What follows belongs to an exercise in optimizing a design on an open flow for small area and a short achievable clock period; a production flow would make more cautious choices.
Where RTL was checked, it was by simulation tests only, not by an equivalence proof against the original.
Not every run is shown, and edits may drop behaviour that the tests do not exercise.
Function not checked in runs 2 to 7: the RTL went through the layout flow alone.

### design/flow/design.v
module D_ff(input clk, input reset, input regWrite,input d, output reg q);
	always@(posedge clk)
		begin
			if(reset)
				q<=0;
			else
				if(regWrite == 1) begin q<=d; end
		end
endmodule
module D_ff_reg (input clk, input reset, input regWrite, input decOut1b, input d, output reg q);
	always @ (posedge clk)
		begin
			if(reset==1)
				q<=1;
			else
				if(regWrite == 1 && decOut1b==1)
					begin
						q<=d;
					end
		end
endmodule
module register16bit( input clk, input reset, input regWrite, input decOut1b, input [15:0] writeData, output  [15:0] outR );
	D_ff_reg d0(clk, reset, regWrite, decOut1b, writeData[0], outR[0]);
	D_ff_reg d1(clk, reset, regWrite, decOut1b, writeData[1], outR[1]);
	D_ff_reg d2(clk, reset, regWrite, decOut1b, writeData[2], outR[2]);
	D_ff_reg d3(clk, reset, regWrite, decOut1b, writeData[3], outR[3]);
	D_ff_reg d4(clk, reset, regWrite, decOut1b, writeData[4], outR[4]);
	D_ff_reg d5(clk, reset, regWrite, decOut1b, writeData[5], outR[5]);
	D_ff_reg d6(clk, reset, regWrite, decOut1b, writeData[6], outR[6]);
	D_ff_reg d7(clk, reset, regWrite, decOut1b, writeData[7], outR[7]);
	D_ff_reg d8(clk, reset, regWrite, decOut1b, writeData[8], outR[8]);
	D_ff_reg d9(clk, reset, regWrite, decOut1b, writeData[9], outR[9]);
	D_ff_reg d10(clk, reset, regWrite, decOut1b, writeData[10], outR[10]);
	D_ff_reg d11(clk, reset, regWrite, decOut1b, writeData[11], outR[11]);
	D_ff_reg d12(clk, reset, regWrite, decOut1b, writeData[12], outR[12]);
	D_ff_reg d13(clk, reset, regWrite, decOut1b, writeData[13], outR[13]);
	D_ff_reg d14(clk, reset, regWrite, decOut1b, writeData[14], outR[14]);
	D_ff_reg d15(clk, reset, regWrite, decOut1b, writeData[15], outR[15]);
endmodule
module registerSet( input clk, input reset, input regWrite, input [7:0] decOut, input [15:0] writeData,
output [15:0] outR0, output [15:0] outR1, output [15:0] outR2, output [15:0] outR3,
	output [15:0] outR4,output [15:0] outR5, output [15:0] outR6, output [15:0] outR7);
	register16bit rs0( clk, reset, regWrite, decOut[0], writeData, outR0 );
	register16bit rs1( clk, reset, regWrite, decOut[1], writeData, outR1 );
	register16bit rs2( clk, reset, regWrite, decOut[2], writeData, outR2 );
	register16bit rs3( clk, reset, regWrite, decOut[3], writeData, outR3 );
	register16bit rs4( clk, reset, regWrite, decOut[4], writeData, outR4 );
	register16bit rs5( clk, reset, regWrite, decOut[5], writeData, outR5 );
	register16bit rs6( clk, reset, regWrite, decOut[6], writeData, outR6 );
	register16bit rs7( clk, reset, regWrite, decOut[7], writeData, outR7 );
endmodule
module decoder( input [2:0] destReg, output reg [7:0] decOut);
always @(destReg)
	case(destReg)
	3'd0: decOut=8'b0000_0001;
	3'd1: decOut=8'b0000_0010;
	3'd2: decOut=8'b0000_0100;
	3'd3: decOut=8'b0000_1000;
	3'd4: decOut=8'b0001_0000;
	3'd5: decOut=8'b0010_0000;
	3'd6: decOut=8'b0100_0000;
	3'd7: decOut=8'b1000_0000;
	endcase
endmodule
module mux8to1( input [15:0] outR0, input [15:0] outR1, input [15:0] outR2, input [15:0] outR3, input [15:0] outR4, input [15:0] outR5, 
input [15:0] outR6, input [15:0] outR7, input [2:0] Sel, output reg [15:0] outBus );
always@(outR0,outR1,outR2,outR3,outR4,outR5,outR6,outR7,Sel)
	case(Sel)
		3'd0:outBus=outR0;
		3'd1:outBus=outR1;
		3'd2:outBus=outR2;
		3'd3:outBus=outR3;
		3'd4:outBus=outR4;
		3'd5:outBus=outR5;
		3'd6:outBus=outR6;
		3'd7:outBus=outR7;
	endcase
endmodule
module registerFile(input clk, input reset, input regWrite, input [2:0] rs, input [2:0] rt,input [2:0] rd, 
input [15:0] writeData, output [15:0] outR0, output [15:0] outR1);
	wire [7:0] decOut;
	wire [15:0] outR00,outR11, outR2, outR3, outR4, outR5, outR6, outR7;
	decoder dec(rd,decOut);
	registerSet rSet( clk, reset, regWrite,decOut, writeData,outR00,outR11, outR2, outR3, outR4, outR5, outR6, outR7);
	mux8to1 mux8_1_1( outR00, outR11,outR2,outR3,outR4, outR5, outR6,outR7, rs, outR0 );
	mux8to1 mux8_1_2( outR00, outR11,outR2,outR3,outR4, outR5, outR6,outR7, rt, outR1 );
endmodule
module register16bit_PC( input clk, input reset, input regWrite, input [15:0] writeData, output  [15:0] outR );
	D_ff d0(clk, reset, regWrite, writeData[0], outR[0]);
	D_ff d1(clk, reset, regWrite, writeData[1], outR[1]);
	D_ff d2(clk, reset, regWrite, writeData[2], outR[2]);
	D_ff d3(clk, reset, regWrite, writeData[3], outR[3]);
	D_ff d4(clk, reset, regWrite, writeData[4], outR[4]);
	D_ff d5(clk, reset, regWrite, writeData[5], outR[5]);
	D_ff d6(clk, reset, regWrite, writeData[6], outR[6]);
	D_ff d7(clk, reset, regWrite, writeData[7], outR[7]);
	D_ff d8(clk, reset, regWrite, writeData[8], outR[8]);
	D_ff d9(clk, reset, regWrite, writeData[9], outR[9]);
	D_ff d10(clk, reset, regWrite, writeData[10], outR[10]);
	D_ff d11(clk, reset, regWrite, writeData[11], outR[11]);
	D_ff d12(clk, reset, regWrite, writeData[12], outR[12]);
	D_ff d13(clk, reset, regWrite, writeData[13], outR[13]);
	D_ff d14(clk, reset, regWrite, writeData[14], outR[14]);
	D_ff d15(clk, reset, regWrite, writeData[15], outR[15]);
endmodule
module ctrlCkt	(input [3:0] opcode, output reg regWrite, output reg regDst, output reg [1:0] aluSrcB, output reg aluSrcC,
		output reg [1:0] aluOp, output reg hiWrite, output reg loWrite,output reg flagWr);
	always @ (opcode)
	begin
		regWrite=0;
		regDst=0;
		aluSrcB=2'b00;
		aluSrcC=0;
		aluOp=2'b00;
		hiWrite=0;
		loWrite=0;
		flagWr=0;
		case (opcode)
			4'b0000:
			begin
				regWrite=1;
				regDst=1;
				aluSrcB=2'b00;
				aluSrcC=0;
				aluOp=2'b00;
				hiWrite=0;
				loWrite=0;
				flagWr=1;
			end
			4'b0001:
			begin
				regWrite=1;
				regDst=1;
				aluSrcB=2'b00;
				aluSrcC=0;
				aluOp=2'b01;
				hiWrite=0;
				loWrite=0;
				flagWr=1;
			end
			4'b0010:
			begin
				regWrite=1;
				regDst=1;
				aluSrcB=2'b00;
				aluSrcC=1;
				aluOp=2'b00;
				hiWrite=0;
				loWrite=0;
				flagWr=1;
			end
			4'b0011:
			begin
				regWrite=1;
				regDst=0;
				aluSrcB=2'b01;
				aluSrcC=1;
				aluOp=2'b00;
				hiWrite=0;
				loWrite=0;
				flagWr=1;
			end
			4'b0100:
			begin
				regWrite=1;
				regDst=0;
				aluSrcB=2'b10;
				aluSrcC=0;
				aluOp=2'b10;
				hiWrite=0;
				loWrite=0;
				flagWr=1;
			end
			4'b0101:
			begin
				regWrite=0;
				regDst=0;
				aluSrcB=2'b00;
				aluSrcC=0;
				aluOp=2'b11;
				hiWrite=1;
				loWrite=1;
				flagWr=0;
			end
		endcase
	end
endmodule
module mux2to1_3bits(input [2:0] in1, input [2:0] in2, input sel, output reg [2:0] muxOut);
   always @ (in1 or in2 or sel)
   	begin
   		case (sel)
   			0:
   			begin
   				muxOut=in1;
   			end
   			1:
   			begin
   				muxOut=in2;
   			end
   		endcase
   	end
endmodule
module mux2to1_16bits(input [15:0] in1, input [15:0] in2, input sel, output reg [15:0] muxOut);
	always @ (in1 or in2 or sel)
   	begin
   		case (sel)
   			0:
   			begin
   				muxOut=in1;
   			end
   			1:
   			begin
   				muxOut=in2;
   			end
   		endcase
   	end
endmodule
module mux4to1_16bits(input [15:0] in1, input [15:0] in2, input [15:0] in3, input [1:0] sel, output reg [15:0] muxOut);
    always @ (in1 or in2 or in3 or sel)
   	begin
   		case (sel)
   			2'b00:
   			begin
   				muxOut=in1;
   			end
   			2'b01:
   			begin
   				muxOut=in2;
   			end
   			2'b10:
   			begin
   				muxOut=in3;
   			end
   			default:
   			begin
   				muxOut=in1;
   			end
   		endcase
   	end
endmodule
module adder(input [15:0] in1, input [15:0] in2, output reg [15:0] adder_out);
    always @ (in1 or in2)
    begin
    	adder_out=in1+in2;
    end
endmodule
module signExt6to16( input [5:0] offset, output reg [15:0] signExtOffset);
	always @ (offset)
	begin
		if (offset[5]==1)
		begin
			signExtOffset={10'b1111111111, offset};
		end
		else begin
			signExtOffset={10'd0, offset};
		end
	end
endmodule
module zeroExt4to16( input [3:0] offset, output reg [15:0] zeroExtOffset);
	always @ (offset)
	begin
		zeroExtOffset={12'd0, offset};
	end
endmodule
module alu(input [15:0] aluIn1, input [15:0] aluIn2,input [15:0] aluIn3, input [1:0] aluOp,output reg zero,output reg neg,output reg pos,
		output reg carry, output reg [15:0] aluOut1,output reg [15:0] aluOut2);
	always @ (aluIn1 or aluIn2 or aluIn3 or aluOp)
	begin
		carry=0;
		aluOut2=16'd0;
		zero=0;
		neg=0;
		pos=0;
		case (aluOp)
			2'b00:
			begin
				{carry, aluOut1}=aluIn1+aluIn2+aluIn3;
			end
			2'b01:
			begin
				{carry, aluOut1}=aluIn1-aluIn2;
			end
			2'b10:
			begin
				{carry, aluOut1}=aluIn1>>aluIn2;
			end
			2'b11:
			begin
				{aluOut2, aluOut1}=aluIn1*aluIn2;
			end
		endcase
		if (aluOut1>16'd0)
			pos=1;
		else if (aluOut1==16'd0)
			zero=1;
		else begin
			neg=1;
		end
	end
endmodule
module singleCycle(input clk, input reset, input [15:0] instr, output [15:0] pc, output [15:0] Result );
	wire [15:0] newPC, IR, addPC, writeData, aluIn1, regRt, aluIn2, aluIn3, signExtOffset, zeroExtOffset, aluOut2, hi, lo;
	wire [3:0] regRd;
	wire [1:0] aluSrcB, aluOp;
	wire regDst, aluSrcC, hiWrite, loWrite, flagWr, carry, zero, neg, pos, regWrite, cFlag, zFlag, pFlag, nFlag;
	register16bit_PC PC(clk, reset, 1, addPC, newPC);
	assign IR=instr;
	assign pc=newPC;
	adder a(newPC, 16'd2, addPC);
	ctrlCkt	CC(IR[15:12], regWrite, regDst, aluSrcB, aluSrcC, aluOp, hiWrite, loWrite, flagWr);
	mux2to1_3bits mux1(IR[8:6], IR[5:3], regDst, regRd);
	registerFile RF(clk, reset, regWrite, IR[11:9], IR[8:6], regRd, writeData, aluIn1, regRt);
	signExt6to16 sExt(IR[5:0], signExtOffset);
	zeroExt4to16 zExt(IR[3:0], zeroExtOffset);
	mux4to1_16bits mux2(regRt, signExtOffset, zeroExtOffset, aluSrcB, aluIn2);
	mux2to1_16bits mux3(16'd0, {15'd0, cFlag}, aluSrcC, aluIn3);
	alu ALU(aluIn1, aluIn2, aluIn3, aluOp, zero, neg, pos, carry, writeData, aluOut2);
	D_ff Fl0(clk, reset, flagWr, carry, cFlag);
	D_ff Fl1(clk, reset, flagWr, neg, nFlag);
	D_ff Fl2(clk, reset, flagWr, pos, pFlag);
	D_ff fl3(clk, reset, flagWr, zero, zFlag);
	register16bit_PC HI(clk, reset, hiWrite, aluOut2, hi);
	register16bit_PC LO(clk, reset, loWrite, writeData, lo);
	assign Result=writeData;
endmodule
### design/flow/run.sh
#!/bin/bash
# synth_recipe.tcl (not shown) runs the flow's synth.tcl, then flattens the netlist and writes it again
# the make line also repeats each setting of config.mk as NAME=value (left out here)
make -C /OpenROAD-flow-scripts/flow DESIGN_CONFIG=/design/flow/config.mk WORK_HOME=/design/flow/orfs CLKGATE_MAP_FILE= SYNTH_SCRIPT=/design/flow/synth_recipe.tcl finish
### design/flow/config.mk
export PLATFORM = sky130hd
export DESIGN_NAME = singleCycle
export DESIGN_NICKNAME = singleCycle
export VERILOG_FILES = /design/flow/design.v
export SDC_FILE = /design/flow/constraint.sdc
export NUM_CORES = 4
export LEC_CHECK = 0
export CAP_MARGIN = 20
export CORE_MARGIN = 2
export CORE_UTILIZATION = 40
export SLEW_MARGIN = 20
### design/flow/constraint.sdc
create_clock -name core_clock -period 20.0 [get_ports {clk}]
set_input_delay 4.0000 -clock core_clock [delete_from_list [all_inputs] [get_ports {clk}]]
set_output_delay 4.0000 -clock core_clock [all_outputs]
set_load 0.01 [all_outputs]
==> results_dict.tcl, run 1 <==
set metrics [dict create \
    post-synth-top-count-cell "inv_1" \
    clk_latency_ns 0.44 \
    synth_cell_types 85 \
    status "finished clean" \
    track_usage_pct 27.8 \
    dieHeight_um 193 \
    setup_viol 0 \
    synth_top_area_share_pct 20.1 \
    htreeDepth 4 \
    firstDrtPassIters 8 \
    crit_arrival_ns 14.08 \
    drt-initial-drc-count 1406 \
    stdcell_count 2259 \
    path_max_fanout 18 \
    synthCells 1828 \
    syn2layout_area_growth_pct 8.38 \
    ant_nets 0 \
    maxSlewHeadroom_pct 18.9 \
    grt_max_degree 78 \
    synth_edf_count 0 \
    antenna_found_initial 0 \
    synth_commonest_cells "inv_1 (189), nand2_1 (188), dfxtp_1 (144)" \
    synth_seq_area_share_pct 20.1 \
    crit_required_ns 16.00 \
    final_nets 1969 \
    grt_pass1_wl_um 81200 \
    max-cap-violations 0 \
    num_rows 69 \
    finalCritPeriodShare_pct 90.4 \
    async_reset_ff_share_pct 0 \
    cts_tree "built" \
    synth_area_sq_um 14400 \
    critical_path_class "input port to output pin" \
    wl_per_cell_um 23.2 \
    end_kind "output pin" \
    cts.path.max_buffers 2 \
    slew_violations 0 \
    placed_cells 2226 \
    grt_setup_unrepaired "no" \
    yosys-top-cells-area "dfxtp_1 (20%), fa_1 (12%), ha_1 (7.3%)" \
    finalHoldViolations 0 \
    drive_gt1_share_pct 7.90 \
    ys_ff_latch 144 \
    die_area_sq_um 37400 \
    path_clk_slew_ns 0.06 \
    dp_hpwl_um 38100 \
    timing.fmax_ghz 0.0553 \
    hold_class "flip-flop to flip-flop" \
    die_w_um 193 \
    postCtsSetupRepairBufs 0 \
]
-- run 1: kinds of logic (layout without fill, tap and decap cells) --
kind of cell	after synthesis	in the layout	synth area share, %
mux	51	51	4.08
compound gates	498	498	24.2
buf+inv	349	318	10.5
simple gates	564	564	18.6
xor+xnor	54	54	3.68
flops	144	144	20.1
fa+ha+maj	167	167	18.9
other cells	1	2	0.0261
-- run 1: worst max-delay path, cell delays in order --
cell	delay (ns)
clkdlybuf4s50_1	0.75
nor2b_1	0.29
nand2_1	0.25
ha_1	0.75
o21ai_0	0.19
o21ai_1	0.96
clkinv_1	0.69
nor2_1	0.31
fa_1	0.43
fa_1	0.44
ha_1	0.23
fa_1	0.53
inv_1	0.05
fa_1	0.48
fa_1	0.55
inv_1	0.04
ha_1	0.23
a2111oi_0	0.47
o31ai_1	0.27
xnor2_1	0.29
nor2_1	0.10
nor2_1	0.14
a32oi_1	0.11
o211ai_1	0.73
inv_1	0.21
clkdlybuf4s50_1	0.55
-- run 1: routing by layer --
metal  GRT usage [%]  routed length (um)
met1            36.9               22100
met2            45.2               24400
met3            4.46                4130
met4            10.7                1810
met5               0                   0
-- run 1: metrics by stage --
stage	instance area [sq um]	hold WS [ns]	setup WS [ns]
3_5_place_dp	14900	0.463	2.24
3_3_place_gp	14900	0.446	2.41
4_1_cts	15600	0.478	2.18
5_1_grt	15600	0.510	1.47
2_1_floorplan	14400	0.429	4.57
6_report	15600	0.475	1.92
-- run 1: path summary, 6_finish.rpt --
check	startpoint	endpoint	slack (ns)	depth (start not counted)
max	instr[14]	Result[12]	1.92	26
max reg2reg	RF.rSet.rs6.d3.q	RF.rSet.rs3.d12.q	11.64	23
min reg2reg	PC.d1.q	PC.d1.q	0.47	1
min	PC.d1.q	PC.d1.q	0.47	1
-- run 1: cells in the final DEF (no fill, tap or decap), drive strengths merged, types with 33 or more instances in the layout --
cell           Yosys  final
a21oi            112    112
buf               70     48
clkdlybuf4s50      0     42
dfxtp            144    144
fa                83     83
ha                84     84
inv              194    203
mux2i             36     36
nand2            188    188
nand3             44     44
nor2             142    142
nor3              33     33
o211ai            70     70
o21ai             90     90
xnor2             36     36
-- run 1: cell type report --
type	count	area, sq um	area share [%]
multi-input combinational	1335	9990	64.2
sequential	144	2880	18.5
timing repair buffer	90	766	4.92
inverter	196	738	4.74
tap	461	577	3.71
clock buffer	17	425	2.73
clock inverter	15	189	1.21
antenna	1	2.50	0.0161
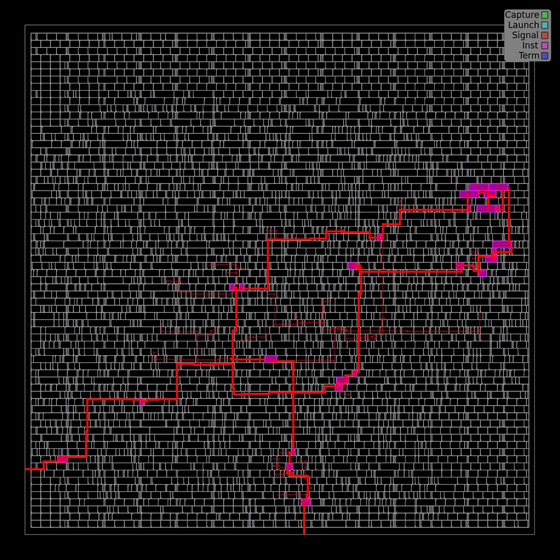
**Above:** run 1 (the worst timing path).
Final TNS setup: 0 ns
Final WS setup: 1.92 ns
post-layout util: 43.9%

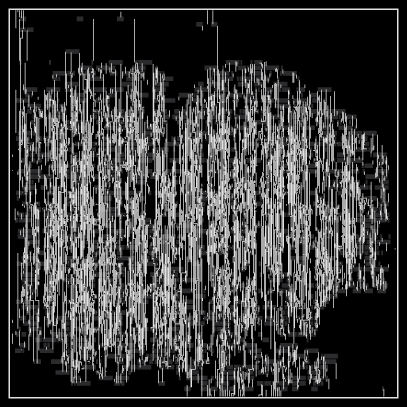
**Above:** run 1 (metal 2).
Scale: 2 px per um. Cells faint in the background.
The layer carries 24.4 mm of wire. The longest straight run is 89.1 um. The layer holds 46% of the routed length. 1,595 nets have wire on it.
met2 Usage GRT: 45.2%
via count: 13,700
drt total wl: 52,400 um

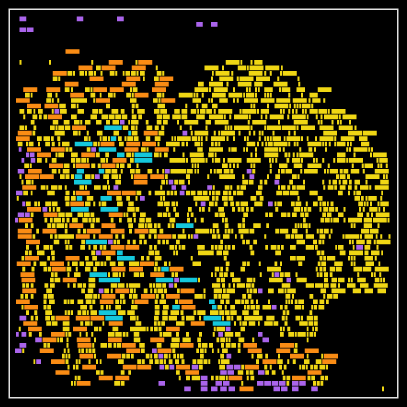
**Above:** run 1 (cells colored by class).
Scale: 2 px per um.
Key: purple = other buffers and delay cells [cells 90, share of their area 5.1%]; orange = flip-flops [cells 144, share of their area 19%]; yellow = all other logic [cells 1,531, share of their area 72%]; cyan = clock drivers and dummy loads [cells 32, share of their area 4.1%]
Seq/total area: 18.5%
Placeable Area: 35,500 sq um

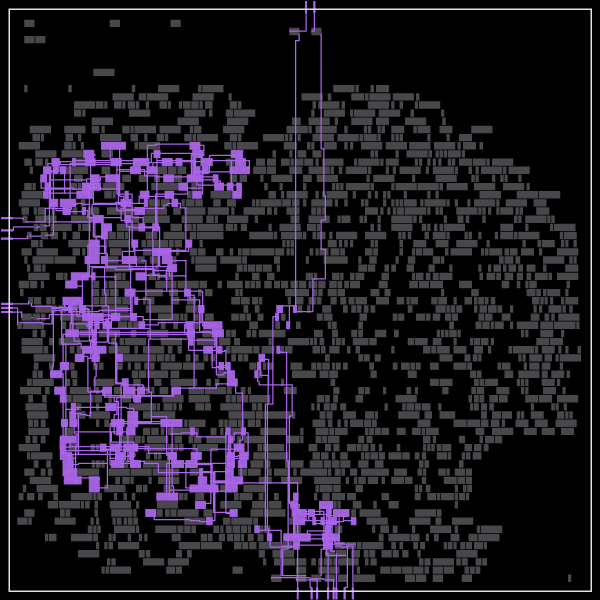
**Above:** run 1 (wires at chosen ports, followed through buffers).
Scale: 3 px per um.
Key: purple = `instr` [bits 16, direction input, end cells 231, wire 4,230 um]
Top-Level Pins: 50
IO Port Bufs: 48

==> run 2: a larger rewrite; changed files in full <==
==> design/flow/design.v <==
module mul16lo(input [15:0] a, input [15:0] b, output [15:0] p);
  wire [15:0] pp [0:15];
  genvar gi;
  generate for (gi = 0; gi < 16; gi = gi + 1) begin : g_pp
    assign pp[gi] = a & {16{b[gi]}};
  end endgenerate
  wire s1, c2, s3, c4, s5, c6, s7, c8, s9, c10, s11, c12, s13, c14, s15, c16, s17, c18, s19, c20, s21, c22, s23, c24, s25, c26, s27, c28, s29, c30, s31, c32, s33, c34, s35, c36, s37, c38, s39, c40, s41, c42, s43, c44, s45, c46, s47, c48, s49, c50, s51, c52, s53, c54, s55, c56, s57, c58, s59, c60, s61, c62, s63, c64, s65, c66, s67, c68, s69, c70, s71, c72, s73, c74, s75, c76, s77, c78, s79, c80, s81, c82, s83, c84, s85, c86, s87, c88, s89, c90, s91, c92, s93, c94, s95, c96, s97, c98, s99, c100, s101, c102, s103, c104, s105, c106, s107, c108, s109, c110, s111, c112, s113, c114, s115, c116, s117, c118, s119, c120, s121, c122, s123, c124, s125, c126, s127, c128, s129, c130, s131, c132, s133, c134, s135, c136, s137, c138, s139, c140, s141, c142, s143, c144, s145, c146, s147, c148, s149, c150, s151, c152, s153, c154, s155, c156, s157, c158, s159, c160, s161, c162, s163, c164, s165, c166, s167, c168, s169, c170, s171, c172, s173, c174, s175, c176, s177, c178, s179, c180, s181, c182, x183, x184, x185, x186, x187, x188, x189, x190, x191, x192, x193, x194, x195, x196, x197, x198, x199, x200, x201, x202, x203, x204, x205, x206, x207, x208, x209;
  assign s1 = pp[2][0] ^ pp[1][1];
  assign c2 = pp[2][0] & pp[1][1];
  assign s3 = pp[3][0] ^ pp[2][1] ^ pp[1][2];
  assign c4 = (pp[3][0] & pp[2][1]) | (pp[3][0] & pp[1][2]) | (pp[2][1] & pp[1][2]);
  assign s5 = pp[0][3] ^ c2;
  assign c6 = pp[0][3] & c2;
  assign s7 = pp[4][0] ^ pp[3][1] ^ pp[2][2];
  assign c8 = (pp[4][0] & pp[3][1]) | (pp[4][0] & pp[2][2]) | (pp[3][1] & pp[2][2]);
  assign s9 = pp[1][3] ^ pp[0][4] ^ c4;
  assign c10 = (pp[1][3] & pp[0][4]) | (pp[1][3] & c4) | (pp[0][4] & c4);
  assign s11 = s7 ^ c6;
  assign c12 = s7 & c6;
  assign s13 = pp[5][0] ^ pp[4][1] ^ pp[3][2];
  assign c14 = (pp[5][0] & pp[4][1]) | (pp[5][0] & pp[3][2]) | (pp[4][1] & pp[3][2]);
  assign s15 = pp[2][3] ^ pp[1][4] ^ pp[0][5];
  assign c16 = (pp[2][3] & pp[1][4]) | (pp[2][3] & pp[0][5]) | (pp[1][4] & pp[0][5]);
  assign s17 = c8 ^ s13 ^ s15;
  assign c18 = (c8 & s13) | (c8 & s15) | (s13 & s15);
  assign s19 = c12 ^ c10;
  assign c20 = c12 & c10;
  assign s21 = pp[6][0] ^ pp[5][1] ^ pp[4][2];
  assign c22 = (pp[6][0] & pp[5][1]) | (pp[6][0] & pp[4][2]) | (pp[5][1] & pp[4][2]);
  assign s23 = pp[3][3] ^ pp[2][4] ^ pp[1][5];
  assign c24 = (pp[3][3] & pp[2][4]) | (pp[3][3] & pp[1][5]) | (pp[2][4] & pp[1][5]);
  assign s25 = pp[0][6] ^ c14 ^ c16;
  assign c26 = (pp[0][6] & c14) | (pp[0][6] & c16) | (c14 & c16);
  assign s27 = s21 ^ s23 ^ c18;
  assign c28 = (s21 & s23) | (s21 & c18) | (s23 & c18);
  assign s29 = s25 ^ c20;
  assign c30 = s25 & c20;
  assign s31 = pp[7][0] ^ pp[6][1] ^ pp[5][2];
  assign c32 = (pp[7][0] & pp[6][1]) | (pp[7][0] & pp[5][2]) | (pp[6][1] & pp[5][2]);
  assign s33 = pp[4][3] ^ pp[3][4] ^ pp[2][5];
  assign c34 = (pp[4][3] & pp[3][4]) | (pp[4][3] & pp[2][5]) | (pp[3][4] & pp[2][5]);
  assign s35 = pp[1][6] ^ pp[0][7] ^ c22;
  assign c36 = (pp[1][6] & pp[0][7]) | (pp[1][6] & c22) | (pp[0][7] & c22);
  assign s37 = c24 ^ s31 ^ s33;
  assign c38 = (c24 & s31) | (c24 & s33) | (s31 & s33);
  assign s39 = c26 ^ s35 ^ s37;
  assign c40 = (c26 & s35) | (c26 & s37) | (s35 & s37);
  assign s41 = c28 ^ c30;
  assign c42 = c28 & c30;
  assign s43 = pp[8][0] ^ pp[7][1] ^ pp[6][2];
  assign c44 = (pp[8][0] & pp[7][1]) | (pp[8][0] & pp[6][2]) | (pp[7][1] & pp[6][2]);
  assign s45 = pp[5][3] ^ pp[4][4] ^ pp[3][5];
  assign c46 = (pp[5][3] & pp[4][4]) | (pp[5][3] & pp[3][5]) | (pp[4][4] & pp[3][5]);
  assign s47 = pp[2][6] ^ pp[1][7] ^ pp[0][8];
  assign c48 = (pp[2][6] & pp[1][7]) | (pp[2][6] & pp[0][8]) | (pp[1][7] & pp[0][8]);
  assign s49 = c32 ^ c34 ^ s43;
  assign c50 = (c32 & c34) | (c32 & s43) | (c34 & s43);
  assign s51 = s45 ^ s47 ^ c36;
  assign c52 = (s45 & s47) | (s45 & c36) | (s47 & c36);
  assign s53 = c38 ^ s49 ^ s51;
  assign c54 = (c38 & s49) | (c38 & s51) | (s49 & s51);
  assign s55 = c40 ^ c42;
  assign c56 = c40 & c42;
  assign s57 = pp[9][0] ^ pp[8][1] ^ pp[7][2];
  assign c58 = (pp[9][0] & pp[8][1]) | (pp[9][0] & pp[7][2]) | (pp[8][1] & pp[7][2]);
  assign s59 = pp[6][3] ^ pp[5][4] ^ pp[4][5];
  assign c60 = (pp[6][3] & pp[5][4]) | (pp[6][3] & pp[4][5]) | (pp[5][4] & pp[4][5]);
  assign s61 = pp[3][6] ^ pp[2][7] ^ pp[1][8];
  assign c62 = (pp[3][6] & pp[2][7]) | (pp[3][6] & pp[1][8]) | (pp[2][7] & pp[1][8]);
  assign s63 = pp[0][9] ^ c44 ^ c46;
  assign c64 = (pp[0][9] & c44) | (pp[0][9] & c46) | (c44 & c46);
  assign s65 = c48 ^ s57 ^ s59;
  assign c66 = (c48 & s57) | (c48 & s59) | (s57 & s59);
  assign s67 = s61 ^ c50 ^ s63;
  assign c68 = (s61 & c50) | (s61 & s63) | (c50 & s63);
  assign s69 = s65 ^ c52 ^ s67;
  assign c70 = (s65 & c52) | (s65 & s67) | (c52 & s67);
  assign s71 = c54 ^ s69;
  assign c72 = c54 & s69;
  assign s73 = pp[10][0] ^ pp[9][1] ^ pp[8][2];
  assign c74 = (pp[10][0] & pp[9][1]) | (pp[10][0] & pp[8][2]) | (pp[9][1] & pp[8][2]);
  assign s75 = pp[7][3] ^ pp[6][4] ^ pp[5][5];
  assign c76 = (pp[7][3] & pp[6][4]) | (pp[7][3] & pp[5][5]) | (pp[6][4] & pp[5][5]);
  assign s77 = pp[4][6] ^ pp[3][7] ^ pp[2][8];
  assign c78 = (pp[4][6] & pp[3][7]) | (pp[4][6] & pp[2][8]) | (pp[3][7] & pp[2][8]);
  assign s79 = pp[1][9] ^ pp[0][10] ^ c58;
  assign c80 = (pp[1][9] & pp[0][10]) | (pp[1][9] & c58) | (pp[0][10] & c58);
  assign s81 = c60 ^ c62 ^ s73;
  assign c82 = (c60 & c62) | (c60 & s73) | (c62 & s73);
  assign s83 = s75 ^ s77 ^ c64;
  assign c84 = (s75 & s77) | (s75 & c64) | (s77 & c64);
  assign s85 = c66 ^ s79 ^ s81;
  assign c86 = (c66 & s79) | (c66 & s81) | (s79 & s81);
  assign s87 = c68 ^ s83 ^ s85;
  assign c88 = (c68 & s83) | (c68 & s85) | (s83 & s85);
  assign s89 = c70 ^ s87;
  assign c90 = c70 & s87;
  assign s91 = pp[11][0] ^ pp[10][1] ^ pp[9][2];
  assign c92 = (pp[11][0] & pp[10][1]) | (pp[11][0] & pp[9][2]) | (pp[10][1] & pp[9][2]);
  assign s93 = pp[8][3] ^ pp[7][4] ^ pp[6][5];
  assign c94 = (pp[8][3] & pp[7][4]) | (pp[8][3] & pp[6][5]) | (pp[7][4] & pp[6][5]);
  assign s95 = pp[5][6] ^ pp[4][7] ^ pp[3][8];
  assign c96 = (pp[5][6] & pp[4][7]) | (pp[5][6] & pp[3][8]) | (pp[4][7] & pp[3][8]);
  assign s97 = pp[2][9] ^ pp[1][10] ^ pp[0][11];
  assign c98 = (pp[2][9] & pp[1][10]) | (pp[2][9] & pp[0][11]) | (pp[1][10] & pp[0][11]);
  assign s99 = c74 ^ c76 ^ c78;
  assign c100 = (c74 & c76) | (c74 & c78) | (c76 & c78);
  assign s101 = s91 ^ s93 ^ s95;
  assign c102 = (s91 & s93) | (s91 & s95) | (s93 & s95);
  assign s103 = s97 ^ c80 ^ c82;
  assign c104 = (s97 & c80) | (s97 & c82) | (c80 & c82);
  assign s105 = s99 ^ s101 ^ c84;
  assign c106 = (s99 & s101) | (s99 & c84) | (s101 & c84);
  assign s107 = c86 ^ s103 ^ s105;
  assign c108 = (c86 & s103) | (c86 & s105) | (s103 & s105);
  assign s109 = c88 ^ c90;
  assign c110 = c88 & c90;
  assign s111 = pp[12][0] ^ pp[11][1] ^ pp[10][2];
  assign c112 = (pp[12][0] & pp[11][1]) | (pp[12][0] & pp[10][2]) | (pp[11][1] & pp[10][2]);
  assign s113 = pp[9][3] ^ pp[8][4] ^ pp[7][5];
  assign c114 = (pp[9][3] & pp[8][4]) | (pp[9][3] & pp[7][5]) | (pp[8][4] & pp[7][5]);
  assign s115 = pp[6][6] ^ pp[5][7] ^ pp[4][8];
  assign c116 = (pp[6][6] & pp[5][7]) | (pp[6][6] & pp[4][8]) | (pp[5][7] & pp[4][8]);
  assign s117 = pp[3][9] ^ pp[2][10] ^ pp[1][11];
  assign c118 = (pp[3][9] & pp[2][10]) | (pp[3][9] & pp[1][11]) | (pp[2][10] & pp[1][11]);
  assign s119 = pp[0][12] ^ c92 ^ c94;
  assign c120 = (pp[0][12] & c92) | (pp[0][12] & c94) | (c92 & c94);
  assign s121 = c96 ^ c98 ^ s111;
  assign c122 = (c96 & c98) | (c96 & s111) | (c98 & s111);
  assign s123 = s113 ^ s115 ^ s117;
  assign c124 = (s113 & s115) | (s113 & s117) | (s115 & s117);
  assign s125 = c100 ^ c102 ^ s119;
  assign c126 = (c100 & c102) | (c100 & s119) | (c102 & s119);
  assign s127 = s121 ^ s123 ^ c104;
  assign c128 = (s121 & s123) | (s121 & c104) | (s123 & c104);
  assign s129 = s125 ^ c106 ^ s127;
  assign c130 = (s125 & c106) | (s125 & s127) | (c106 & s127);
  assign s131 = c108 ^ s129;
  assign c132 = c108 & s129;
  assign s133 = pp[13][0] ^ pp[12][1] ^ pp[11][2];
  assign c134 = (pp[13][0] & pp[12][1]) | (pp[13][0] & pp[11][2]) | (pp[12][1] & pp[11][2]);
  assign s135 = pp[10][3] ^ pp[9][4] ^ pp[8][5];
  assign c136 = (pp[10][3] & pp[9][4]) | (pp[10][3] & pp[8][5]) | (pp[9][4] & pp[8][5]);
  assign s137 = pp[7][6] ^ pp[6][7] ^ pp[5][8];
  assign c138 = (pp[7][6] & pp[6][7]) | (pp[7][6] & pp[5][8]) | (pp[6][7] & pp[5][8]);
  assign s139 = pp[4][9] ^ pp[3][10] ^ pp[2][11];
  assign c140 = (pp[4][9] & pp[3][10]) | (pp[4][9] & pp[2][11]) | (pp[3][10] & pp[2][11]);
  assign s141 = pp[1][12] ^ pp[0][13] ^ c112;
  assign c142 = (pp[1][12] & pp[0][13]) | (pp[1][12] & c112) | (pp[0][13] & c112);
  assign s143 = c114 ^ c116 ^ c118;
  assign c144 = (c114 & c116) | (c114 & c118) | (c116 & c118);
  assign s145 = s133 ^ s135 ^ s137;
  assign c146 = (s133 & s135) | (s133 & s137) | (s135 & s137);
  assign s147 = s139 ^ c120 ^ c122;
  assign c148 = (s139 & c120) | (s139 & c122) | (c120 & c122);
  assign s149 = c124 ^ s141 ^ s143;
  assign c150 = (c124 & s141) | (c124 & s143) | (s141 & s143);
  assign s151 = s145 ^ c126 ^ s147;
  assign c152 = (s145 & c126) | (s145 & s147) | (c126 & s147);
  assign s153 = s149 ^ c128 ^ s151;
  assign c154 = (s149 & c128) | (s149 & s151) | (c128 & s151);
  assign s155 = c130 ^ s153;
  assign c156 = c130 & s153;
  assign s157 = pp[14][0] ^ pp[13][1] ^ pp[12][2];
  assign c158 = (pp[14][0] & pp[13][1]) | (pp[14][0] & pp[12][2]) | (pp[13][1] & pp[12][2]);
  assign s159 = pp[11][3] ^ pp[10][4] ^ pp[9][5];
  assign c160 = (pp[11][3] & pp[10][4]) | (pp[11][3] & pp[9][5]) | (pp[10][4] & pp[9][5]);
  assign s161 = pp[8][6] ^ pp[7][7] ^ pp[6][8];
  assign c162 = (pp[8][6] & pp[7][7]) | (pp[8][6] & pp[6][8]) | (pp[7][7] & pp[6][8]);
  assign s163 = pp[5][9] ^ pp[4][10] ^ pp[3][11];
  assign c164 = (pp[5][9] & pp[4][10]) | (pp[5][9] & pp[3][11]) | (pp[4][10] & pp[3][11]);
  assign s165 = pp[2][12] ^ pp[1][13] ^ pp[0][14];
  assign c166 = (pp[2][12] & pp[1][13]) | (pp[2][12] & pp[0][14]) | (pp[1][13] & pp[0][14]);
  assign s167 = c134 ^ c136 ^ c138;
  assign c168 = (c134 & c136) | (c134 & c138) | (c136 & c138);
  assign s169 = c140 ^ s157 ^ s159;
  assign c170 = (c140 & s157) | (c140 & s159) | (s157 & s159);
  assign s171 = s161 ^ s163 ^ s165;
  assign c172 = (s161 & s163) | (s161 & s165) | (s163 & s165);
  assign s173 = c142 ^ c144 ^ c146;
  assign c174 = (c142 & c144) | (c142 & c146) | (c144 & c146);
  assign s175 = s167 ^ s169 ^ s171;
  assign c176 = (s167 & s169) | (s167 & s171) | (s169 & s171);
  assign s177 = c148 ^ c150 ^ s173;
  assign c178 = (c148 & c150) | (c148 & s173) | (c150 & s173);
  assign s179 = s175 ^ c152 ^ s177;
  assign c180 = (s175 & c152) | (s175 & s177) | (c152 & s177);
  assign s181 = c154 ^ s179;
  assign c182 = c154 & s179;
  assign x183 = pp[15][0] ^ pp[14][1];
  assign x184 = pp[13][2] ^ pp[12][3];
  assign x185 = pp[11][4] ^ pp[10][5];
  assign x186 = pp[9][6] ^ pp[8][7];
  assign x187 = pp[7][8] ^ pp[6][9];
  assign x188 = pp[5][10] ^ pp[4][11];
  assign x189 = pp[3][12] ^ pp[2][13];
  assign x190 = pp[1][14] ^ pp[0][15];
  assign x191 = x183 ^ x184;
  assign x192 = x185 ^ x186;
  assign x193 = x187 ^ x188;
  assign x194 = x189 ^ x190;
  assign x195 = c158 ^ c160;
  assign x196 = c162 ^ c164;
  assign x197 = c166 ^ x191;
  assign x198 = x192 ^ x193;
  assign x199 = x194 ^ x195;
  assign x200 = x196 ^ x197;
  assign x201 = x198 ^ c168;
  assign x202 = c170 ^ c172;
  assign x203 = x199 ^ x200;
  assign x204 = x201 ^ x202;
  assign x205 = c174 ^ x203;
  assign x206 = c176 ^ x204;
  assign x207 = x205 ^ x206;
  assign x208 = c178 ^ x207;
  assign x209 = x208 ^ c180;
  wire [15:0] mx = {c182, c156, c132, c110, s107, c72, c56, s53, s39, s27, s17, s9, s3, pp[0][2], pp[1][0], pp[0][0]};
  wire [15:0] my = {x209, s181, s155, s131, s109, s89, s71, s55, s41, s29, s19, s11, s5, s1, pp[0][1], 1'b0};
  assign p = mx + my;
endmodule
module singleCycle(input clk, input reset, input [15:0] instr, output [15:0] pc, output [15:0] Result);
  reg [14:0] pcr;
  assign pc = {pcr, 1'b0};
  always @(posedge clk)
    if (reset) pcr <= 15'd0;
    else       pcr <= pcr + 15'd1;
  wire [3:0] op = instr[15:12];
  wire [2:0] s  = instr[11:9];
  wire [2:0] t  = instr[8:6];
  wire [2:0] d  = instr[5:3];
  reg [15:0] r0, r1, r2, r3, r4, r5, r6, r7;
  reg        C;
  reg [15:0] a, b;
  always @* begin
    case (s)
      3'd0: a = r0; 3'd1: a = r1; 3'd2: a = r2; 3'd3: a = r3;
      3'd4: a = r4; 3'd5: a = r5; 3'd6: a = r6; default: a = r7;
    endcase
    case (t)
      3'd0: b = r0; 3'd1: b = r1; 3'd2: b = r2; 3'd3: b = r3;
      3'd4: b = r4; 3'd5: b = r5; 3'd6: b = r6; default: b = r7;
    endcase
  end
  wire [15:0] sext = {{10{instr[5]}}, instr[5:0]};
  wire [15:0] bop  = (op[1] & op[0]) ? sext : (op[0] ? ~b : b);
  wire        cin  = op[1] ? C : op[0];
  wire [16:0] sum  = {1'b0, a} + {1'b0, bop} + {16'd0, cin};
  wire [15:0] shr = a >> instr[3:0];
  wire [15:0] mul;
  mul16lo u_mul(.a(a), .b(b), .p(mul));
  assign Result = op[2] ? (op[0] ? mul : shr) : sum[15:0];
  wire       we   = ~op[3] & ~(op[2] & (op[1] | op[0]));
  wire [2:0] dst  = (op[2] | (op[1] & op[0])) ? t : d;
  wire [15:0] wd  = Result | {16{reset}};
  wire [7:0] en;
  genvar gi;
  generate for (gi = 0; gi < 8; gi = gi + 1) begin : g_en
    assign en[gi] = reset | (we & (dst == gi));
  end endgenerate
  always @(posedge clk) begin
    if (en[0]) r0 <= wd;
    if (en[1]) r1 <= wd;
    if (en[2]) r2 <= wd;
    if (en[3]) r3 <= wd;
    if (en[4]) r4 <= wd;
    if (en[5]) r5 <= wd;
    if (en[6]) r6 <= wd;
    if (en[7]) r7 <= wd;
  end
  wire cnew = op[2] ? 1'b0 : (sum[16] ^ (~op[1] & op[0]));
  always @(posedge clk)
    if (reset)   C <= 1'b0;
    else if (we) C <= cnew;
endmodule
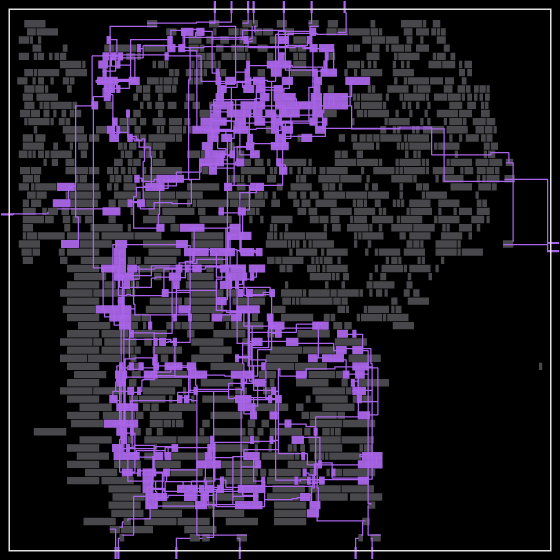
**Above:** run 2 (wires at chosen ports, followed through buffers).
Scale: 3 px per um.
Key: purple = `instr` [bits 16, direction input, end cells 331, wire 5,200 um]

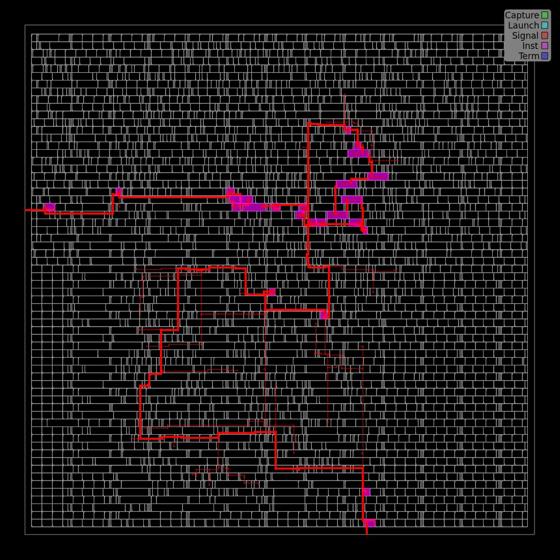
**Above:** run 2 (the worst timing path).
Final Non-Filler Cells: 1,652
Final WS setup: 3.19 ns
post-layout util: 45.7%

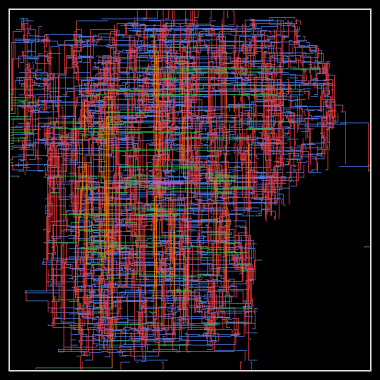
**Above:** run 2 (wiring by layer).
Scale: 2 px per um.
Key: orange = met4 [wire length 1,660 um]; blue = met1 [wire length 16,100 um]; red = met2 [wire length 18,000 um]; green = met3 [wire length 2,530 um]; purple = met5 [wire length 13.8 um]
drt total wl: 38,300 um
per-cell routed wire length: 23.2 um

==> run 2 against run 1 <==
Against the previous run:
- count of clock-buffer cells in the layout stayed put
- area after synthesis shrank 14%
- die area down 13%
- wire length fell by 27%
- design area down 10%
- critical path depth is 2 lower
- final cell count shrank 27%
- first-iteration DRC count decreased by 29%
==> results_dict.tcl, run 2 <==
set metrics [dict create \
    synth_area_sq_um 12400 \
    final_cell_mix "nor2_1 (136), edfxtp_1 (128), inv_1 (112)" \
    crit_required_ns 16.00 \
    cp_cell_sequence "clkdlybuf4s50_1, buf_4, nand3_1, o22ai_1, inv_1, nand2b_1, fa_1, fa_1, fa_1, fa_1, fa_1, inv_1, ha_1, xor2_1, xnor2_1, xnor2_1, xnor2_1, xnor2_1, xnor3_1, xnor3_1, xor2_1, a22oi_1, o21ai_0, clkdlybuf4s50_1" \
    ys_ff_latch 144 \
    core_area_sq_um 30500 \
    hold_ws_ns 0.467 \
    syn2layout_area_growth_pct 12.6 \
    grt_max_degree 63 \
    end_kind "output pin" \
    routed-via-count 9784 \
    critPathSlowestCell "o22ai_1" \
    track_usage_pct 23.8 \
    status "finished clean" \
    post-place-ws_ns 3.35 \
    port_buffers 48 \
    die_area_sq_um 32400 \
    path_max_fanout 35 \
    cts_tree "built" \
    antenna_found_initial 1 \
    ant_nets 0 \
    post-synth-top-count-cell "nor2_1" \
    grt_setup_unrepaired "no" \
    mostFrequentLayoutCell "nor2_1" \
    firstDrtPassIters 5 \
    synth_seq_area_share_pct 33.6 \
    htreeDepth 4 \
    maxSlewHeadroom_pct 27.0 \
]
## run 2: cell count changes after synthesis, sizes merged, moves of 36 or more
cell    before  now
clkbuf      83   43
or2         13   49
a21oi      112   47
nand2      188   56
ha          84   43
dfxtp      144   16
inv        194  113
o211ai      70   23
edfxtp       0  128
## run 2: final timing paths
| path | start | depth (start not counted) | slack [ns] | end |
|---|---|---|---|---|
| setup / recovery | instr[11] | 24 | 3.19 | Result[15] |
| hold / removal | pcr[0] | 1 | 0.47 | pcr[0] |
| setup reg to reg | r7[8] | 23 | 12.38 | r1[15] |
| hold reg to reg | pcr[0] | 1 | 0.47 | pcr[0] |
## run 2: area by class of cell
cell class / count / area (sq um)
clock buffers: 17 / 425
clock inverters: 15 / 204
fillers: 2827 / 16600
inverters: 114 / 428
multi-input cells: 882 / 7490
flip-flops and latches: 144 / 4160
well taps: 396 / 495
repair buffers: 84 / 739
## run 2: worst max-delay path: cells and delay by family
kind,cells,cell delay [ns]
buf+inv,5,1.78
compound gates,3,1.67
simple gates,2,1.04
fa+ha+maj,6,2.51
xor+xnor,8,1.76
## run 2: per-layer routing
| layer | track usage, % | vias up | share of wire (%) |
|---|---|---|---|
| li1 | - | 4373 | - |
| met1 | 31.4 | 4880 | 42 |
| met2 | 38.7 | 443 | 47 |
| met3 | 3.62 | 86 | 6.6 |
| met4 | 11.0 | 2 | 4.3 |
| met5 | 0 | - | 0.034 |
## run 2: kinds of logic (layout without fill, tap and decap cells)
logic type                 Yosys count  in the layout  synth area share (%)
AOI/OAI and AO/OA                  276            276                  15.6
xor gates and xnor gates            59             59                  4.61
DFF                                144            144                  33.6
muxes                               87             87                  8.91
other                                1              1                0.0303
buffers and inverters              193            230                  6.70
adders and majority gates          124            124                  17.4
and+or+nand+nor                    335            335                  13.1
## run 2: metrics by stage
stage | instances | area [sq um]
2_1_floorplan | 1219 | 12400
3_3_place_gp | 1619 | 13300
3_5_place_dp | 1619 | 13300
4_1_cts | 1651 | 13900
5_1_grt | 1652 | 13900
6_report | 1652 | 13900
==> inputs of run 3 (changes only) <==
--- a/design/flow/config.mk
+++ b/design/flow/config.mk
@@ -9,3 +9,4 @@
 export CORE_MARGIN = 2
 export CORE_UTILIZATION = 40
+export SETUP_SLACK_MARGIN = 5
 export SLEW_MARGIN = 20
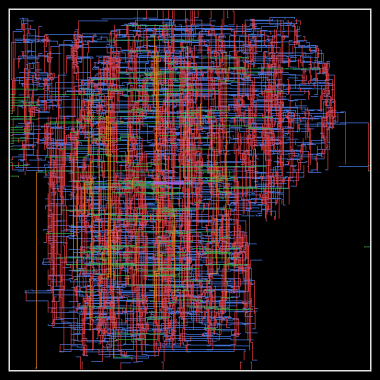
**Above:** run 3 (wiring by layer).
Scale: 2 px per um.
Key: red = met2 [wire length 19,000 um]; purple = met5 [wire length 13.8 um]; blue = met1 [wire length 16,700 um]; orange = met4 [wire length 1,770 um]; green = met3 [wire length 2,790 um]
via count: 10,000
gr usage total: 24.6%

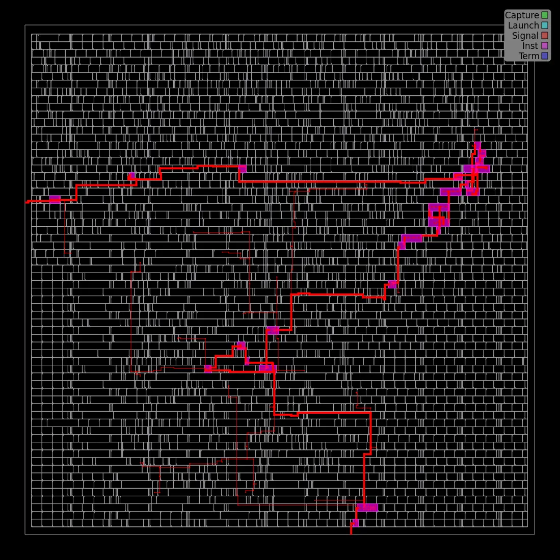
**Above:** run 3 (the worst timing path).
min cycle time layout: 14.80 ns
Final Non-Filler Cells: 1,685
Final WS setup: 5.20 ns
post-layout util: 47.9%

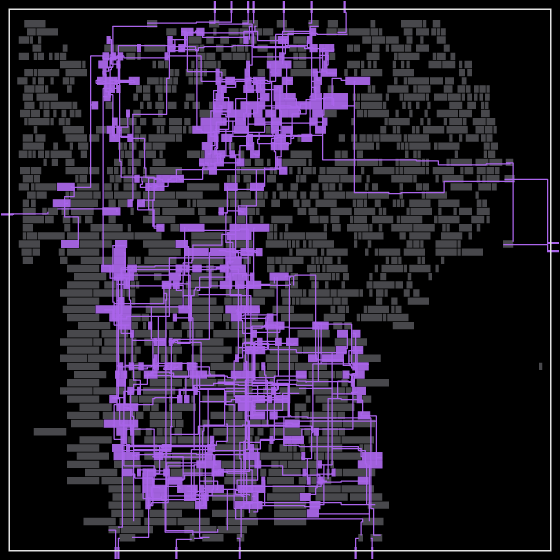
**Above:** run 3 (wires at chosen ports, followed through buffers).
Scale: 3 px per um.
Key: purple = `instr` [bits 16, direction input, end cells 331, wire 6,540 um]

==> run 3 against run 2 <==
Against the previous run:
- first-iteration DRC count rose by 16%
- via count rose by 2.6%
- final cell count rose by 2.0%
- area after synthesis did not move
- die area did not move
- critical path type unchanged
- sequential cell count did not move
- maximum frequency rose by 14%
- global-route usage rose by 0.80 points
- design area rose by 4.7%
- synthesized cell count did not move
==> results_dict.tcl, run 3 <==
set metrics [dict create \
    path_max_fanout 25 \
    placed_cells 1619 \
    antenna_found_initial 1 \
    syn2layout_area_growth_pct 17.9 \
    initial_core_util_pct 40.6 \
    worst_pin_slew_ns 1.03 \
    cp_top_family "adder cells" \
    use_met1_pct 32.1 \
    ant_nets 0 \
    critPathSlowestCell "clkdlybuf4s50_1" \
    end_kind "output pin" \
    grt_use_met3_pct 3.94 \
    mostFrequentLayoutCell "nor2_1" \
    n_fill_cell 2757 \
    cp.buffers_inverters 8 \
    cts_tree "built" \
    core_area_sq_um 30500 \
    post-place-ws_ns 3.35 \
    crit_required_ns 16.00 \
    ys_ff_latch 144 \
    synth_seq_area_share_pct 33.6 \
    post-synth-top-count-cell "nor2_1" \
    firstDrtPassIters 7 \
    wl_um 40400 \
    grtUsageMet2_pct 40.1 \
    wl_per_cell_um 23.9 \
    synth_area_leader_cell "edfxtp_1" \
    cts_root_buffer "clkbuf_16" \
    hold_ws_ns 0.467 \
    maxSlewHeadroom_pct 31.4 \
    grt_max_degree 63 \
    grt_setup_unrepaired "no" \
    synth_area_sq_um 12400 \
    status "finished clean" \
    port_buffers 48 \
    die_area_sq_um 32400 \
    gr-max-usage-layer "met2" \
]
[run 3: worst reg2reg max path, stage by stage (launching register included)]
cell       delay (ns)
edfxtp_1         0.47
mux4_2           0.50
nand2b_4         0.17
o2111ai_1        0.19
a21boi_4         0.26
nor2_1           0.09
fa_1             0.52
fa_1             0.43
inv_1            0.09
fa_1             0.41
fa_1             0.52
fa_1             0.56
inv_1            0.05
ha_1             0.20
xor2_1           0.15
xnor2_1          0.18
xnor2_1          0.15
xnor2_1          0.17
xnor2_1          0.15
xnor3_1          0.43
xnor3_1          0.35
xor2_1           0.18
a22oi_2          0.12
buf_4            0.19
o211ai_1         0.45
[run 3: worst paths after layout]
path,depth (start not counted),start,slack [ns],end
setup / recovery,26,instr[10],5.20,Result[14]
hold / removal,1,pcr[0],0.47,pcr[0]
setup reg to reg,24,r7[8],12.76,r6[15]
hold reg to reg,1,pcr[0],0.47,pcr[0]
[run 3: cells by family after synthesis]
group,after synthesis,share of synthesized area [%]
AO/OA/AOI/OAI,276,15.6
buffers and inverters,193,6.70
XOR/XNOR,59,4.61
adder cells (fa/ha/maj),124,17.4
multiplexers,87,8.91
flip-flops,144,33.6
AND/OR/NAND/NOR,335,13.1
other,1,0.0303
[run 3: metal layers]
layer / vias to the layer above / routed length, um
met1: 5029 / 16700
met3: 96 / 2790
met5: - / 13
li1: 4432 / -
met4: 2 / 1770
met2: 481 / 19000
[run 3: through the flow]
stage / area, sq um / utilization (%)
2_1_floorplan: 12400 / -
3_3_place_gp: 13300 / 43.6
3_5_place_dp: 13300 / 43.6
4_1_cts: 14300 / 47.0
5_1_grt: 14600 / 47.9
6_report: 14600 / 47.9
[run 3: timing repair]
action                     CTS  global route
pin swaps                    3             2
gates cloned                 3             3
setup endpoints to repair    6             2
gates resized for setup     63            19
hold buffers                 0             0
buffers inserted            11            16
[run 3: cell type report]
class                           instances  area (sq um)  share of cell area (%)
Multi-Input combinational cell        882          7690                    52.6
Sequential cell                       144          4160                    28.5
Timing Repair Buffer                  117          1200                    8.21
Tap cell                              396           495                    3.39
Inverter                              114           437                    2.99
Clock buffer                           17           425                    2.91
Clock inverter                         15           204                    1.40
==> inputs of run 4 (changes only) <==
==> design/flow/flow/run.sh (new file) <==
#!/bin/bash
# Standard ORFS layout (standard.sh, unchanged synthesis), with repair_timing
# asked to leave a larger setup margin so that it sizes the critical paths harder.
set -euo pipefail
bash standard.sh SETUP_SLACK_MARGIN=9 finish > flow_make.log 2>&1
==> design/flow/standard.sh (new file) <==
#!/bin/bash
# synth_recipe.tcl (not shown) runs the flow's synth.tcl, then flattens the netlist and writes it again
# the make line also repeats each setting of config.mk as NAME=value (left out here)
make -C /OpenROAD-flow-scripts/flow DESIGN_CONFIG=/design/flow/config.mk WORK_HOME=/design/flow/orfs CLKGATE_MAP_FILE= SYNTH_SCRIPT=/design/flow/synth_recipe.tcl "${@:-finish}"
--- a/design/flow/config.mk
+++ b/design/flow/config.mk
@@ -9,4 +9,3 @@
 export CORE_MARGIN = 2
 export CORE_UTILIZATION = 40
-export SETUP_SLACK_MARGIN = 5
 export SLEW_MARGIN = 20
removed: design/flow/run.sh
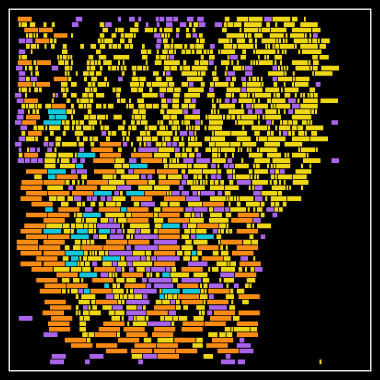
**Above:** run 4 (cells colored by class).
Scale: 2 px per um.
Key: yellow = all other logic [cells 996, share of their area 55%]; purple = other buffers and delay cells [cells 218, share of their area 15%]; orange = flip-flops [cells 144, share of their area 26%]; cyan = clock drivers and dummy loads [cells 32, share of their area 3.7%]
post-route design area: 16,600 sq um
post-layout util: 54.5%

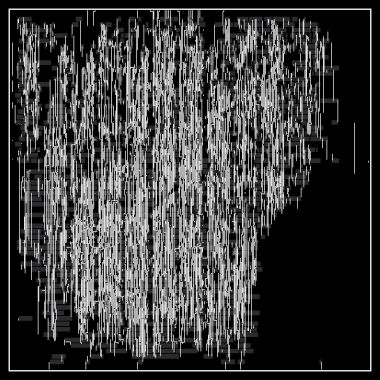
**Above:** run 4 (metal 2).
Scale: 2 px per um. Cells faint in the background.
The wires run mostly vertical. The layer carries 21.0 mm of wire. The layer holds 47% of the routed length.
met2 Usage GRT: 44.7%
drt total wl: 44,400 um
via count: 10,900

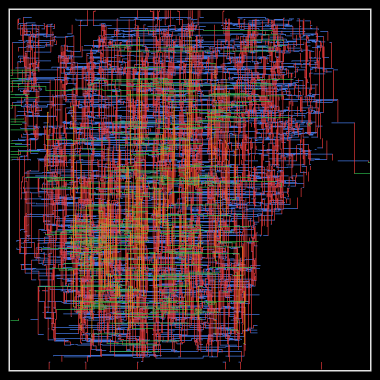
**Above:** run 4 (wiring by layer).
Scale: 2 px per um.
Key: blue = met1 [wire length 17,100 um]; red = met2 [wire length 21.0 mm]; green = met3 [wire length 3,910 um]; orange = met4 [wire length 2,400 um]
per-cell routed wire length: 24.9 um
gr usage total: 27.0%

==> run 4 against run 3 <==
Against the previous run:
- first-iteration DRC count rose by 2.7%
- highest routed layer is now met4
- largest cell class unchanged
- global-route usage rose by 2.4 points
- non-clock buffer count rose by 101
- critical path depth rose by 1
- critical endpoint is now Result[15]
- register-to-register slack improved by 0.56 ns
- die area did not move
- still clean
- maximum frequency rose by 5.5%
- wire length rose by 10%
- worst setup slack improved by 0.77 ns
==> results_dict.tcl, run 4 <==
set metrics [dict create \
    crit_required_ns 16.00 \
    cts_tree "built" \
    synth_area_sq_um 12400 \
    grt_setup_unrepaired "yes" \
    ys_ff_latch 144 \
    synthAdderAreaFrac_pct 17.4 \
    maxSlewHeadroom_pct 33.9 \
    post-synth-top-count-cell "nor2_1" \
    ant_nets 0 \
    mostFrequentLayoutCell "edfxtp_1" \
    synth_xor_area_share_pct 4.61 \
    min_period_ns 14.03 \
    status "finished clean" \
    worst_pin_slew_ns 0.989 \
    firstDrtPassIters 5 \
    grt_max_degree 63 \
    synth-simple-area-share_pct 13.1 \
    synth_mux_area_share_pct 8.91 \
    ctsHoldBuffers 0 \
    path_max_fanout 13 \
    synth_compound_area_share_pct 15.6 \
    die_area_sq_um 32400 \
    syn2layout_area_growth_pct 34.3 \
    placed_cell_area_sq_um 13600 \
]
-- run 4: cell counts after synthesis --
Identical to the previous run, type by type.
-- run 4: per-stage QoR --
stage	hold WS (ns)	cells	setup WS, ns
after floorplan	0.469	1219	6.58
after global placement	0.450	1612	4.23
after detailed placement	0.457	1612	4.33
after CTS	0.474	1771	6.13
after global routing	0.501	1786	5.78
final	0.466	1786	5.97
-- run 4: layer usage --
metal  vias to the layer above  global-route usage [%]  share of wire (%)
met1                      5304                    34.3                 39
met4                         0                    13.6                5.4
met5                         -                       0                  0
met2                       701                    44.7                 47
met3                       196                    4.37                8.8
li1                       4660                       -                  -
-- run 4: worst paths after layout --
kind | from | slack (ns) | depth (start not counted) | to
min reg2reg | pcr[0] | 0.47 | 1 | pcr[0]
min | pcr[0] | 0.47 | 1 | pcr[0]
max reg2reg | r7[8] | 13.32 | 24 | r1[15]
max | instr[7] | 5.97 | 27 | Result[15]
-- run 4: timing repair --
item                       CTS  global route
pin swaps                   81            26
gates cloned                15             1
gates resized for setup    272            16
buffers inserted           112            13
setup endpoints to repair   32            16
-- run 4: kinds of logic (layout without fill, tap and decap cells) --
kind of cell	Yosys count	after routing
XOR/XNOR	59	59
flip-flops	144	144
adder cells (fa/ha/maj)	124	124
AO/OA/AOI/OAI	276	276
buffers and inverters	193	364
multiplexers	87	87
AND/OR/NAND/NOR	335	335
other	1	1
-- run 4: cell type report --
cell class / count / area [sq um] / area share (%)
clock buffer: 17 / 425 / 2.56
clock inverter: 15 / 170 / 1.02
inverter: 114 / 445 / 2.68
multi-input combinational: 882 / 8480 / 51.0
sequential: 144 / 4160 / 25.0
tap: 396 / 495 / 2.98
timing repair buffer: 218 / 2460 / 14.8
-- run 4: worst max-delay path, stage by stage --
cell       delay [ns]
buf_12           0.12
buf_12           0.13
bufbuf_16        0.29
and3b_1          0.18
a31oi_1          0.12
o21ai_0          0.08
o22ai_1          0.55
or2_4            0.24
fa_1             0.44
fa_1             0.49
inv_1            0.05
fa_1             0.49
inv_1            0.05
fa_1             0.52
inv_1            0.04
ha_2             0.18
xor2_1           0.17
xnor2_1          0.15
xnor2_1          0.25
xnor2_1          0.19
xnor2_1          0.16
xnor3_1          0.25
xnor3_1          0.20
xor2_1           0.16
a22oi_2          0.24
o21ai_2          0.08
buf_2            0.17
==> inputs of run 5 (changes only) <==
==> design/flow/flow/run.sh (replaced) <==
#!/bin/bash
# Standard ORFS layout (standard.sh, unchanged synthesis), with repair_timing
# asked to leave a larger setup margin so that it sizes the critical paths harder.
set -euo pipefail
bash standard.sh SETUP_SLACK_MARGIN=7 finish > flow_make.log 2>&1
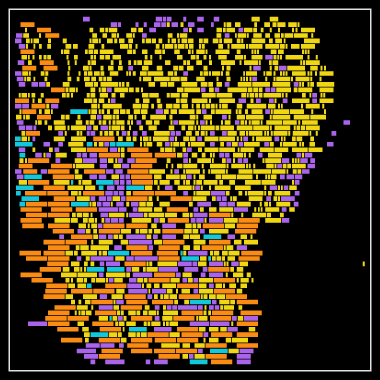
**Above:** run 5 (cells colored by class).
Scale: 2 px per um.
Key: orange = flip-flops [cells 144, share of their area 25%]; purple = other buffers and delay cells [cells 270, share of their area 18%]; yellow = all other logic [cells 996, share of their area 54%]; cyan = clock drivers and dummy loads [cells 31, share of their area 3.4%]
post-route design area: 17,200 sq um
post-layout util: 56.3%
Site Rows: 64
Placeable Area: 30,500 sq um

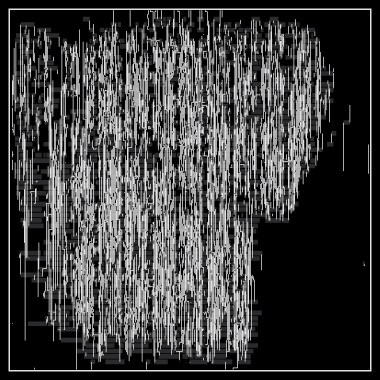
**Above:** run 5 (metal 2).
Scale: 2 px per um. Cells faint in the background.
The wires run mostly vertical. The layer holds 48% of the routed length. The longest straight run is 62.0 um. 1,397 nets have wire on it. The layer carries 21.7 mm of wire.
drt total wl: 45,000 um
met2 Usage GRT: 44.8%
via count: 11,000

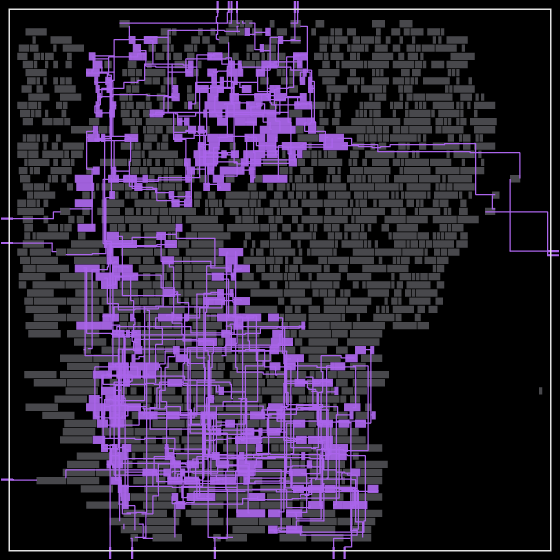
**Above:** run 5 (wires at chosen ports, followed through buffers).
Scale: 3 px per um.
Key: purple = `instr` [bits 16, direction input, end cells 331, wire 7,480 um]

==> run 5 against run 4 <==
Against the previous run:
- die area unchanged
- sequential cell count unchanged
- area after synthesis is the same
- worst setup slack got worse by 0.0094 ns
- register-to-register slack worse by 0.18 ns
- hold slack better by 0.013 ns
- design area rose by 3.2%
- sequential share of layout area shrank 0.77 points
- first-iteration DRC count shrank 3.7%
- largest cell class unchanged
==> results_dict.tcl, run 5 <==
set metrics [dict create \
    status "finished clean" \
    synth_warnings 2 \
    maxSlewHeadroom_pct 25.3 \
    hold_ws_ns 0.479 \
    start_kind "input port" \
    cts.sinks 144 \
    mostFrequentLayoutCell "buf_4" \
    cts_tree "built" \
    wl_per_cell_um 24.5 \
    ant_nets 0 \
    htreeDepth 4 \
    ctsHoldBuffers 0 \
    crit_required_ns 16.00 \
    placed_cell_area_sq_um 13400 \
    ios 50 \
    synth_area_leader_cell "edfxtp_1" \
    drt-initial-drc-count 1148 \
    antenna_found_initial 0 \
    critical_path_class "input port to output pin" \
    placed_cells 1613 \
    min_period_ns 14.04 \
    grt_setup_unrepaired "yes" \
    grt_max_degree 63 \
    grt_pass1_wl_um 66100 \
    synthFlopType "edfxtp_1" \
    numCtsBuffers 17 \
    path_max_fanout 6 \
    post-place-ws_ns 3.90 \
    grt_pass1_vias 11100 \
    synth_area_sq_um 12400 \
    crit_arrival_ns 10.04 \
    firstDrtPassIters 5 \
    initial_core_util_pct 40.6 \
    syn2layout_area_growth_pct 38.5 \
    timing.fmax_ghz 0.0712 \
    async_reset_ff_share_pct 0 \
    stdcell_count 1837 \
    hold_class "flip-flop to flip-flop" \
    worst_pin_slew_ns 1.12 \
    synth_edf_count 128 \
    post-synth-top-count-cell "nor2_1" \
    track_usage_pct 26.8 \
    drive_gt1_share_pct 37.3 \
    setup_slack_ns 5.96 \
    ys_ff_latch 144 \
    dieHeight_um 180 \
    die_area_sq_um 32400 \
]
[run 5: worst paths after layout]
kind,from,endpoint,slack (ns),depth (start not counted)
worst max register to register,r7[8],r2[15],13.14,25
worst max-delay path,instr[11],Result[15],5.96,28
worst min register to register,pcr[0],pcr[0],0.48,1
worst min-delay path,pcr[0],pcr[0],0.48,1
[run 5: cells by family after synthesis]
logic type / share of synthesized area [%]
DFF: 33.6
other: 0.0303
and+or+nand+nor: 13.1
buffers and inverters: 6.70
adders and majority gates: 17.4
AOI/OAI and AO/OA: 15.6
muxes: 8.91
xor gates and xnor gates: 4.61
[run 5: what timing repair did]
item | in CTS | in global routing
pin swaps | 72 | 60
setup buffers | 143 | 36
resized for setup | 260 | 115
setup endpoints to repair | 14 | 16
cloned | 12 | 1
[run 5: cell type report]
class / instances / area (sq um)
Clock buffer: 18 / 429
Clock inverter: 13 / 139
Fill cell: 2432 / 13300
Inverter: 114 / 450
Multi-Input combinational cell: 882 / 8550
Sequential cell: 144 / 4160
Tap cell: 396 / 495
Timing Repair Buffer: 270 / 2940
[run 5: per-layer routing]
metal	GRT usage [%]	vias to the layer above	share of wire, %
met5	0	-	0
met4	13.8	0	5.2
met3	4.83	154	8.2
met2	44.8	588	48
met1	33.3	5470	38
li1	-	4761	-
[run 5: critical path, stage by stage]
cell	delay, ns
buf_8	0.11
buf_12	0.14
clkinvlp_4	0.24
buf_6	0.22
nor2_2	0.16
o32ai_4	0.11
buf_12	0.16
buf_4	0.14
or2_2	0.30
fa_1	0.47
fa_1	0.56
inv_1	0.07
fa_1	0.53
inv_2	0.05
fa_1	0.54
inv_1	0.05
ha_2	0.18
xor2_1	0.17
xnor2_1	0.14
xnor2_1	0.14
xnor2_1	0.23
xnor2_1	0.16
xnor3_1	0.24
xnor3_1	0.20
xor2_1	0.16
a22oi_2	0.25
o21ai_1	0.11
buf_2	0.18
==> inputs of run 6 (changes only) <==
==> design/flow/flow/run.sh (replaced) <==
#!/bin/bash
# Standard ORFS layout (standard.sh, unchanged synthesis) with two changes:
# the port buffers are buf_2 cells instead of the default delay-buffer cell, and
# repair_timing aims for a larger setup margin.
set -euo pipefail
bash standard.sh "BUFFER_PORTS_ARGS=-buffer_cell sky130_fd_sc_hd__buf_2" SETUP_SLACK_MARGIN=6 finish > flow_make.log 2>&1
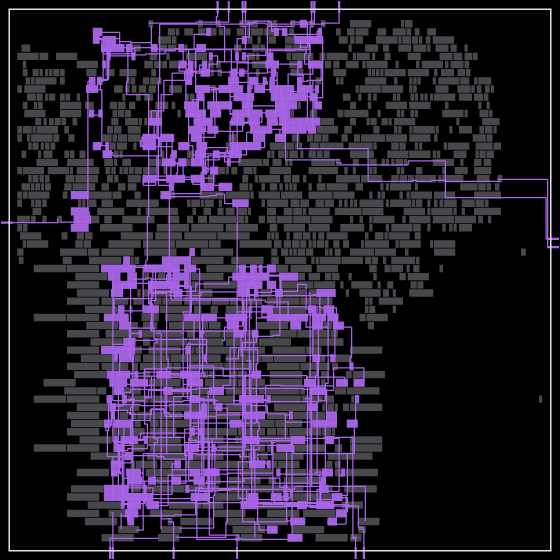
**Above:** run 6 (wires at chosen ports, followed through buffers).
Scale: 3 px per um.
Key: purple = `instr` [bits 16, direction input, end cells 332, wire 7,070 um]

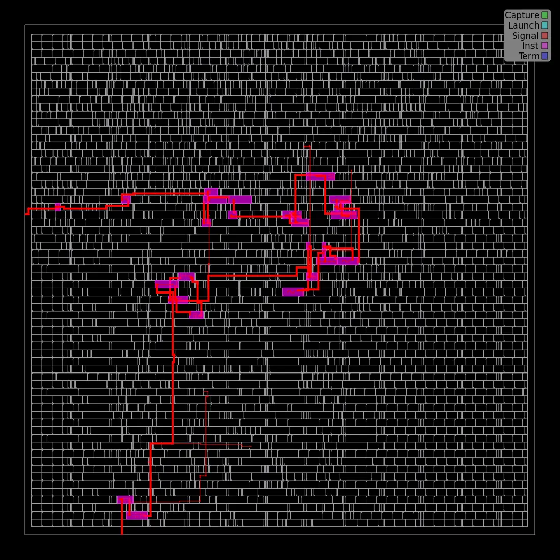
**Above:** run 6 (the worst timing path).
post-layout util: 50.2%
min cycle time layout: 14.07 ns
Final Non-Filler Cells: 1,726
Final WS setup: 5.93 ns

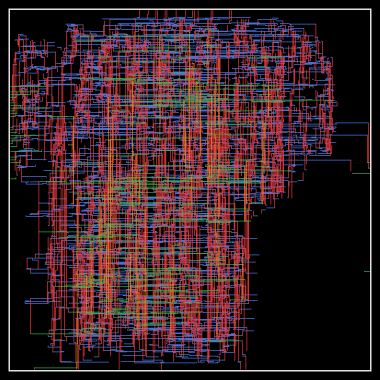
**Above:** run 6 (wiring by layer).
Scale: 2 px per um.
Key: red = met2 [wire length 20.1 mm]; green = met3 [wire length 3,470 um]; orange = met4 [wire length 1,650 um]; blue = met1 [wire length 16,500 um]
per-cell routed wire length: 24.1 um
via count: 10,400

==> run 6 against run 5 <==
Against the previous run:
- critical path type unchanged
- sequential share of layout area is 2.9 points higher
- clock skew is 0.0013 ns lower
- synthesized cell count stayed put
- wire length is 7.4% lower
- first-iteration DRC count is 17% higher
- via count is 5.4% lower
- area after synthesis stayed put
- maximum frequency is 0.20% lower
- utilization is 6.1 points lower
==> results_dict.tcl, run 6 <==
set metrics [dict create \
    status "finished clean" \
    critPathSlowestCell "fa_1" \
    core_area_sq_um 30500 \
    cts.sinks 144 \
    post-synth-top-count-cell "nor2_1" \
    initial_core_util_pct 40.6 \
    reg2reg_depth 25 \
    timing.fmax_ghz 0.0711 \
    synth_area_leader_cell "edfxtp_1" \
    placed_cells 1618 \
    synth_warnings 2 \
    placed_cell_area_sq_um 13100 \
    critical_path_class "input port to output pin" \
    drive_gt1_share_pct 28.2 \
    path_max_fanout 5 \
    crit_path_frequent_cell "fa_1" \
    synth_area_sq_um 12400 \
    wl_um 41600 \
    dieHeight_um 180 \
    htreeDepth 4 \
    die_area_sq_um 32400 \
    async_reset_ff_share_pct 0 \
    grt_max_degree 63 \
    ys_ff_latch 144 \
    cts_tree "built" \
    ios 50 \
    cp.buffers_inverters 8 \
    cp.depth 28 \
    worst_pin_slew_ns 0.873 \
    grt_pass1_vias 10300 \
    synthFlopType "edfxtp_1" \
    cpPeakStageDelay_ns 0.55 \
    grt_setup_unrepaired "yes" \
    synth_edf_count 128 \
    track_usage_pct 25.2 \
    numCtsBuffers 17 \
    antenna_found_initial 1 \
    crit_required_ns 16.00 \
    min_path_cells 1 \
    hold_class "flip-flop to flip-flop" \
    finalInstanceArea_sq_um 15300 \
    drt-initial-drc-count 1340 \
    syn2layout_area_growth_pct 23.5 \
    maxSlewHeadroom_pct 41.7 \
]
[run 6: cell counts after synthesis]
Identical to the previous run, type by type.
[run 6: logic make-up (layout without fill, tap and decap cells)]
kind of cell               Yosys count  in the layout  synth area share, %
and+or+nand+nor                    335            335                 13.1
AOI/OAI and AO/OA                  276            277                 15.6
buffers and inverters              193            303                 6.70
DFF                                144            144                 33.6
adders and majority gates          124            124                 17.4
muxes                               87             87                 8.91
xor gates and xnor gates            59             59                 4.61
other                                1              1               0.0303
[run 6: path summary, 6_finish.rpt]
check             slack, ns  startpoint         end
setup / recovery       5.93    instr[9]  Result[15]
hold / removal         0.47      pcr[0]      pcr[0]
setup reg to reg      13.14       r7[8]      r2[15]
hold reg to reg        0.47      pcr[0]      pcr[0]
[run 6: repair_timing]
action | in CTS | in global routing
buffers inserted | 51 | 13
resized for setup | 123 | 40
gates cloned | 9 | 3
pin swaps | 34 | 35
setup endpoints to repair | 7 | 5
[run 6: final cells by class]
class,instances,area [sq um]
Sequential cell,144,4160
Multi-Input combinational cell,883,7960
Clock inverter,15,196
Tap cell,396,495
Timing Repair Buffer,157,1630
Fill cell,2656,15200
Clock buffer,17,425
Inverter,114,440
[run 6: per-layer routing]
metal,up-vias,part of all wire (%),track usage [%]
li1,4540,-,-
met1,5157,40,32.7
met2,568,48,41.7
met3,110,8.3,4.02
met4,0,4.0,11.4
met5,-,0,0
==> inputs of run 7 (changes only) <==
==> design/flow/flow/run.sh (replaced) <==
#!/bin/bash
# Standard ORFS layout (standard.sh, unchanged synthesis) with two changes:
# the port buffers are buf_2 cells instead of the default delay-buffer cell, and
# repair_timing aims for a larger setup margin.
set -euo pipefail
bash standard.sh "BUFFER_PORTS_ARGS=-buffer_cell sky130_fd_sc_hd__buf_2" SETUP_SLACK_MARGIN=5 finish > flow_make.log 2>&1
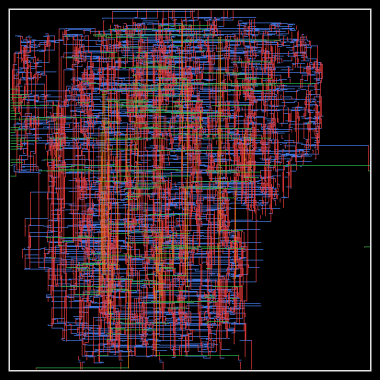
**Above:** run 7 (wiring by layer).
Scale: 2 px per um.
Key: orange = met4 [wire length 1,540 um]; blue = met1 [wire length 16,100 um]; red = met2 [wire length 17,500 um]; green = met3 [wire length 2,660 um]
gr usage total: 23.0%
via count: 9,787
drt total wl: 37,800 um

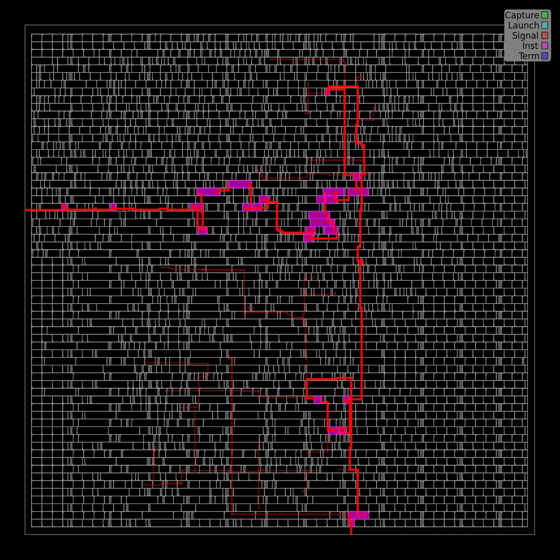
**Above:** run 7 (the worst timing path).
Final Non-Filler Cells: 1,664
post-layout util: 45.8%

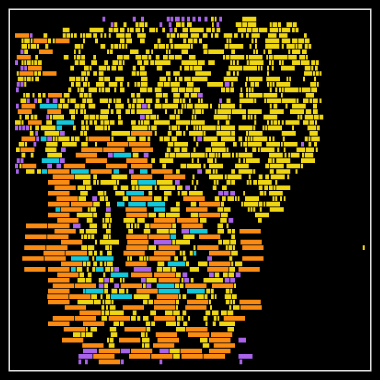
**Above:** run 7 (cells colored by class).
Scale: 2 px per um.
Key: yellow = all other logic [cells 996, share of their area 60%]; orange = flip-flops [cells 144, share of their area 31%]; cyan = clock drivers and dummy loads [cells 32, share of their area 4.5%]; purple = other buffers and delay cells [cells 95, share of their area 5.1%]
post-route design area: 14,000 sq um
Seq/total area: 29.8%

==> run 7 against run 6 <==
Against the previous run:
- still clean
- utilization shrank 4.3 points
- wire length shrank 9.3%
- area after synthesis is the same
- synthesized cell count is the same
- register-to-register slack lost 0.33 ns
- die area is the same
- worst setup slack lost 0.65 ns
- hold slack lost 0.010 ns
- critical path type unchanged
==> results_dict.tcl, run 7 <==
set metrics [dict create \
    status "finished clean" \
    post-synth-top-count-cell "nor2_1" \
    placed_cell_area_sq_um 13100 \
    cts.sinks 144 \
    cts_tree "built" \
    synth_area_leader_cell "edfxtp_1" \
    rrSetupSlack_ns 12.81 \
    cp.buffers_inverters 6 \
    timing.fmax_ghz 0.0679 \
    drive_gt1_share_pct 19.4 \
    grt_pass1_vias 9665 \
    initial_core_util_pct 40.6 \
    synthFlopType "edfxtp_1" \
    async_reset_ff_share_pct 0 \
    dieHeight_um 180 \
    critical_path_class "input port to output pin" \
    synth_edf_count 128 \
    cp.depth 26 \
    ios 50 \
    crit_path_frequent_cell "fa_1" \
    synth_area_sq_um 12400 \
    core_area_sq_um 30500 \
    crit_path_start "instr[10]" \
    hold_class "flip-flop to flip-flop" \
    critPathSlowestCell "fa_1" \
    syn2layout_area_growth_pct 12.8 \
    ys_ff_latch 144 \
    r2r_end "r0[15]" \
    crit_required_ns 16.00 \
    crit_path_end "Result[15]" \
]
[run 7: cell counts after synthesis]
No cell type changed its count.
[run 7: metrics by stage]
stage,instances
final,1664
after global routing,1663
after CTS,1653
after detailed placement,1618
after global placement,1618
after floorplan,1219
[run 7: logic make-up after synthesis]
group	Yosys count	share of synthesized area [%]
compound gates	276	15.6
xor+xnor	59	4.61
fa+ha+maj	124	17.4
buf+inv	193	6.70
flops	144	33.6
mux	87	8.91
other cells	1	0.0303
simple gates	335	13.1
[run 7: worst register-to-register path, cell delays in order, from the launching register on]
cell and delay, ns:
edfxtp_1 0.49, mux4_2 0.50, nand2b_4 0.17, o2111ai_1 0.21
a21boi_4 0.27, nor2_1 0.10, fa_1 0.51, fa_1 0.42
inv_1 0.09, fa_1 0.41, fa_1 0.51, fa_1 0.54
inv_1 0.04, ha_1 0.20, xor2_1 0.15, xnor2_1 0.26
xnor2_1 0.17, xnor2_1 0.16, xnor2_1 0.14, xnor3_1 0.43
xnor3_1 0.36, xor2_1 0.20, a22oi_2 0.10, o211ai_1 0.48
[run 7: layout make-up]
cell class                 instances  area, sq um
tap                              396          495
sequential                       144         4160
clock buffer                      17          425
timing repair buffer              95          692
clock inverter                    15          178
fill                            2790        16500
inverter                         114          433
multi-input combinational        882         7590
antenna                            1         2.50
[run 7: worst min-delay path by stage]
stage,cells after the start,slack (ns),from,to
after floorplan,1,0.47,C,C
after global placement,1,0.44,pcr[0],pcr[0]
after detailed placement,1,0.45,pcr[0],pcr[0]
after CTS,1,0.46,pcr[0],pcr[0]
after global routing,1,0.51,pcr[0],pcr[0]
final,1,0.46,pcr[0],pcr[0]
[run 7: routing by layer]
layer,GRT usage [%],wire length (um),vias to the layer above
li1,-,-,4392
met1,31.1,16100,4902
met2,37.0,17500,426
met3,3.29,2660,67
met4,9.94,1540,0
met5,0,0,-
[run 7: what timing repair did]
action                     in CTS  in global routing
hold buffers                    0                  0
cloned                          0                  2
gates resized for setup        18                 26
setup buffers                   3                  7
setup endpoints to repair       2                  1
pin swaps                       0                  1
==> inputs of run 8 (changes only) <==
--- a/design/flow/design.v
+++ b/design/flow/design.v
@@ -5,5 +5,5 @@
     assign pp[gi] = a & {16{b[gi]}};
   end endgenerate
-  wire s1, c2, s3, c4, s5, c6, s7, c8, s9, c10, s11, c12, s13, c14, s15, c16, s17, c18, s19, c20, s21, c22, s23, c24, s25, c26, s27, c28, s29, c30, s31, c32, s33, c34, s35, c36, s37, c38, s39, c40, s41, c42, s43, c44, s45, c46, s47, c48, s49, c50, s51, c52, s53, c54, s55, c56, s57, c58, s59, c60, s61, c62, s63, c64, s65, c66, s67, c68, s69, c70, s71, c72, s73, c74, s75, c76, s77, c78, s79, c80, s81, c82, s83, c84, s85, c86, s87, c88, s89, c90, s91, c92, s93, c94, s95, c96, s97, c98, s99, c100, s101, c102, s103, c104, s105, c106, s107, c108, s109, c110, s111, c112, s113, c114, s115, c116, s117, c118, s119, c120, s121, c122, s123, c124, s125, c126, s127, c128, s129, c130, s131, c132, s133, c134, s135, c136, s137, c138, s139, c140, s141, c142, s143, c144, s145, c146, s147, c148, s149, c150, s151, c152, s153, c154, s155, c156, s157, c158, s159, c160, s161, c162, s163, c164, s165, c166, s167, c168, s169, c170, s171, c172, s173, c174, s175, c176, s177, c178, s179, c180, s181, c182, x183, x184, x185, x186, x187, x188, x189, x190, x191, x192, x193, x194, x195, x196, x197, x198, x199, x200, x201, x202, x203, x204, x205, x206, x207, x208, x209;
+  wire s1, c2, s3, c4, s5, c6, s7, c8, s9, c10, s11, c12, s13, c14, s15, c16, s17, c18, s19, c20, s21, c22, s23, c24, s25, c26, s27, c28, s29, c30, s31, c32, s33, c34, s35, c36, s37, c38, s39, c40, s41, c42, s43, c44, s45, c46, s47, c48, s49, c50, s51, c52, s53, c54, s55, c56, s57, c58, s59, c60, s61, c62, s63, c64, s65, c66, s67, c68, s69, c70, s71, c72, s73, c74, s75, c76, s77, c78, s79, c80, s81, c82, s83, c84, s85, c86, s87, c88, s89, c90, s91, c92, s93, c94, s95, c96, s97, c98, s99, c100, s101, c102, s103, c104, s105, c106, s107, c108, s109, c110, s111, c112, s113, c114, s115, c116, s117, c118, s119, c120, s121, c122, s123, c124, s125, c126, s127, c128, s129, c130, s131, c132, s133, c134, s135, c136, s137, c138, s139, c140, s141, c142, s143, c144, s145, c146, s147, c148, s149, c150, s151, c152, s153, c154, s155, c156, s157, c158, s159, c160, s161, c162, s163, c164, s165, c166, s167, c168, s169, c170, s171, c172, s173, c174, s175, c176, s177, c178, s179, c180, s181, c182, x183, x184, x185, x186, x187, x188, x189, x190, x191, x192, x193, x194, x195, x196;
   assign s1 = pp[2][0] ^ pp[1][1];
   assign c2 = pp[2][0] & pp[1][1];
@@ -188,33 +188,20 @@
   assign s181 = c154 ^ s179;
   assign c182 = c154 & s179;
-  assign x183 = pp[15][0] ^ pp[14][1];
-  assign x184 = pp[13][2] ^ pp[12][3];
-  assign x185 = pp[11][4] ^ pp[10][5];
-  assign x186 = pp[9][6] ^ pp[8][7];
-  assign x187 = pp[7][8] ^ pp[6][9];
-  assign x188 = pp[5][10] ^ pp[4][11];
-  assign x189 = pp[3][12] ^ pp[2][13];
-  assign x190 = pp[1][14] ^ pp[0][15];
-  assign x191 = x183 ^ x184;
-  assign x192 = x185 ^ x186;
-  assign x193 = x187 ^ x188;
-  assign x194 = x189 ^ x190;
-  assign x195 = c158 ^ c160;
-  assign x196 = c162 ^ c164;
-  assign x197 = c166 ^ x191;
-  assign x198 = x192 ^ x193;
-  assign x199 = x194 ^ x195;
-  assign x200 = x196 ^ x197;
-  assign x201 = x198 ^ c168;
-  assign x202 = c170 ^ c172;
-  assign x203 = x199 ^ x200;
-  assign x204 = x201 ^ x202;
-  assign x205 = c174 ^ x203;
-  assign x206 = c176 ^ x204;
-  assign x207 = x205 ^ x206;
-  assign x208 = c178 ^ x207;
-  assign x209 = x208 ^ c180;
+  assign x183 = pp[15][0] ^ pp[14][1] ^ pp[13][2];
+  assign x184 = pp[12][3] ^ pp[11][4] ^ pp[10][5];
+  assign x185 = pp[9][6] ^ pp[8][7] ^ pp[7][8];
+  assign x186 = pp[6][9] ^ pp[5][10] ^ pp[4][11];
+  assign x187 = pp[3][12] ^ pp[2][13] ^ pp[1][14];
+  assign x188 = pp[0][15] ^ c158 ^ c160;
+  assign x189 = c162 ^ c164 ^ c166;
+  assign x190 = x183 ^ x184 ^ x185;
+  assign x191 = x186 ^ x187 ^ c168;
+  assign x192 = c170 ^ c172 ^ x188;
+  assign x193 = x189 ^ x190 ^ c174;
+  assign x194 = x191 ^ c176 ^ x192;
+  assign x195 = x193 ^ c178 ^ x194;
+  assign x196 = c180 ^ x195;
   wire [15:0] mx = {c182, c156, c132, c110, s107, c72, c56, s53, s39, s27, s17, s9, s3, pp[0][2], pp[1][0], pp[0][0]};
-  wire [15:0] my = {x209, s181, s155, s131, s109, s89, s71, s55, s41, s29, s19, s11, s5, s1, pp[0][1], 1'b0};
+  wire [15:0] my = {x196, s181, s155, s131, s109, s89, s71, s55, s41, s29, s19, s11, s5, s1, pp[0][1], 1'b0};
   assign p = mx + my;
 endmodule
@@ -231,15 +218,10 @@
   reg [15:0] r0, r1, r2, r3, r4, r5, r6, r7;
   reg        C;
-  reg [15:0] a, b;
-  always @* begin
-    case (s)
-      3'd0: a = r0; 3'd1: a = r1; 3'd2: a = r2; 3'd3: a = r3;
-      3'd4: a = r4; 3'd5: a = r5; 3'd6: a = r6; default: a = r7;
-    endcase
-    case (t)
-      3'd0: b = r0; 3'd1: b = r1; 3'd2: b = r2; 3'd3: b = r3;
-      3'd4: b = r4; 3'd5: b = r5; 3'd6: b = r6; default: b = r7;
-    endcase
-  end
+  wire [15:0] a01 = s[0] ? r1 : r0, a23 = s[0] ? r3 : r2, a45 = s[0] ? r5 : r4, a67 = s[0] ? r7 : r6;
+  wire [15:0] a03 = s[1] ? a23 : a01, a47 = s[1] ? a67 : a45;
+  wire [15:0] a   = s[2] ? a47 : a03;
+  wire [15:0] b01 = t[0] ? r1 : r0, b23 = t[0] ? r3 : r2, b45 = t[0] ? r5 : r4, b67 = t[0] ? r7 : r6;
+  wire [15:0] b03 = t[1] ? b23 : b01, b47 = t[1] ? b67 : b45;
+  wire [15:0] b   = t[2] ? b47 : b03;
   wire [15:0] sext = {{10{instr[5]}}, instr[5:0]};
   wire [15:0] bop  = (op[1] & op[0]) ? sext : (op[0] ? ~b : b);
==> design/flow/flow/run.sh (replaced) <==
#!/bin/bash
# The standard ORFS layout (standard.sh) with these make settings:
#   "BUFFER_PORTS_ARGS=-buffer_cell sky130_fd_sc_hd__buf_2" ADDER_MAP_FILE= SETUP_SLACK_MARGIN=7
# BUFFER_PORTS_ARGS: port buffers are buf_2 cells instead of the default delay-buffer cell.
# ADDER_MAP_FILE= (if set): Yosys keeps adders as plain gates for ABC, which then sees
#   the full timing paths through the multiplier tree (registers are unchanged).
# SETUP_SLACK_MARGIN: repair_timing aims for a larger setup margin.
set -euo pipefail
bash standard.sh "BUFFER_PORTS_ARGS=-buffer_cell sky130_fd_sc_hd__buf_2" ADDER_MAP_FILE= SETUP_SLACK_MARGIN=7 finish > flow_make.log 2>&1
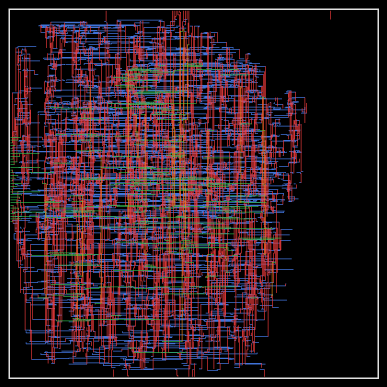
**Above:** run 8 (wiring by layer).
Scale: 2 px per um.
Key: blue = met1 [wire length 16,200 um]; green = met3 [wire length 2,310 um]; red = met2 [wire length 17,800 um]; orange = met4 [wire length 1,080 um]
gr usage total: 22.0%
drt total wl: 37,400 um
per-cell routed wire length: 22.5 um
via count: 9,698

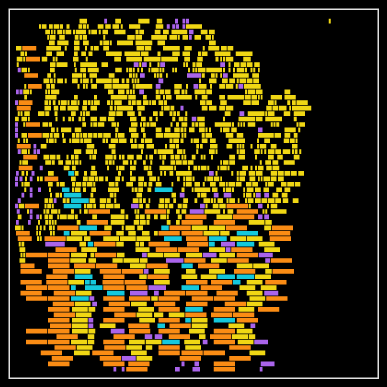
**Above:** run 8 (cells colored by class).
Scale: 2 px per um.
Key: yellow = all other logic [cells 983, share of their area 60%]; cyan = clock drivers and dummy loads [cells 32, share of their area 4.3%]; purple = other buffers and delay cells [cells 101, share of their area 6.1%]; orange = flip-flops [cells 144, share of their area 29%]
post-route design area: 14,700 sq um
Placeable Area: 31,700 sq um
post-layout util: 46.5%
Seq/total area: 28.3%

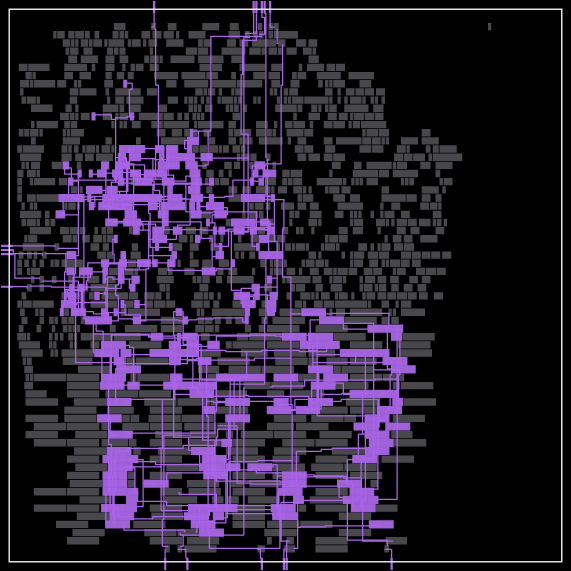
**Above:** run 8 (wires at chosen ports, followed through buffers).
Scale: 3 px per um.
Key: purple = `instr` [bits 16, direction input, end cells 278, wire 5,170 um]

==> run 8 against run 7 <==
Against the previous run:
- synthesized cell count fell by 1.7%
- sequential share of layout area fell by 1.5 points
- still clean
- utilization rose by 0.63 points
==> results_dict.tcl, run 8 <==
set metrics [dict create \
    layout.area.seq_sq_um 4160 \
    synthFlopType "edfxtp_1" \
    grt_pass1_wl_um 55500 \
    status "finished clean" \
    n_fill_cell 2893 \
    hold_class "flip-flop to flip-flop" \
    drive_gt1_share_pct 24.5 \
    antenna_cells 0 \
    cts.sinks 144 \
    critPathSlowestCell "mux4_2" \
    synth_cell_types 77 \
    cp.buffers_inverters 3 \
    multiInputGateArea_sq_um 8500 \
    cts_tree "built" \
    crit_path_frequent_cell "buf_2" \
    grt_pass1_vias 9296 \
    async_reset_ff_share_pct 0 \
    ctsHoldBuffers 0 \
    htreeDepth 4 \
    post-synth-top-count-cell "nor2_1" \
    finalHoldViolations 0 \
    syn_avg_cell_area_sq_um 10.8 \
    drt-initial-drc-count 843 \
    slew_violations 0 \
    initial_core_util_pct 40.7 \
    dieHeight_um 184 \
    die_area_sq_um 33700 \
    timing.fmax_ghz 0.0782 \
    ios 50 \
    post-place-ws_ns 6.30 \
    synth_area_leader_cell "edfxtp_1" \
    crit_required_ns 16.00 \
    ys_ff_latch 144 \
    critical_path_class "input port to output pin" \
]
run 8: metal layers:
layer / routed length, um / track usage [%] / part of all wire [%] / up-vias
met5: 0 / 0 / 0 / -
li1: - / - / - / 4455
met2: 17800 / 37.0 / 48 / 399
met3: 2310 / 2.77 / 6.2 / 60
met4: 1080 / 7.26 / 2.9 / 0
met1: 16200 / 29.5 / 43 / 4784
run 8: per-stage QoR:
step	hold WS (ns)	utilization (%)	instances	area, sq um
floorplan	0.484	-	1198	12900
global placement	0.460	42.1	1592	13400
detailed placement	0.476	42.1	1592	13400
CTS	0.492	45.6	1654	14500
global route	0.530	46.5	1662	14700
finish	0.489	46.5	1662	14700
run 8: repair_timing:
| item | 4_1_cts | 5_1_grt |
|---|---|---|
| buffers inserted | 27 | 4 |
| gates resized for setup | 25 | 24 |
| setup endpoints to repair | 8 | 7 |
| cloned | 3 | 3 |
| pin swaps | 1 | 3 |
run 8: kinds of logic (layout without fill, tap and decap cells):
logic type	Yosys count	count (layout)	share of synthesized area (%)
compound gates	159	159	8.57
xor+xnor	224	224	18.9
fa+ha+maj	76	76	6.20
buf+inv	99	158	4.16
flops	144	144	32.2
mux	137	140	17.9
other cells	1	1	0.0290
simple gates	358	358	12.1
run 8: layout make-up:
cell class | count | share of cell area [%]
tap | 402 | 3.41
timing repair buffer | 101 | 5.85
inverter | 25 | 0.637
clock inverter | 15 | 1.28
sequential | 144 | 28.3
multi-input combinational | 958 | 57.7
clock buffer | 17 | 2.89
run 8: final timing paths:
check / slack (ns) / to / cells past startpoint / startpoint
setup / recovery: 7.22 / Result[14] / 19 / instr[9]
hold / removal: 0.49 / pcr[0] / 1 / pcr[0]
setup reg to reg: 14.72 / r1[14] / 16 / r7[0]
hold reg to reg: 0.49 / pcr[0] / 1 / pcr[0]
==> inputs of run 9 (changes only) <==
==> design/flow/flow/run.sh (replaced) <==
#!/bin/bash
# The standard ORFS layout (standard.sh) with these make settings:
#   "BUFFER_PORTS_ARGS=-buffer_cell sky130_fd_sc_hd__buf_2" ADDER_MAP_FILE= SETUP_SLACK_MARGIN=5
# BUFFER_PORTS_ARGS: port buffers are buf_2 cells instead of the default delay-buffer cell.
# ADDER_MAP_FILE= (if set): Yosys keeps adders as plain gates for ABC, which then sees
#   the full timing paths through the multiplier tree (registers are unchanged).
# SETUP_SLACK_MARGIN: repair_timing aims for a larger setup margin.
set -euo pipefail
bash standard.sh "BUFFER_PORTS_ARGS=-buffer_cell sky130_fd_sc_hd__buf_2" ADDER_MAP_FILE= SETUP_SLACK_MARGIN=5 finish > flow_make.log 2>&1
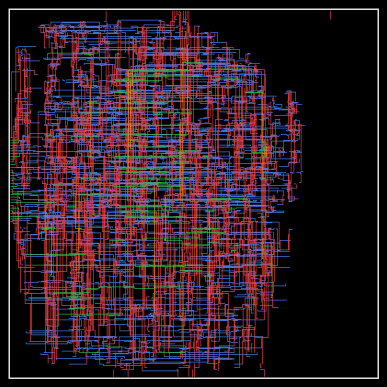
**Above:** run 9 (wiring by layer).
Scale: 2 px per um.
Key: green = met3 [wire length 2,200 um]; red = met2 [wire length 16,900 um]; orange = met4 [wire length 731 um]; blue = met1 [wire length 15,500 um]
drt total wl: 35,400 um
per-cell routed wire length: 21.8 um

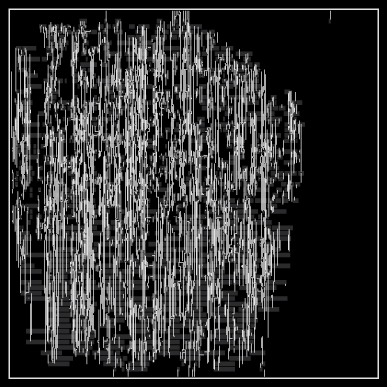
**Above:** run 9 (metal 2).
Scale: 2 px per um. Cells faint in the background.
The longest straight run is 89.1 um. 1,067 nets have wire on it. The layer carries 16,900 um of wire. The layer holds 48% of the routed length.
via count: 9,443
met2 Usage GRT: 35.9%

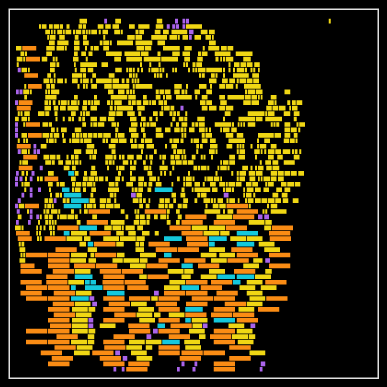
**Above:** run 9 (cells colored by class).
Scale: 2 px per um.
Key: purple = other buffers and delay cells [cells 66, share of their area 2.8%]; cyan = clock drivers and dummy loads [cells 32, share of their area 4.6%]; orange = flip-flops [cells 144, share of their area 31%]; yellow = all other logic [cells 980, share of their area 62%]
Site Rows: 65
post-layout util: 44.1%
Seq/total area: 29.8%
post-route design area: 14,000 sq um

==> run 9 against run 8 <==
Against the previous run:
- count of clock-buffer cells in the layout unchanged
- synthesized cell count unchanged
- hold slack about the same
- clock skew up 0.00071 ns
- utilization down 2.4 points
- area after synthesis unchanged
==> results_dict.tcl, run 9 <==
set metrics [dict create \
    async_reset_ff_share_pct 0 \
    placed_cells 1592 \
    initial_core_util_pct 40.7 \
    synth_area_leader_cell "edfxtp_1" \
    synth_cell_types 77 \
    cts_tree "built" \
    grt_pass1_wl_um 54000 \
    cts_resized 0 \
    hold_ws_ns 0.489 \
    hold_class "flip-flop to flip-flop" \
    synthFlopType "edfxtp_1" \
    ys_ff_latch 144 \
    antenna_found_initial 0 \
    synthAdderAreaFrac_pct 6.20 \
    r2r_start "r3[6]" \
    ctsHoldBuffers 0 \
    finalHoldViolations 0 \
    grt_pass1_vias 9144 \
    drive_gt1_share_pct 20.9 \
    post-synth-top-count-cell "nor2_1" \
    die_area_sq_um 33700 \
    crit_required_ns 16.00 \
    timing.fmax_ghz 0.0727 \
    stdcell_count 1624 \
    postCtsSetupRepairBufs 0 \
    slew_violations 0 \
    drc 0 \
    worstHoldStart "pcr[0]" \
    track_usage_pct 21.3 \
    placed_cell_area_sq_um 13400 \
    drt-initial-drc-count 763 \
    synth_top_family_by_area "XOR/XNOR gates" \
    synth_compound_area_share_pct 8.57 \
    status "finished clean" \
    crit_path_start "instr[6]" \
    synth_xor_area_share_pct 18.9 \
    synth-simple-area-share_pct 12.1 \
    ios 50 \
    syn_avg_cell_area_sq_um 10.8 \
]
==> run 9: per-layer routing <==
| layer | share of wire (%) | GRT usage, % | wire, um | vias up |
|---|---|---|---|---|
| li1 | - | - | - | 4378 |
| met1 | 44 | 29.3 | 15500 | 4646 |
| met2 | 48 | 35.9 | 16900 | 367 |
| met3 | 6.2 | 2.22 | 2200 | 52 |
| met4 | 2.1 | 5.54 | 730 | 0 |
| met5 | 0 | 0 | 0 | - |
==> run 9: path summary, 6_finish.rpt <==
check,endpoint,slack [ns],cells after the start
setup / recovery,Result[13],6.24,18
hold / removal,pcr[0],0.49,1
setup reg to reg,r4[13],14.12,15
hold reg to reg,pcr[0],0.49,1
==> run 9: logic make-up (layout without fill, tap and decap cells) <==
logic type | count (synthesis) | in the layout
other cells | 1 | 1
mux | 137 | 137
compound gates | 159 | 159
flops | 144 | 144
xor+xnor | 224 | 224
simple gates | 358 | 358
buf+inv | 99 | 123
fa+ha+maj | 76 | 76
==> run 9: final cells by class <==
| type | count | area (sq um) | share of cell area [%] |
|---|---|---|---|
| flip-flops and latches | 144 | 4160 | 29.8 |
| multi-input cells | 955 | 8230 | 58.9 |
| clock buffers | 17 | 425 | 3.04 |
| repair buffers | 66 | 375 | 2.68 |
| inverters | 25 | 93.8 | 0.671 |
| well taps | 402 | 503 | 3.60 |
| clock inverters | 15 | 189 | 1.35 |
==> run 9: metrics by stage <==
| stage | setup WS (ns) | util, % |
|---|---|---|
| after floorplan | 7.79 | - |
| after detailed placement | 6.30 | 42.1 |
| after global placement | 6.03 | 42.1 |
| after global routing | 5.87 | 44.1 |
| after CTS | 6.27 | 44.1 |
| final | 6.24 | 44.1 |
==> run 9: critical path, stage by stage <==
cell and delay [ns]:
buf_2 0.08, buf_4 0.56, mux4_2 0.60, mux2i_2 0.77, nor2_1 0.17, xor3_1 0.44
maj3_2 0.34, xnor3_1 0.46, maj3_2 0.38, nor3_1 0.40, a221oi_1 0.14, or2_2 0.35
o211ai_2 0.09, nand2_1 0.12, xnor2_1 0.14, a221oi_1 0.46, nor2_1 0.08, buf_2 0.16
==> inputs of run 10 (changes only) <==
==> design/flow/flow/run.sh (replaced) <==
#!/bin/bash
# The standard ORFS layout (standard.sh) with these make settings:
#   "BUFFER_PORTS_ARGS=-buffer_cell sky130_fd_sc_hd__buf_2" ADDER_MAP_FILE= SETUP_SLACK_MARGIN=7 CORE_UTILIZATION=60
# BUFFER_PORTS_ARGS: port buffers are buf_2 cells instead of the default delay-buffer cell.
# ADDER_MAP_FILE= (if set): Yosys keeps adders as plain gates for ABC, which then sees
#   the full timing paths through the multiplier tree (registers are unchanged).
# SETUP_SLACK_MARGIN: repair_timing aims for a larger setup margin.
set -euo pipefail
bash standard.sh "BUFFER_PORTS_ARGS=-buffer_cell sky130_fd_sc_hd__buf_2" ADDER_MAP_FILE= SETUP_SLACK_MARGIN=7 CORE_UTILIZATION=60 finish > flow_make.log 2>&1
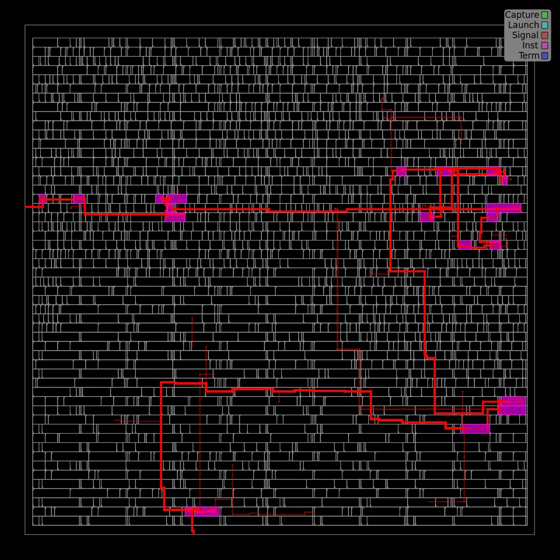
**Above:** run 10 (the worst timing path).
Final WS setup: 7.18 ns
post-layout util: 68.6%
Final Non-Filler Cells: 1,541
min cycle time layout: 12.82 ns

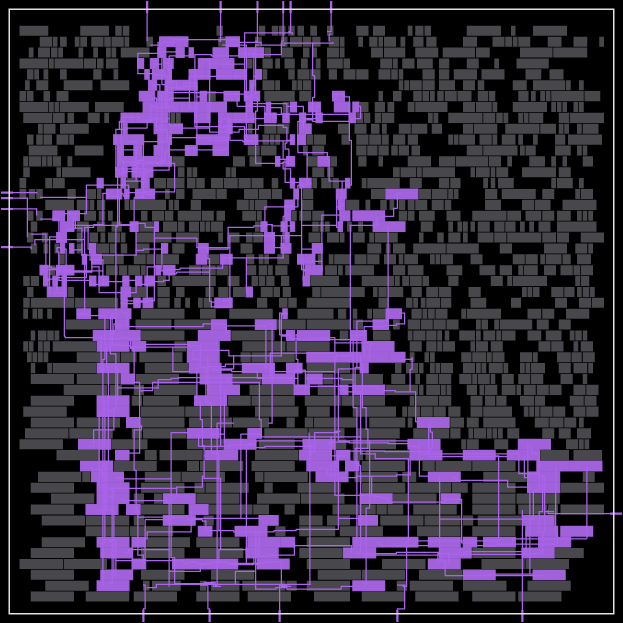
**Above:** run 10 (wires at chosen ports, followed through buffers).
Scale: 4 px per um.
Key: purple = `instr` [bits 16, direction input, end cells 278, wire 4,780 um]

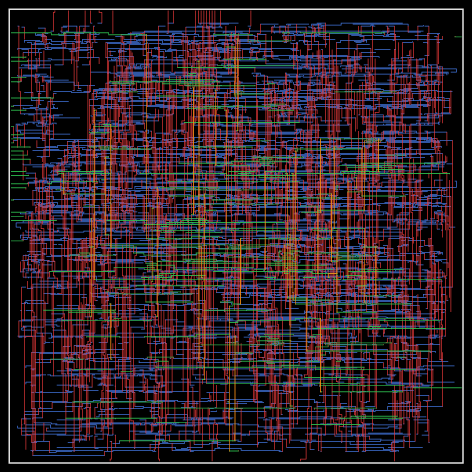
**Above:** run 10 (wiring by layer).
Scale: 3 px per um.
Key: blue = met1 [wire length 15,600 um]; orange = met4 [wire length 1,290 um]; green = met3 [wire length 3,310 um]; red = met2 [wire length 16,700 um]
per-cell routed wire length: 23.9 um
gr usage total: 33.0%
drt total wl: 36,800 um
via count: 9,965

==> run 10 against run 9 <==
Against the previous run:
- sequential share of layout area decreased by 1.0 points
- area after synthesis unchanged
- critical endpoint is now Result[15]
- sequential cell count unchanged
- first-iteration DRC count increased by 27%
- synthesized cell count unchanged
- still clean
- hold slack got worse by 0.00077 ns
- critical path type unchanged
- die area decreased by 33%
- non-clock buffer count increased by 41
- global-route usage increased by 12 points
==> results_dict.tcl, run 10 <==
set metrics [dict create \
    status "finished clean" \
    cp.buffers_inverters 5 \
    timing.fmax_ghz 0.0780 \
    cp_cell_sequence "buf_2, buf_12, mux4_2, mux2i_4, buf_12, buf_4, nor2_1, maj3_2, maj3_2, maj3_2, maj3_1, xor2_1, xnor2_1, xnor2_4, o21ai_0, a31oi_1, a41oi_2, xnor2_2, a31o_1, buf_2" \
    ios 50 \
    ctsHoldBuffers 0 \
    crit_path_frequent_cell "maj3_2" \
    placed_cells 1468 \
    hold_class "flip-flop to flip-flop" \
    drc 0 \
    syn_avg_cell_area_sq_um 10.8 \
    drive_gt1_share_pct 24.4 \
    num_rows 53 \
    synth_area_leader_cell "edfxtp_1" \
    slew_violations 0 \
    critPathSlowestCell "mux4_2" \
    grt_pass1_vias 9298 \
    grt_pass1_wl_um 54900 \
    finalHoldViolations 0 \
    finalInstanceArea_sq_um 14500 \
    synthFlopType "edfxtp_1" \
    layout.area.seq_sq_um 4160 \
    multiInputGateArea_sq_um 8420 \
]
[run 10: cell types whose count changed in the layout (fill, tap and decap cells not counted), sizes merged]
cell      previous run  this run
buf                 66       105
clkinv               4        10
mux2i               49        52
bufinv               2         0
clkbuf              17        19
clkinvlp             2         0
inv                 32        30
[run 10: logic make-up after synthesis]
family / share of synthesized area, %
other cells: 0.0290
compound gates: 8.57
fa+ha+maj: 6.20
xor+xnor: 18.9
simple gates: 12.1
buf+inv: 4.16
mux: 17.9
flops: 32.2
[run 10: cell type report]
type                    instances  area share, %
well taps                     275           2.38
multi-input cells             958           58.2
inverters                      25          0.649
clock buffers                  17           2.94
repair buffers                107           5.84
flip-flops and latches        144           28.8
clock inverters                15           1.24
[run 10: worst paths after layout]
check,startpoint,to,slack [ns],cells after the start
max,instr[6],Result[15],7.18,20
min,pcr[0],pcr[0],0.49,1
max reg2reg,r1[3],r3[13],14.68,17
min reg2reg,pcr[0],pcr[0],0.49,1
[run 10: metal layers]
layer  track usage (%)  up-vias  share of wire (%)
met3              4.64      100                9.0
met4              10.7        0                3.5
met1              47.4     4899                 42
li1                  -     4481                  -
met2              52.1      485                 45
met5                 0        -                  0
[run 10: what timing repair did]
item,CTS,global route
gates resized for setup,18,19
buffers inserted,28,8
gates cloned,3,2
pin swaps,0,2
setup endpoints to repair,9,5
==> inputs of run 11 (changes only) <==
==> design/flow/flow/run.sh (replaced) <==
#!/bin/bash
# The standard ORFS layout (standard.sh) with these make settings:
#   "BUFFER_PORTS_ARGS=-buffer_cell sky130_fd_sc_hd__buf_2" ADDER_MAP_FILE= SETUP_SLACK_MARGIN=6 CORE_UTILIZATION=60 "CTS_BUF_LIST=sky130_fd_sc_hd__clkbuf_4 sky130_fd_sc_hd__clkbuf_8"
# BUFFER_PORTS_ARGS: port buffers are buf_2 cells instead of the default delay-buffer cell.
# ADDER_MAP_FILE= (if set): Yosys keeps adders as plain gates for ABC, which then sees
#   the full timing paths through the multiplier tree (registers are unchanged).
# SETUP_SLACK_MARGIN: repair_timing aims for a larger setup margin.
set -euo pipefail
bash standard.sh "BUFFER_PORTS_ARGS=-buffer_cell sky130_fd_sc_hd__buf_2" ADDER_MAP_FILE= SETUP_SLACK_MARGIN=6 CORE_UTILIZATION=60 "CTS_BUF_LIST=sky130_fd_sc_hd__clkbuf_4 sky130_fd_sc_hd__clkbuf_8" finish > flow_make.log 2>&1
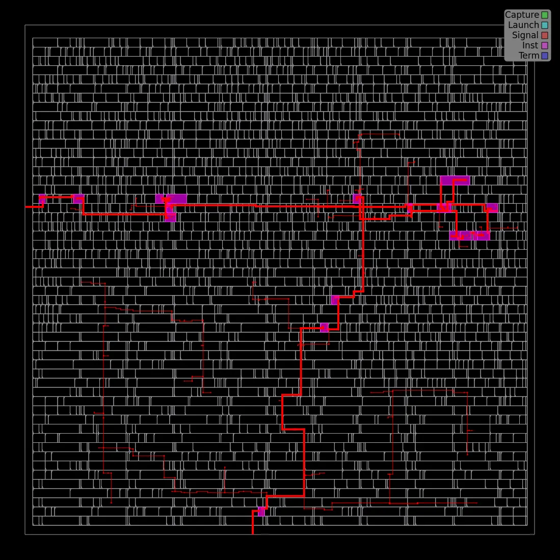
**Above:** run 11 (the worst timing path).
Final WS setup: 6.39 ns
post-layout util: 64.9%

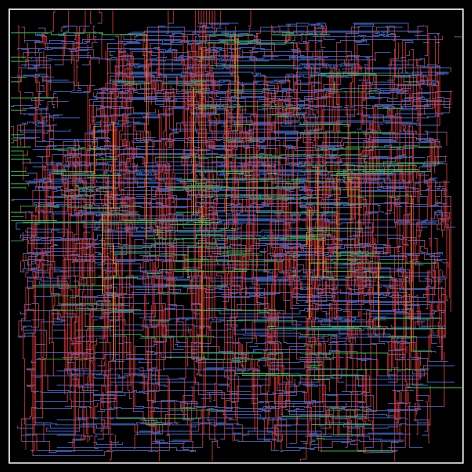
**Above:** run 11 (wiring by layer).
Scale: 3 px per um.
Key: blue = met1 [wire length 15,700 um]; red = met2 [wire length 16,600 um]; orange = met4 [wire length 742 um]; green = met3 [wire length 2,680 um]
gr usage total: 31.7%
drt total wl: 35,700 um

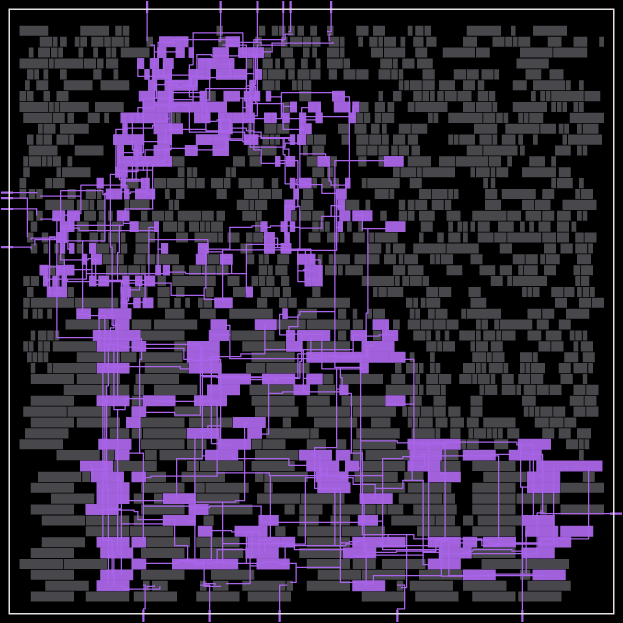
**Above:** run 11 (wires at chosen ports, followed through buffers).
Scale: 4 px per um.
Key: purple = `instr` [bits 16, direction input, end cells 278, wire 4,460 um]

==> run 11 against run 10 <==
Against the previous run:
- still clean on timing, DRC and antenna
- via count decreased by 3.3%
- global-route usage decreased by 1.3 points
- final cell count decreased by 2.5%
- maximum frequency decreased by 5.8%
- hold slack improved by 0.0023 ns
- synthesized cell count unchanged
- critical path type unchanged
- highest routed layer unchanged
==> results_dict.tcl, run 11 <==
set metrics [dict create \
    status "finished clean" \
    wl_per_cell_um 23.8 \
    path_clk_slew_ns 0.10 \
    num_rows 53 \
    finalHoldViolations 0 \
    critPathSlowestCell "o22ai_1" \
    ios 50 \
    viasPerCell 6.41 \
    fin_tns_setup_ns 0 \
    syn_avg_cell_area_sq_um 10.8 \
    routed-via-count 9637 \
    hold_class "flip-flop to flip-flop" \
    post-synth-top-count-cell "nor2_1" \
    drc 0 \
    grt_pass1_vias 9057 \
    ctsHoldBuffers 0 \
    min_period_ns 13.61 \
    synthFlopType "edfxtp_1" \
    cp_cell_sequence "buf_2, nand2b_1, o22ai_1, or2_0, nor2_1, xor3_1, maj3_2, xnor2_1, xnor2_1, clkinv_1, maj3_1, xnor2_1, o21ai_0, a31oi_1, a41oi_2, xnor2_1, a31o_1, buf_2" \
    ant_nets 0 \
    synth_area_leader_cell "edfxtp_1" \
    synth_cell_types 77 \
    cp.buffers_inverters 3 \
    drt-initial-drc-count 943 \
    slew_violations 0 \
    crit_path_frequent_cell "xnor2_1" \
    timing.fmax_ghz 0.0735 \
    place_congestion 0.903 \
]
## run 11: cell counts after synthesis
Identical to the previous run, type by type.
## run 11: layout make-up
class,instances,area (sq um)
clock inverter,15,179
fill,1709,7400
sequential,144,4160
clock buffer,17,234
tap,275,344
timing repair buffer,69,408
multi-input combinational,958,8260
inverter,25,93.8
## run 11: routing by layer
layer	vias to the layer above	global-route usage, %	routed length, um
met5	-	0	0
met4	0	7.85	742
met3	57	3.82	2680
met2	417	50.3	16600
met1	4756	46.8	15700
li1	4407	-	-
## run 11: cell families (layout without fill, tap and decap cells)
logic type,Yosys count,in the layout,synth area share (%)
AOI/OAI and AO/OA,159,159,8.57
DFF,144,144,32.2
adders and majority gates,76,76,6.20
xor gates and xnor gates,224,224,18.9
and+or+nand+nor,358,358,12.1
other,1,1,0.0290
buffers and inverters,99,126,4.16
muxes,137,140,17.9
## run 11: worst reg2reg max path: stages, from the launching register on
cell and delay, ns:
edfxtp_1 0.42, mux4_2 0.50, mux2i_2 0.56, buf_4 0.33
nor2_1 0.13, maj3_2 0.38, maj3_2 0.34, xor2_1 0.29
nor2_1 0.12, or3_1 0.43, a311oi_1 0.36, o21bai_1 0.13
a31oi_2 0.33, o211ai_2 0.15, nand2_1 0.14, xnor2_1 0.09
a221oi_1 0.45, o21ai_1 0.31
## run 11: worst paths after layout
path                 to  cells past startpoint     start  slack, ns
max reg2reg      r3[13]                     17     r2[0]      14.16
min reg2reg      pcr[0]                      1    pcr[0]       0.49
max          Result[15]                     18  instr[7]       6.39
min              pcr[0]                      1    pcr[0]       0.49
## run 11: metrics by stage
stage	cell area [sq um]	utilization [%]	std cells
floorplan	12900	-	1198
global placement	13200	62.7	1468
detailed placement	13200	62.7	1468
CTS	13600	64.6	1500
global route	13700	64.9	1503
finish	13700	64.9	1503
## run 11: repair_timing
action / CTS / global route
gates resized for setup: 0 / 3
buffers inserted: 0 / 0
setup endpoints to repair: 0 / 4

==> screenshots <==
Wires at chosen ports, followed through buffers.
Scale: 3 px per um.
Plate I
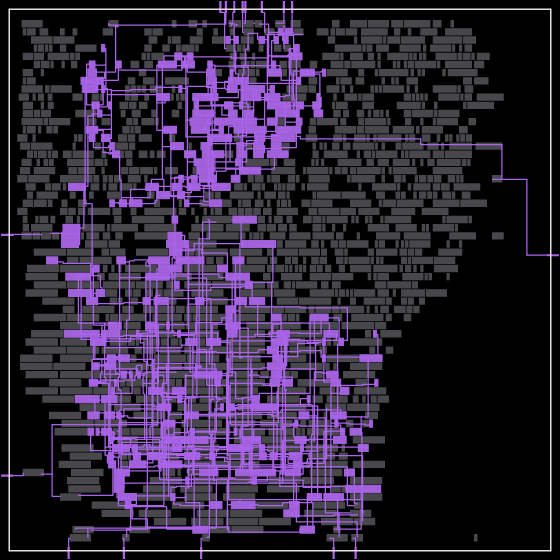
Plate II
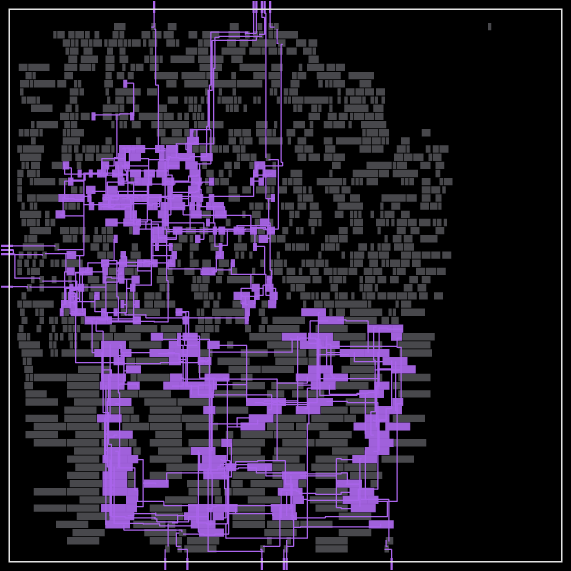
run 9: Plate II
run 4: Plate I


==> screenshots <==
Cells colored by class.
Scale: 2 px per um.
image #1
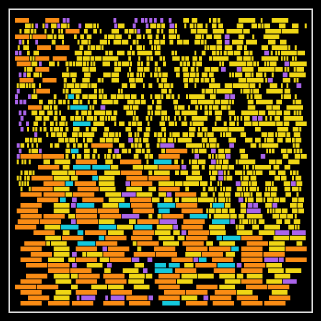
image #2
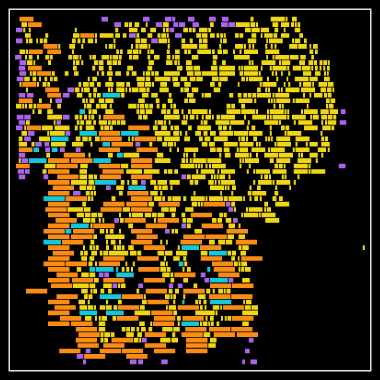
image #2: run 2
image #1: run 10
The one with the largest die is image #2.
The one with the highest utilization is image #1.

Key to image #2:
Key: yellow = all other logic [cells 996, share of their area 59%]; orange = flip-flops [cells 144, share of their area 31%]; cyan = clock drivers and dummy loads [cells 32, share of their area 4.7%]; purple = other buffers and delay cells [cells 84, share of their area 5.5%]

## port drivers added, routing unchanged
The results above use ideal ports. As a check the final layouts listed here were re-extracted and re-timed, cells and wires unchanged.
Step 1 (the two cells are an assumption about what drives the block):
set clk [get_ports {clk}]
set_driving_cell -lib_cell sky130_fd_sc_hd__clkbuf_16 $clk
set_driving_cell -lib_cell sky130_fd_sc_hd__buf_2 [delete_from_list [all_inputs] $clk]
Step 2 times the ports against the registers' clock, not the clock port: input delays grow and output delays shrink by t, the midpoint of the rising clock arrivals with the driver on.
a / b / c = ideal / step 1 / step 2; a / b = the first two.
run | t (ns) | setup slack, ns | clock arrival spread, ns | worst slew at a driven data input, ns | pins driven straight from the clock port
run 1 | 0.482 | 1.921 / 1.890 / 1.890 | 0.017 / 0.017 | 0.04 | 1
run 2 | 0.479 | 3.186 / 3.164 / 3.164 | 0.014 / 0.014 | 0.04 | 1
run 3 | 0.482 | 5.199 / 5.179 / 5.179 | 0.013 / 0.013 | 0.05 | 1
run 4 | 0.467 | 5.971 / 5.925 / 5.925 | 0.010 / 0.010 | 0.06 | 1
run 5 | 0.480 | 5.961 / 5.862 / 5.862 | 0.014 / 0.014 | 0.13 | 1
run 6 | 0.477 | 5.933 / 5.879 / 5.879 | 0.013 / 0.013 | 0.09 | 1
run 7 | 0.463 | 5.279 / 5.245 / 5.245 | 0.010 / 0.011 | 0.09 | 1
run 8 | 0.462 | 7.216 / 7.194 / 7.194 | 0.014 / 0.014 | 0.05 | 1
run 9 | 0.458 | 6.238 / 6.219 / 6.219 | 0.013 / 0.013 | 0.05 | 1
run 10 | 0.476 | 7.180 / 7.155 / 7.155 | 0.016 / 0.016 | 0.07 | 1
run 11 | 0.493 | 6.391 / 6.366 / 6.366 | 0.020 / 0.021 | 0.03 | 1
After both steps setup and hold are still met in every run listed. For run 5, which loses most, drivers alone change the setup slack by -0.099 ns; drivers and shift together by -0.099 ns.
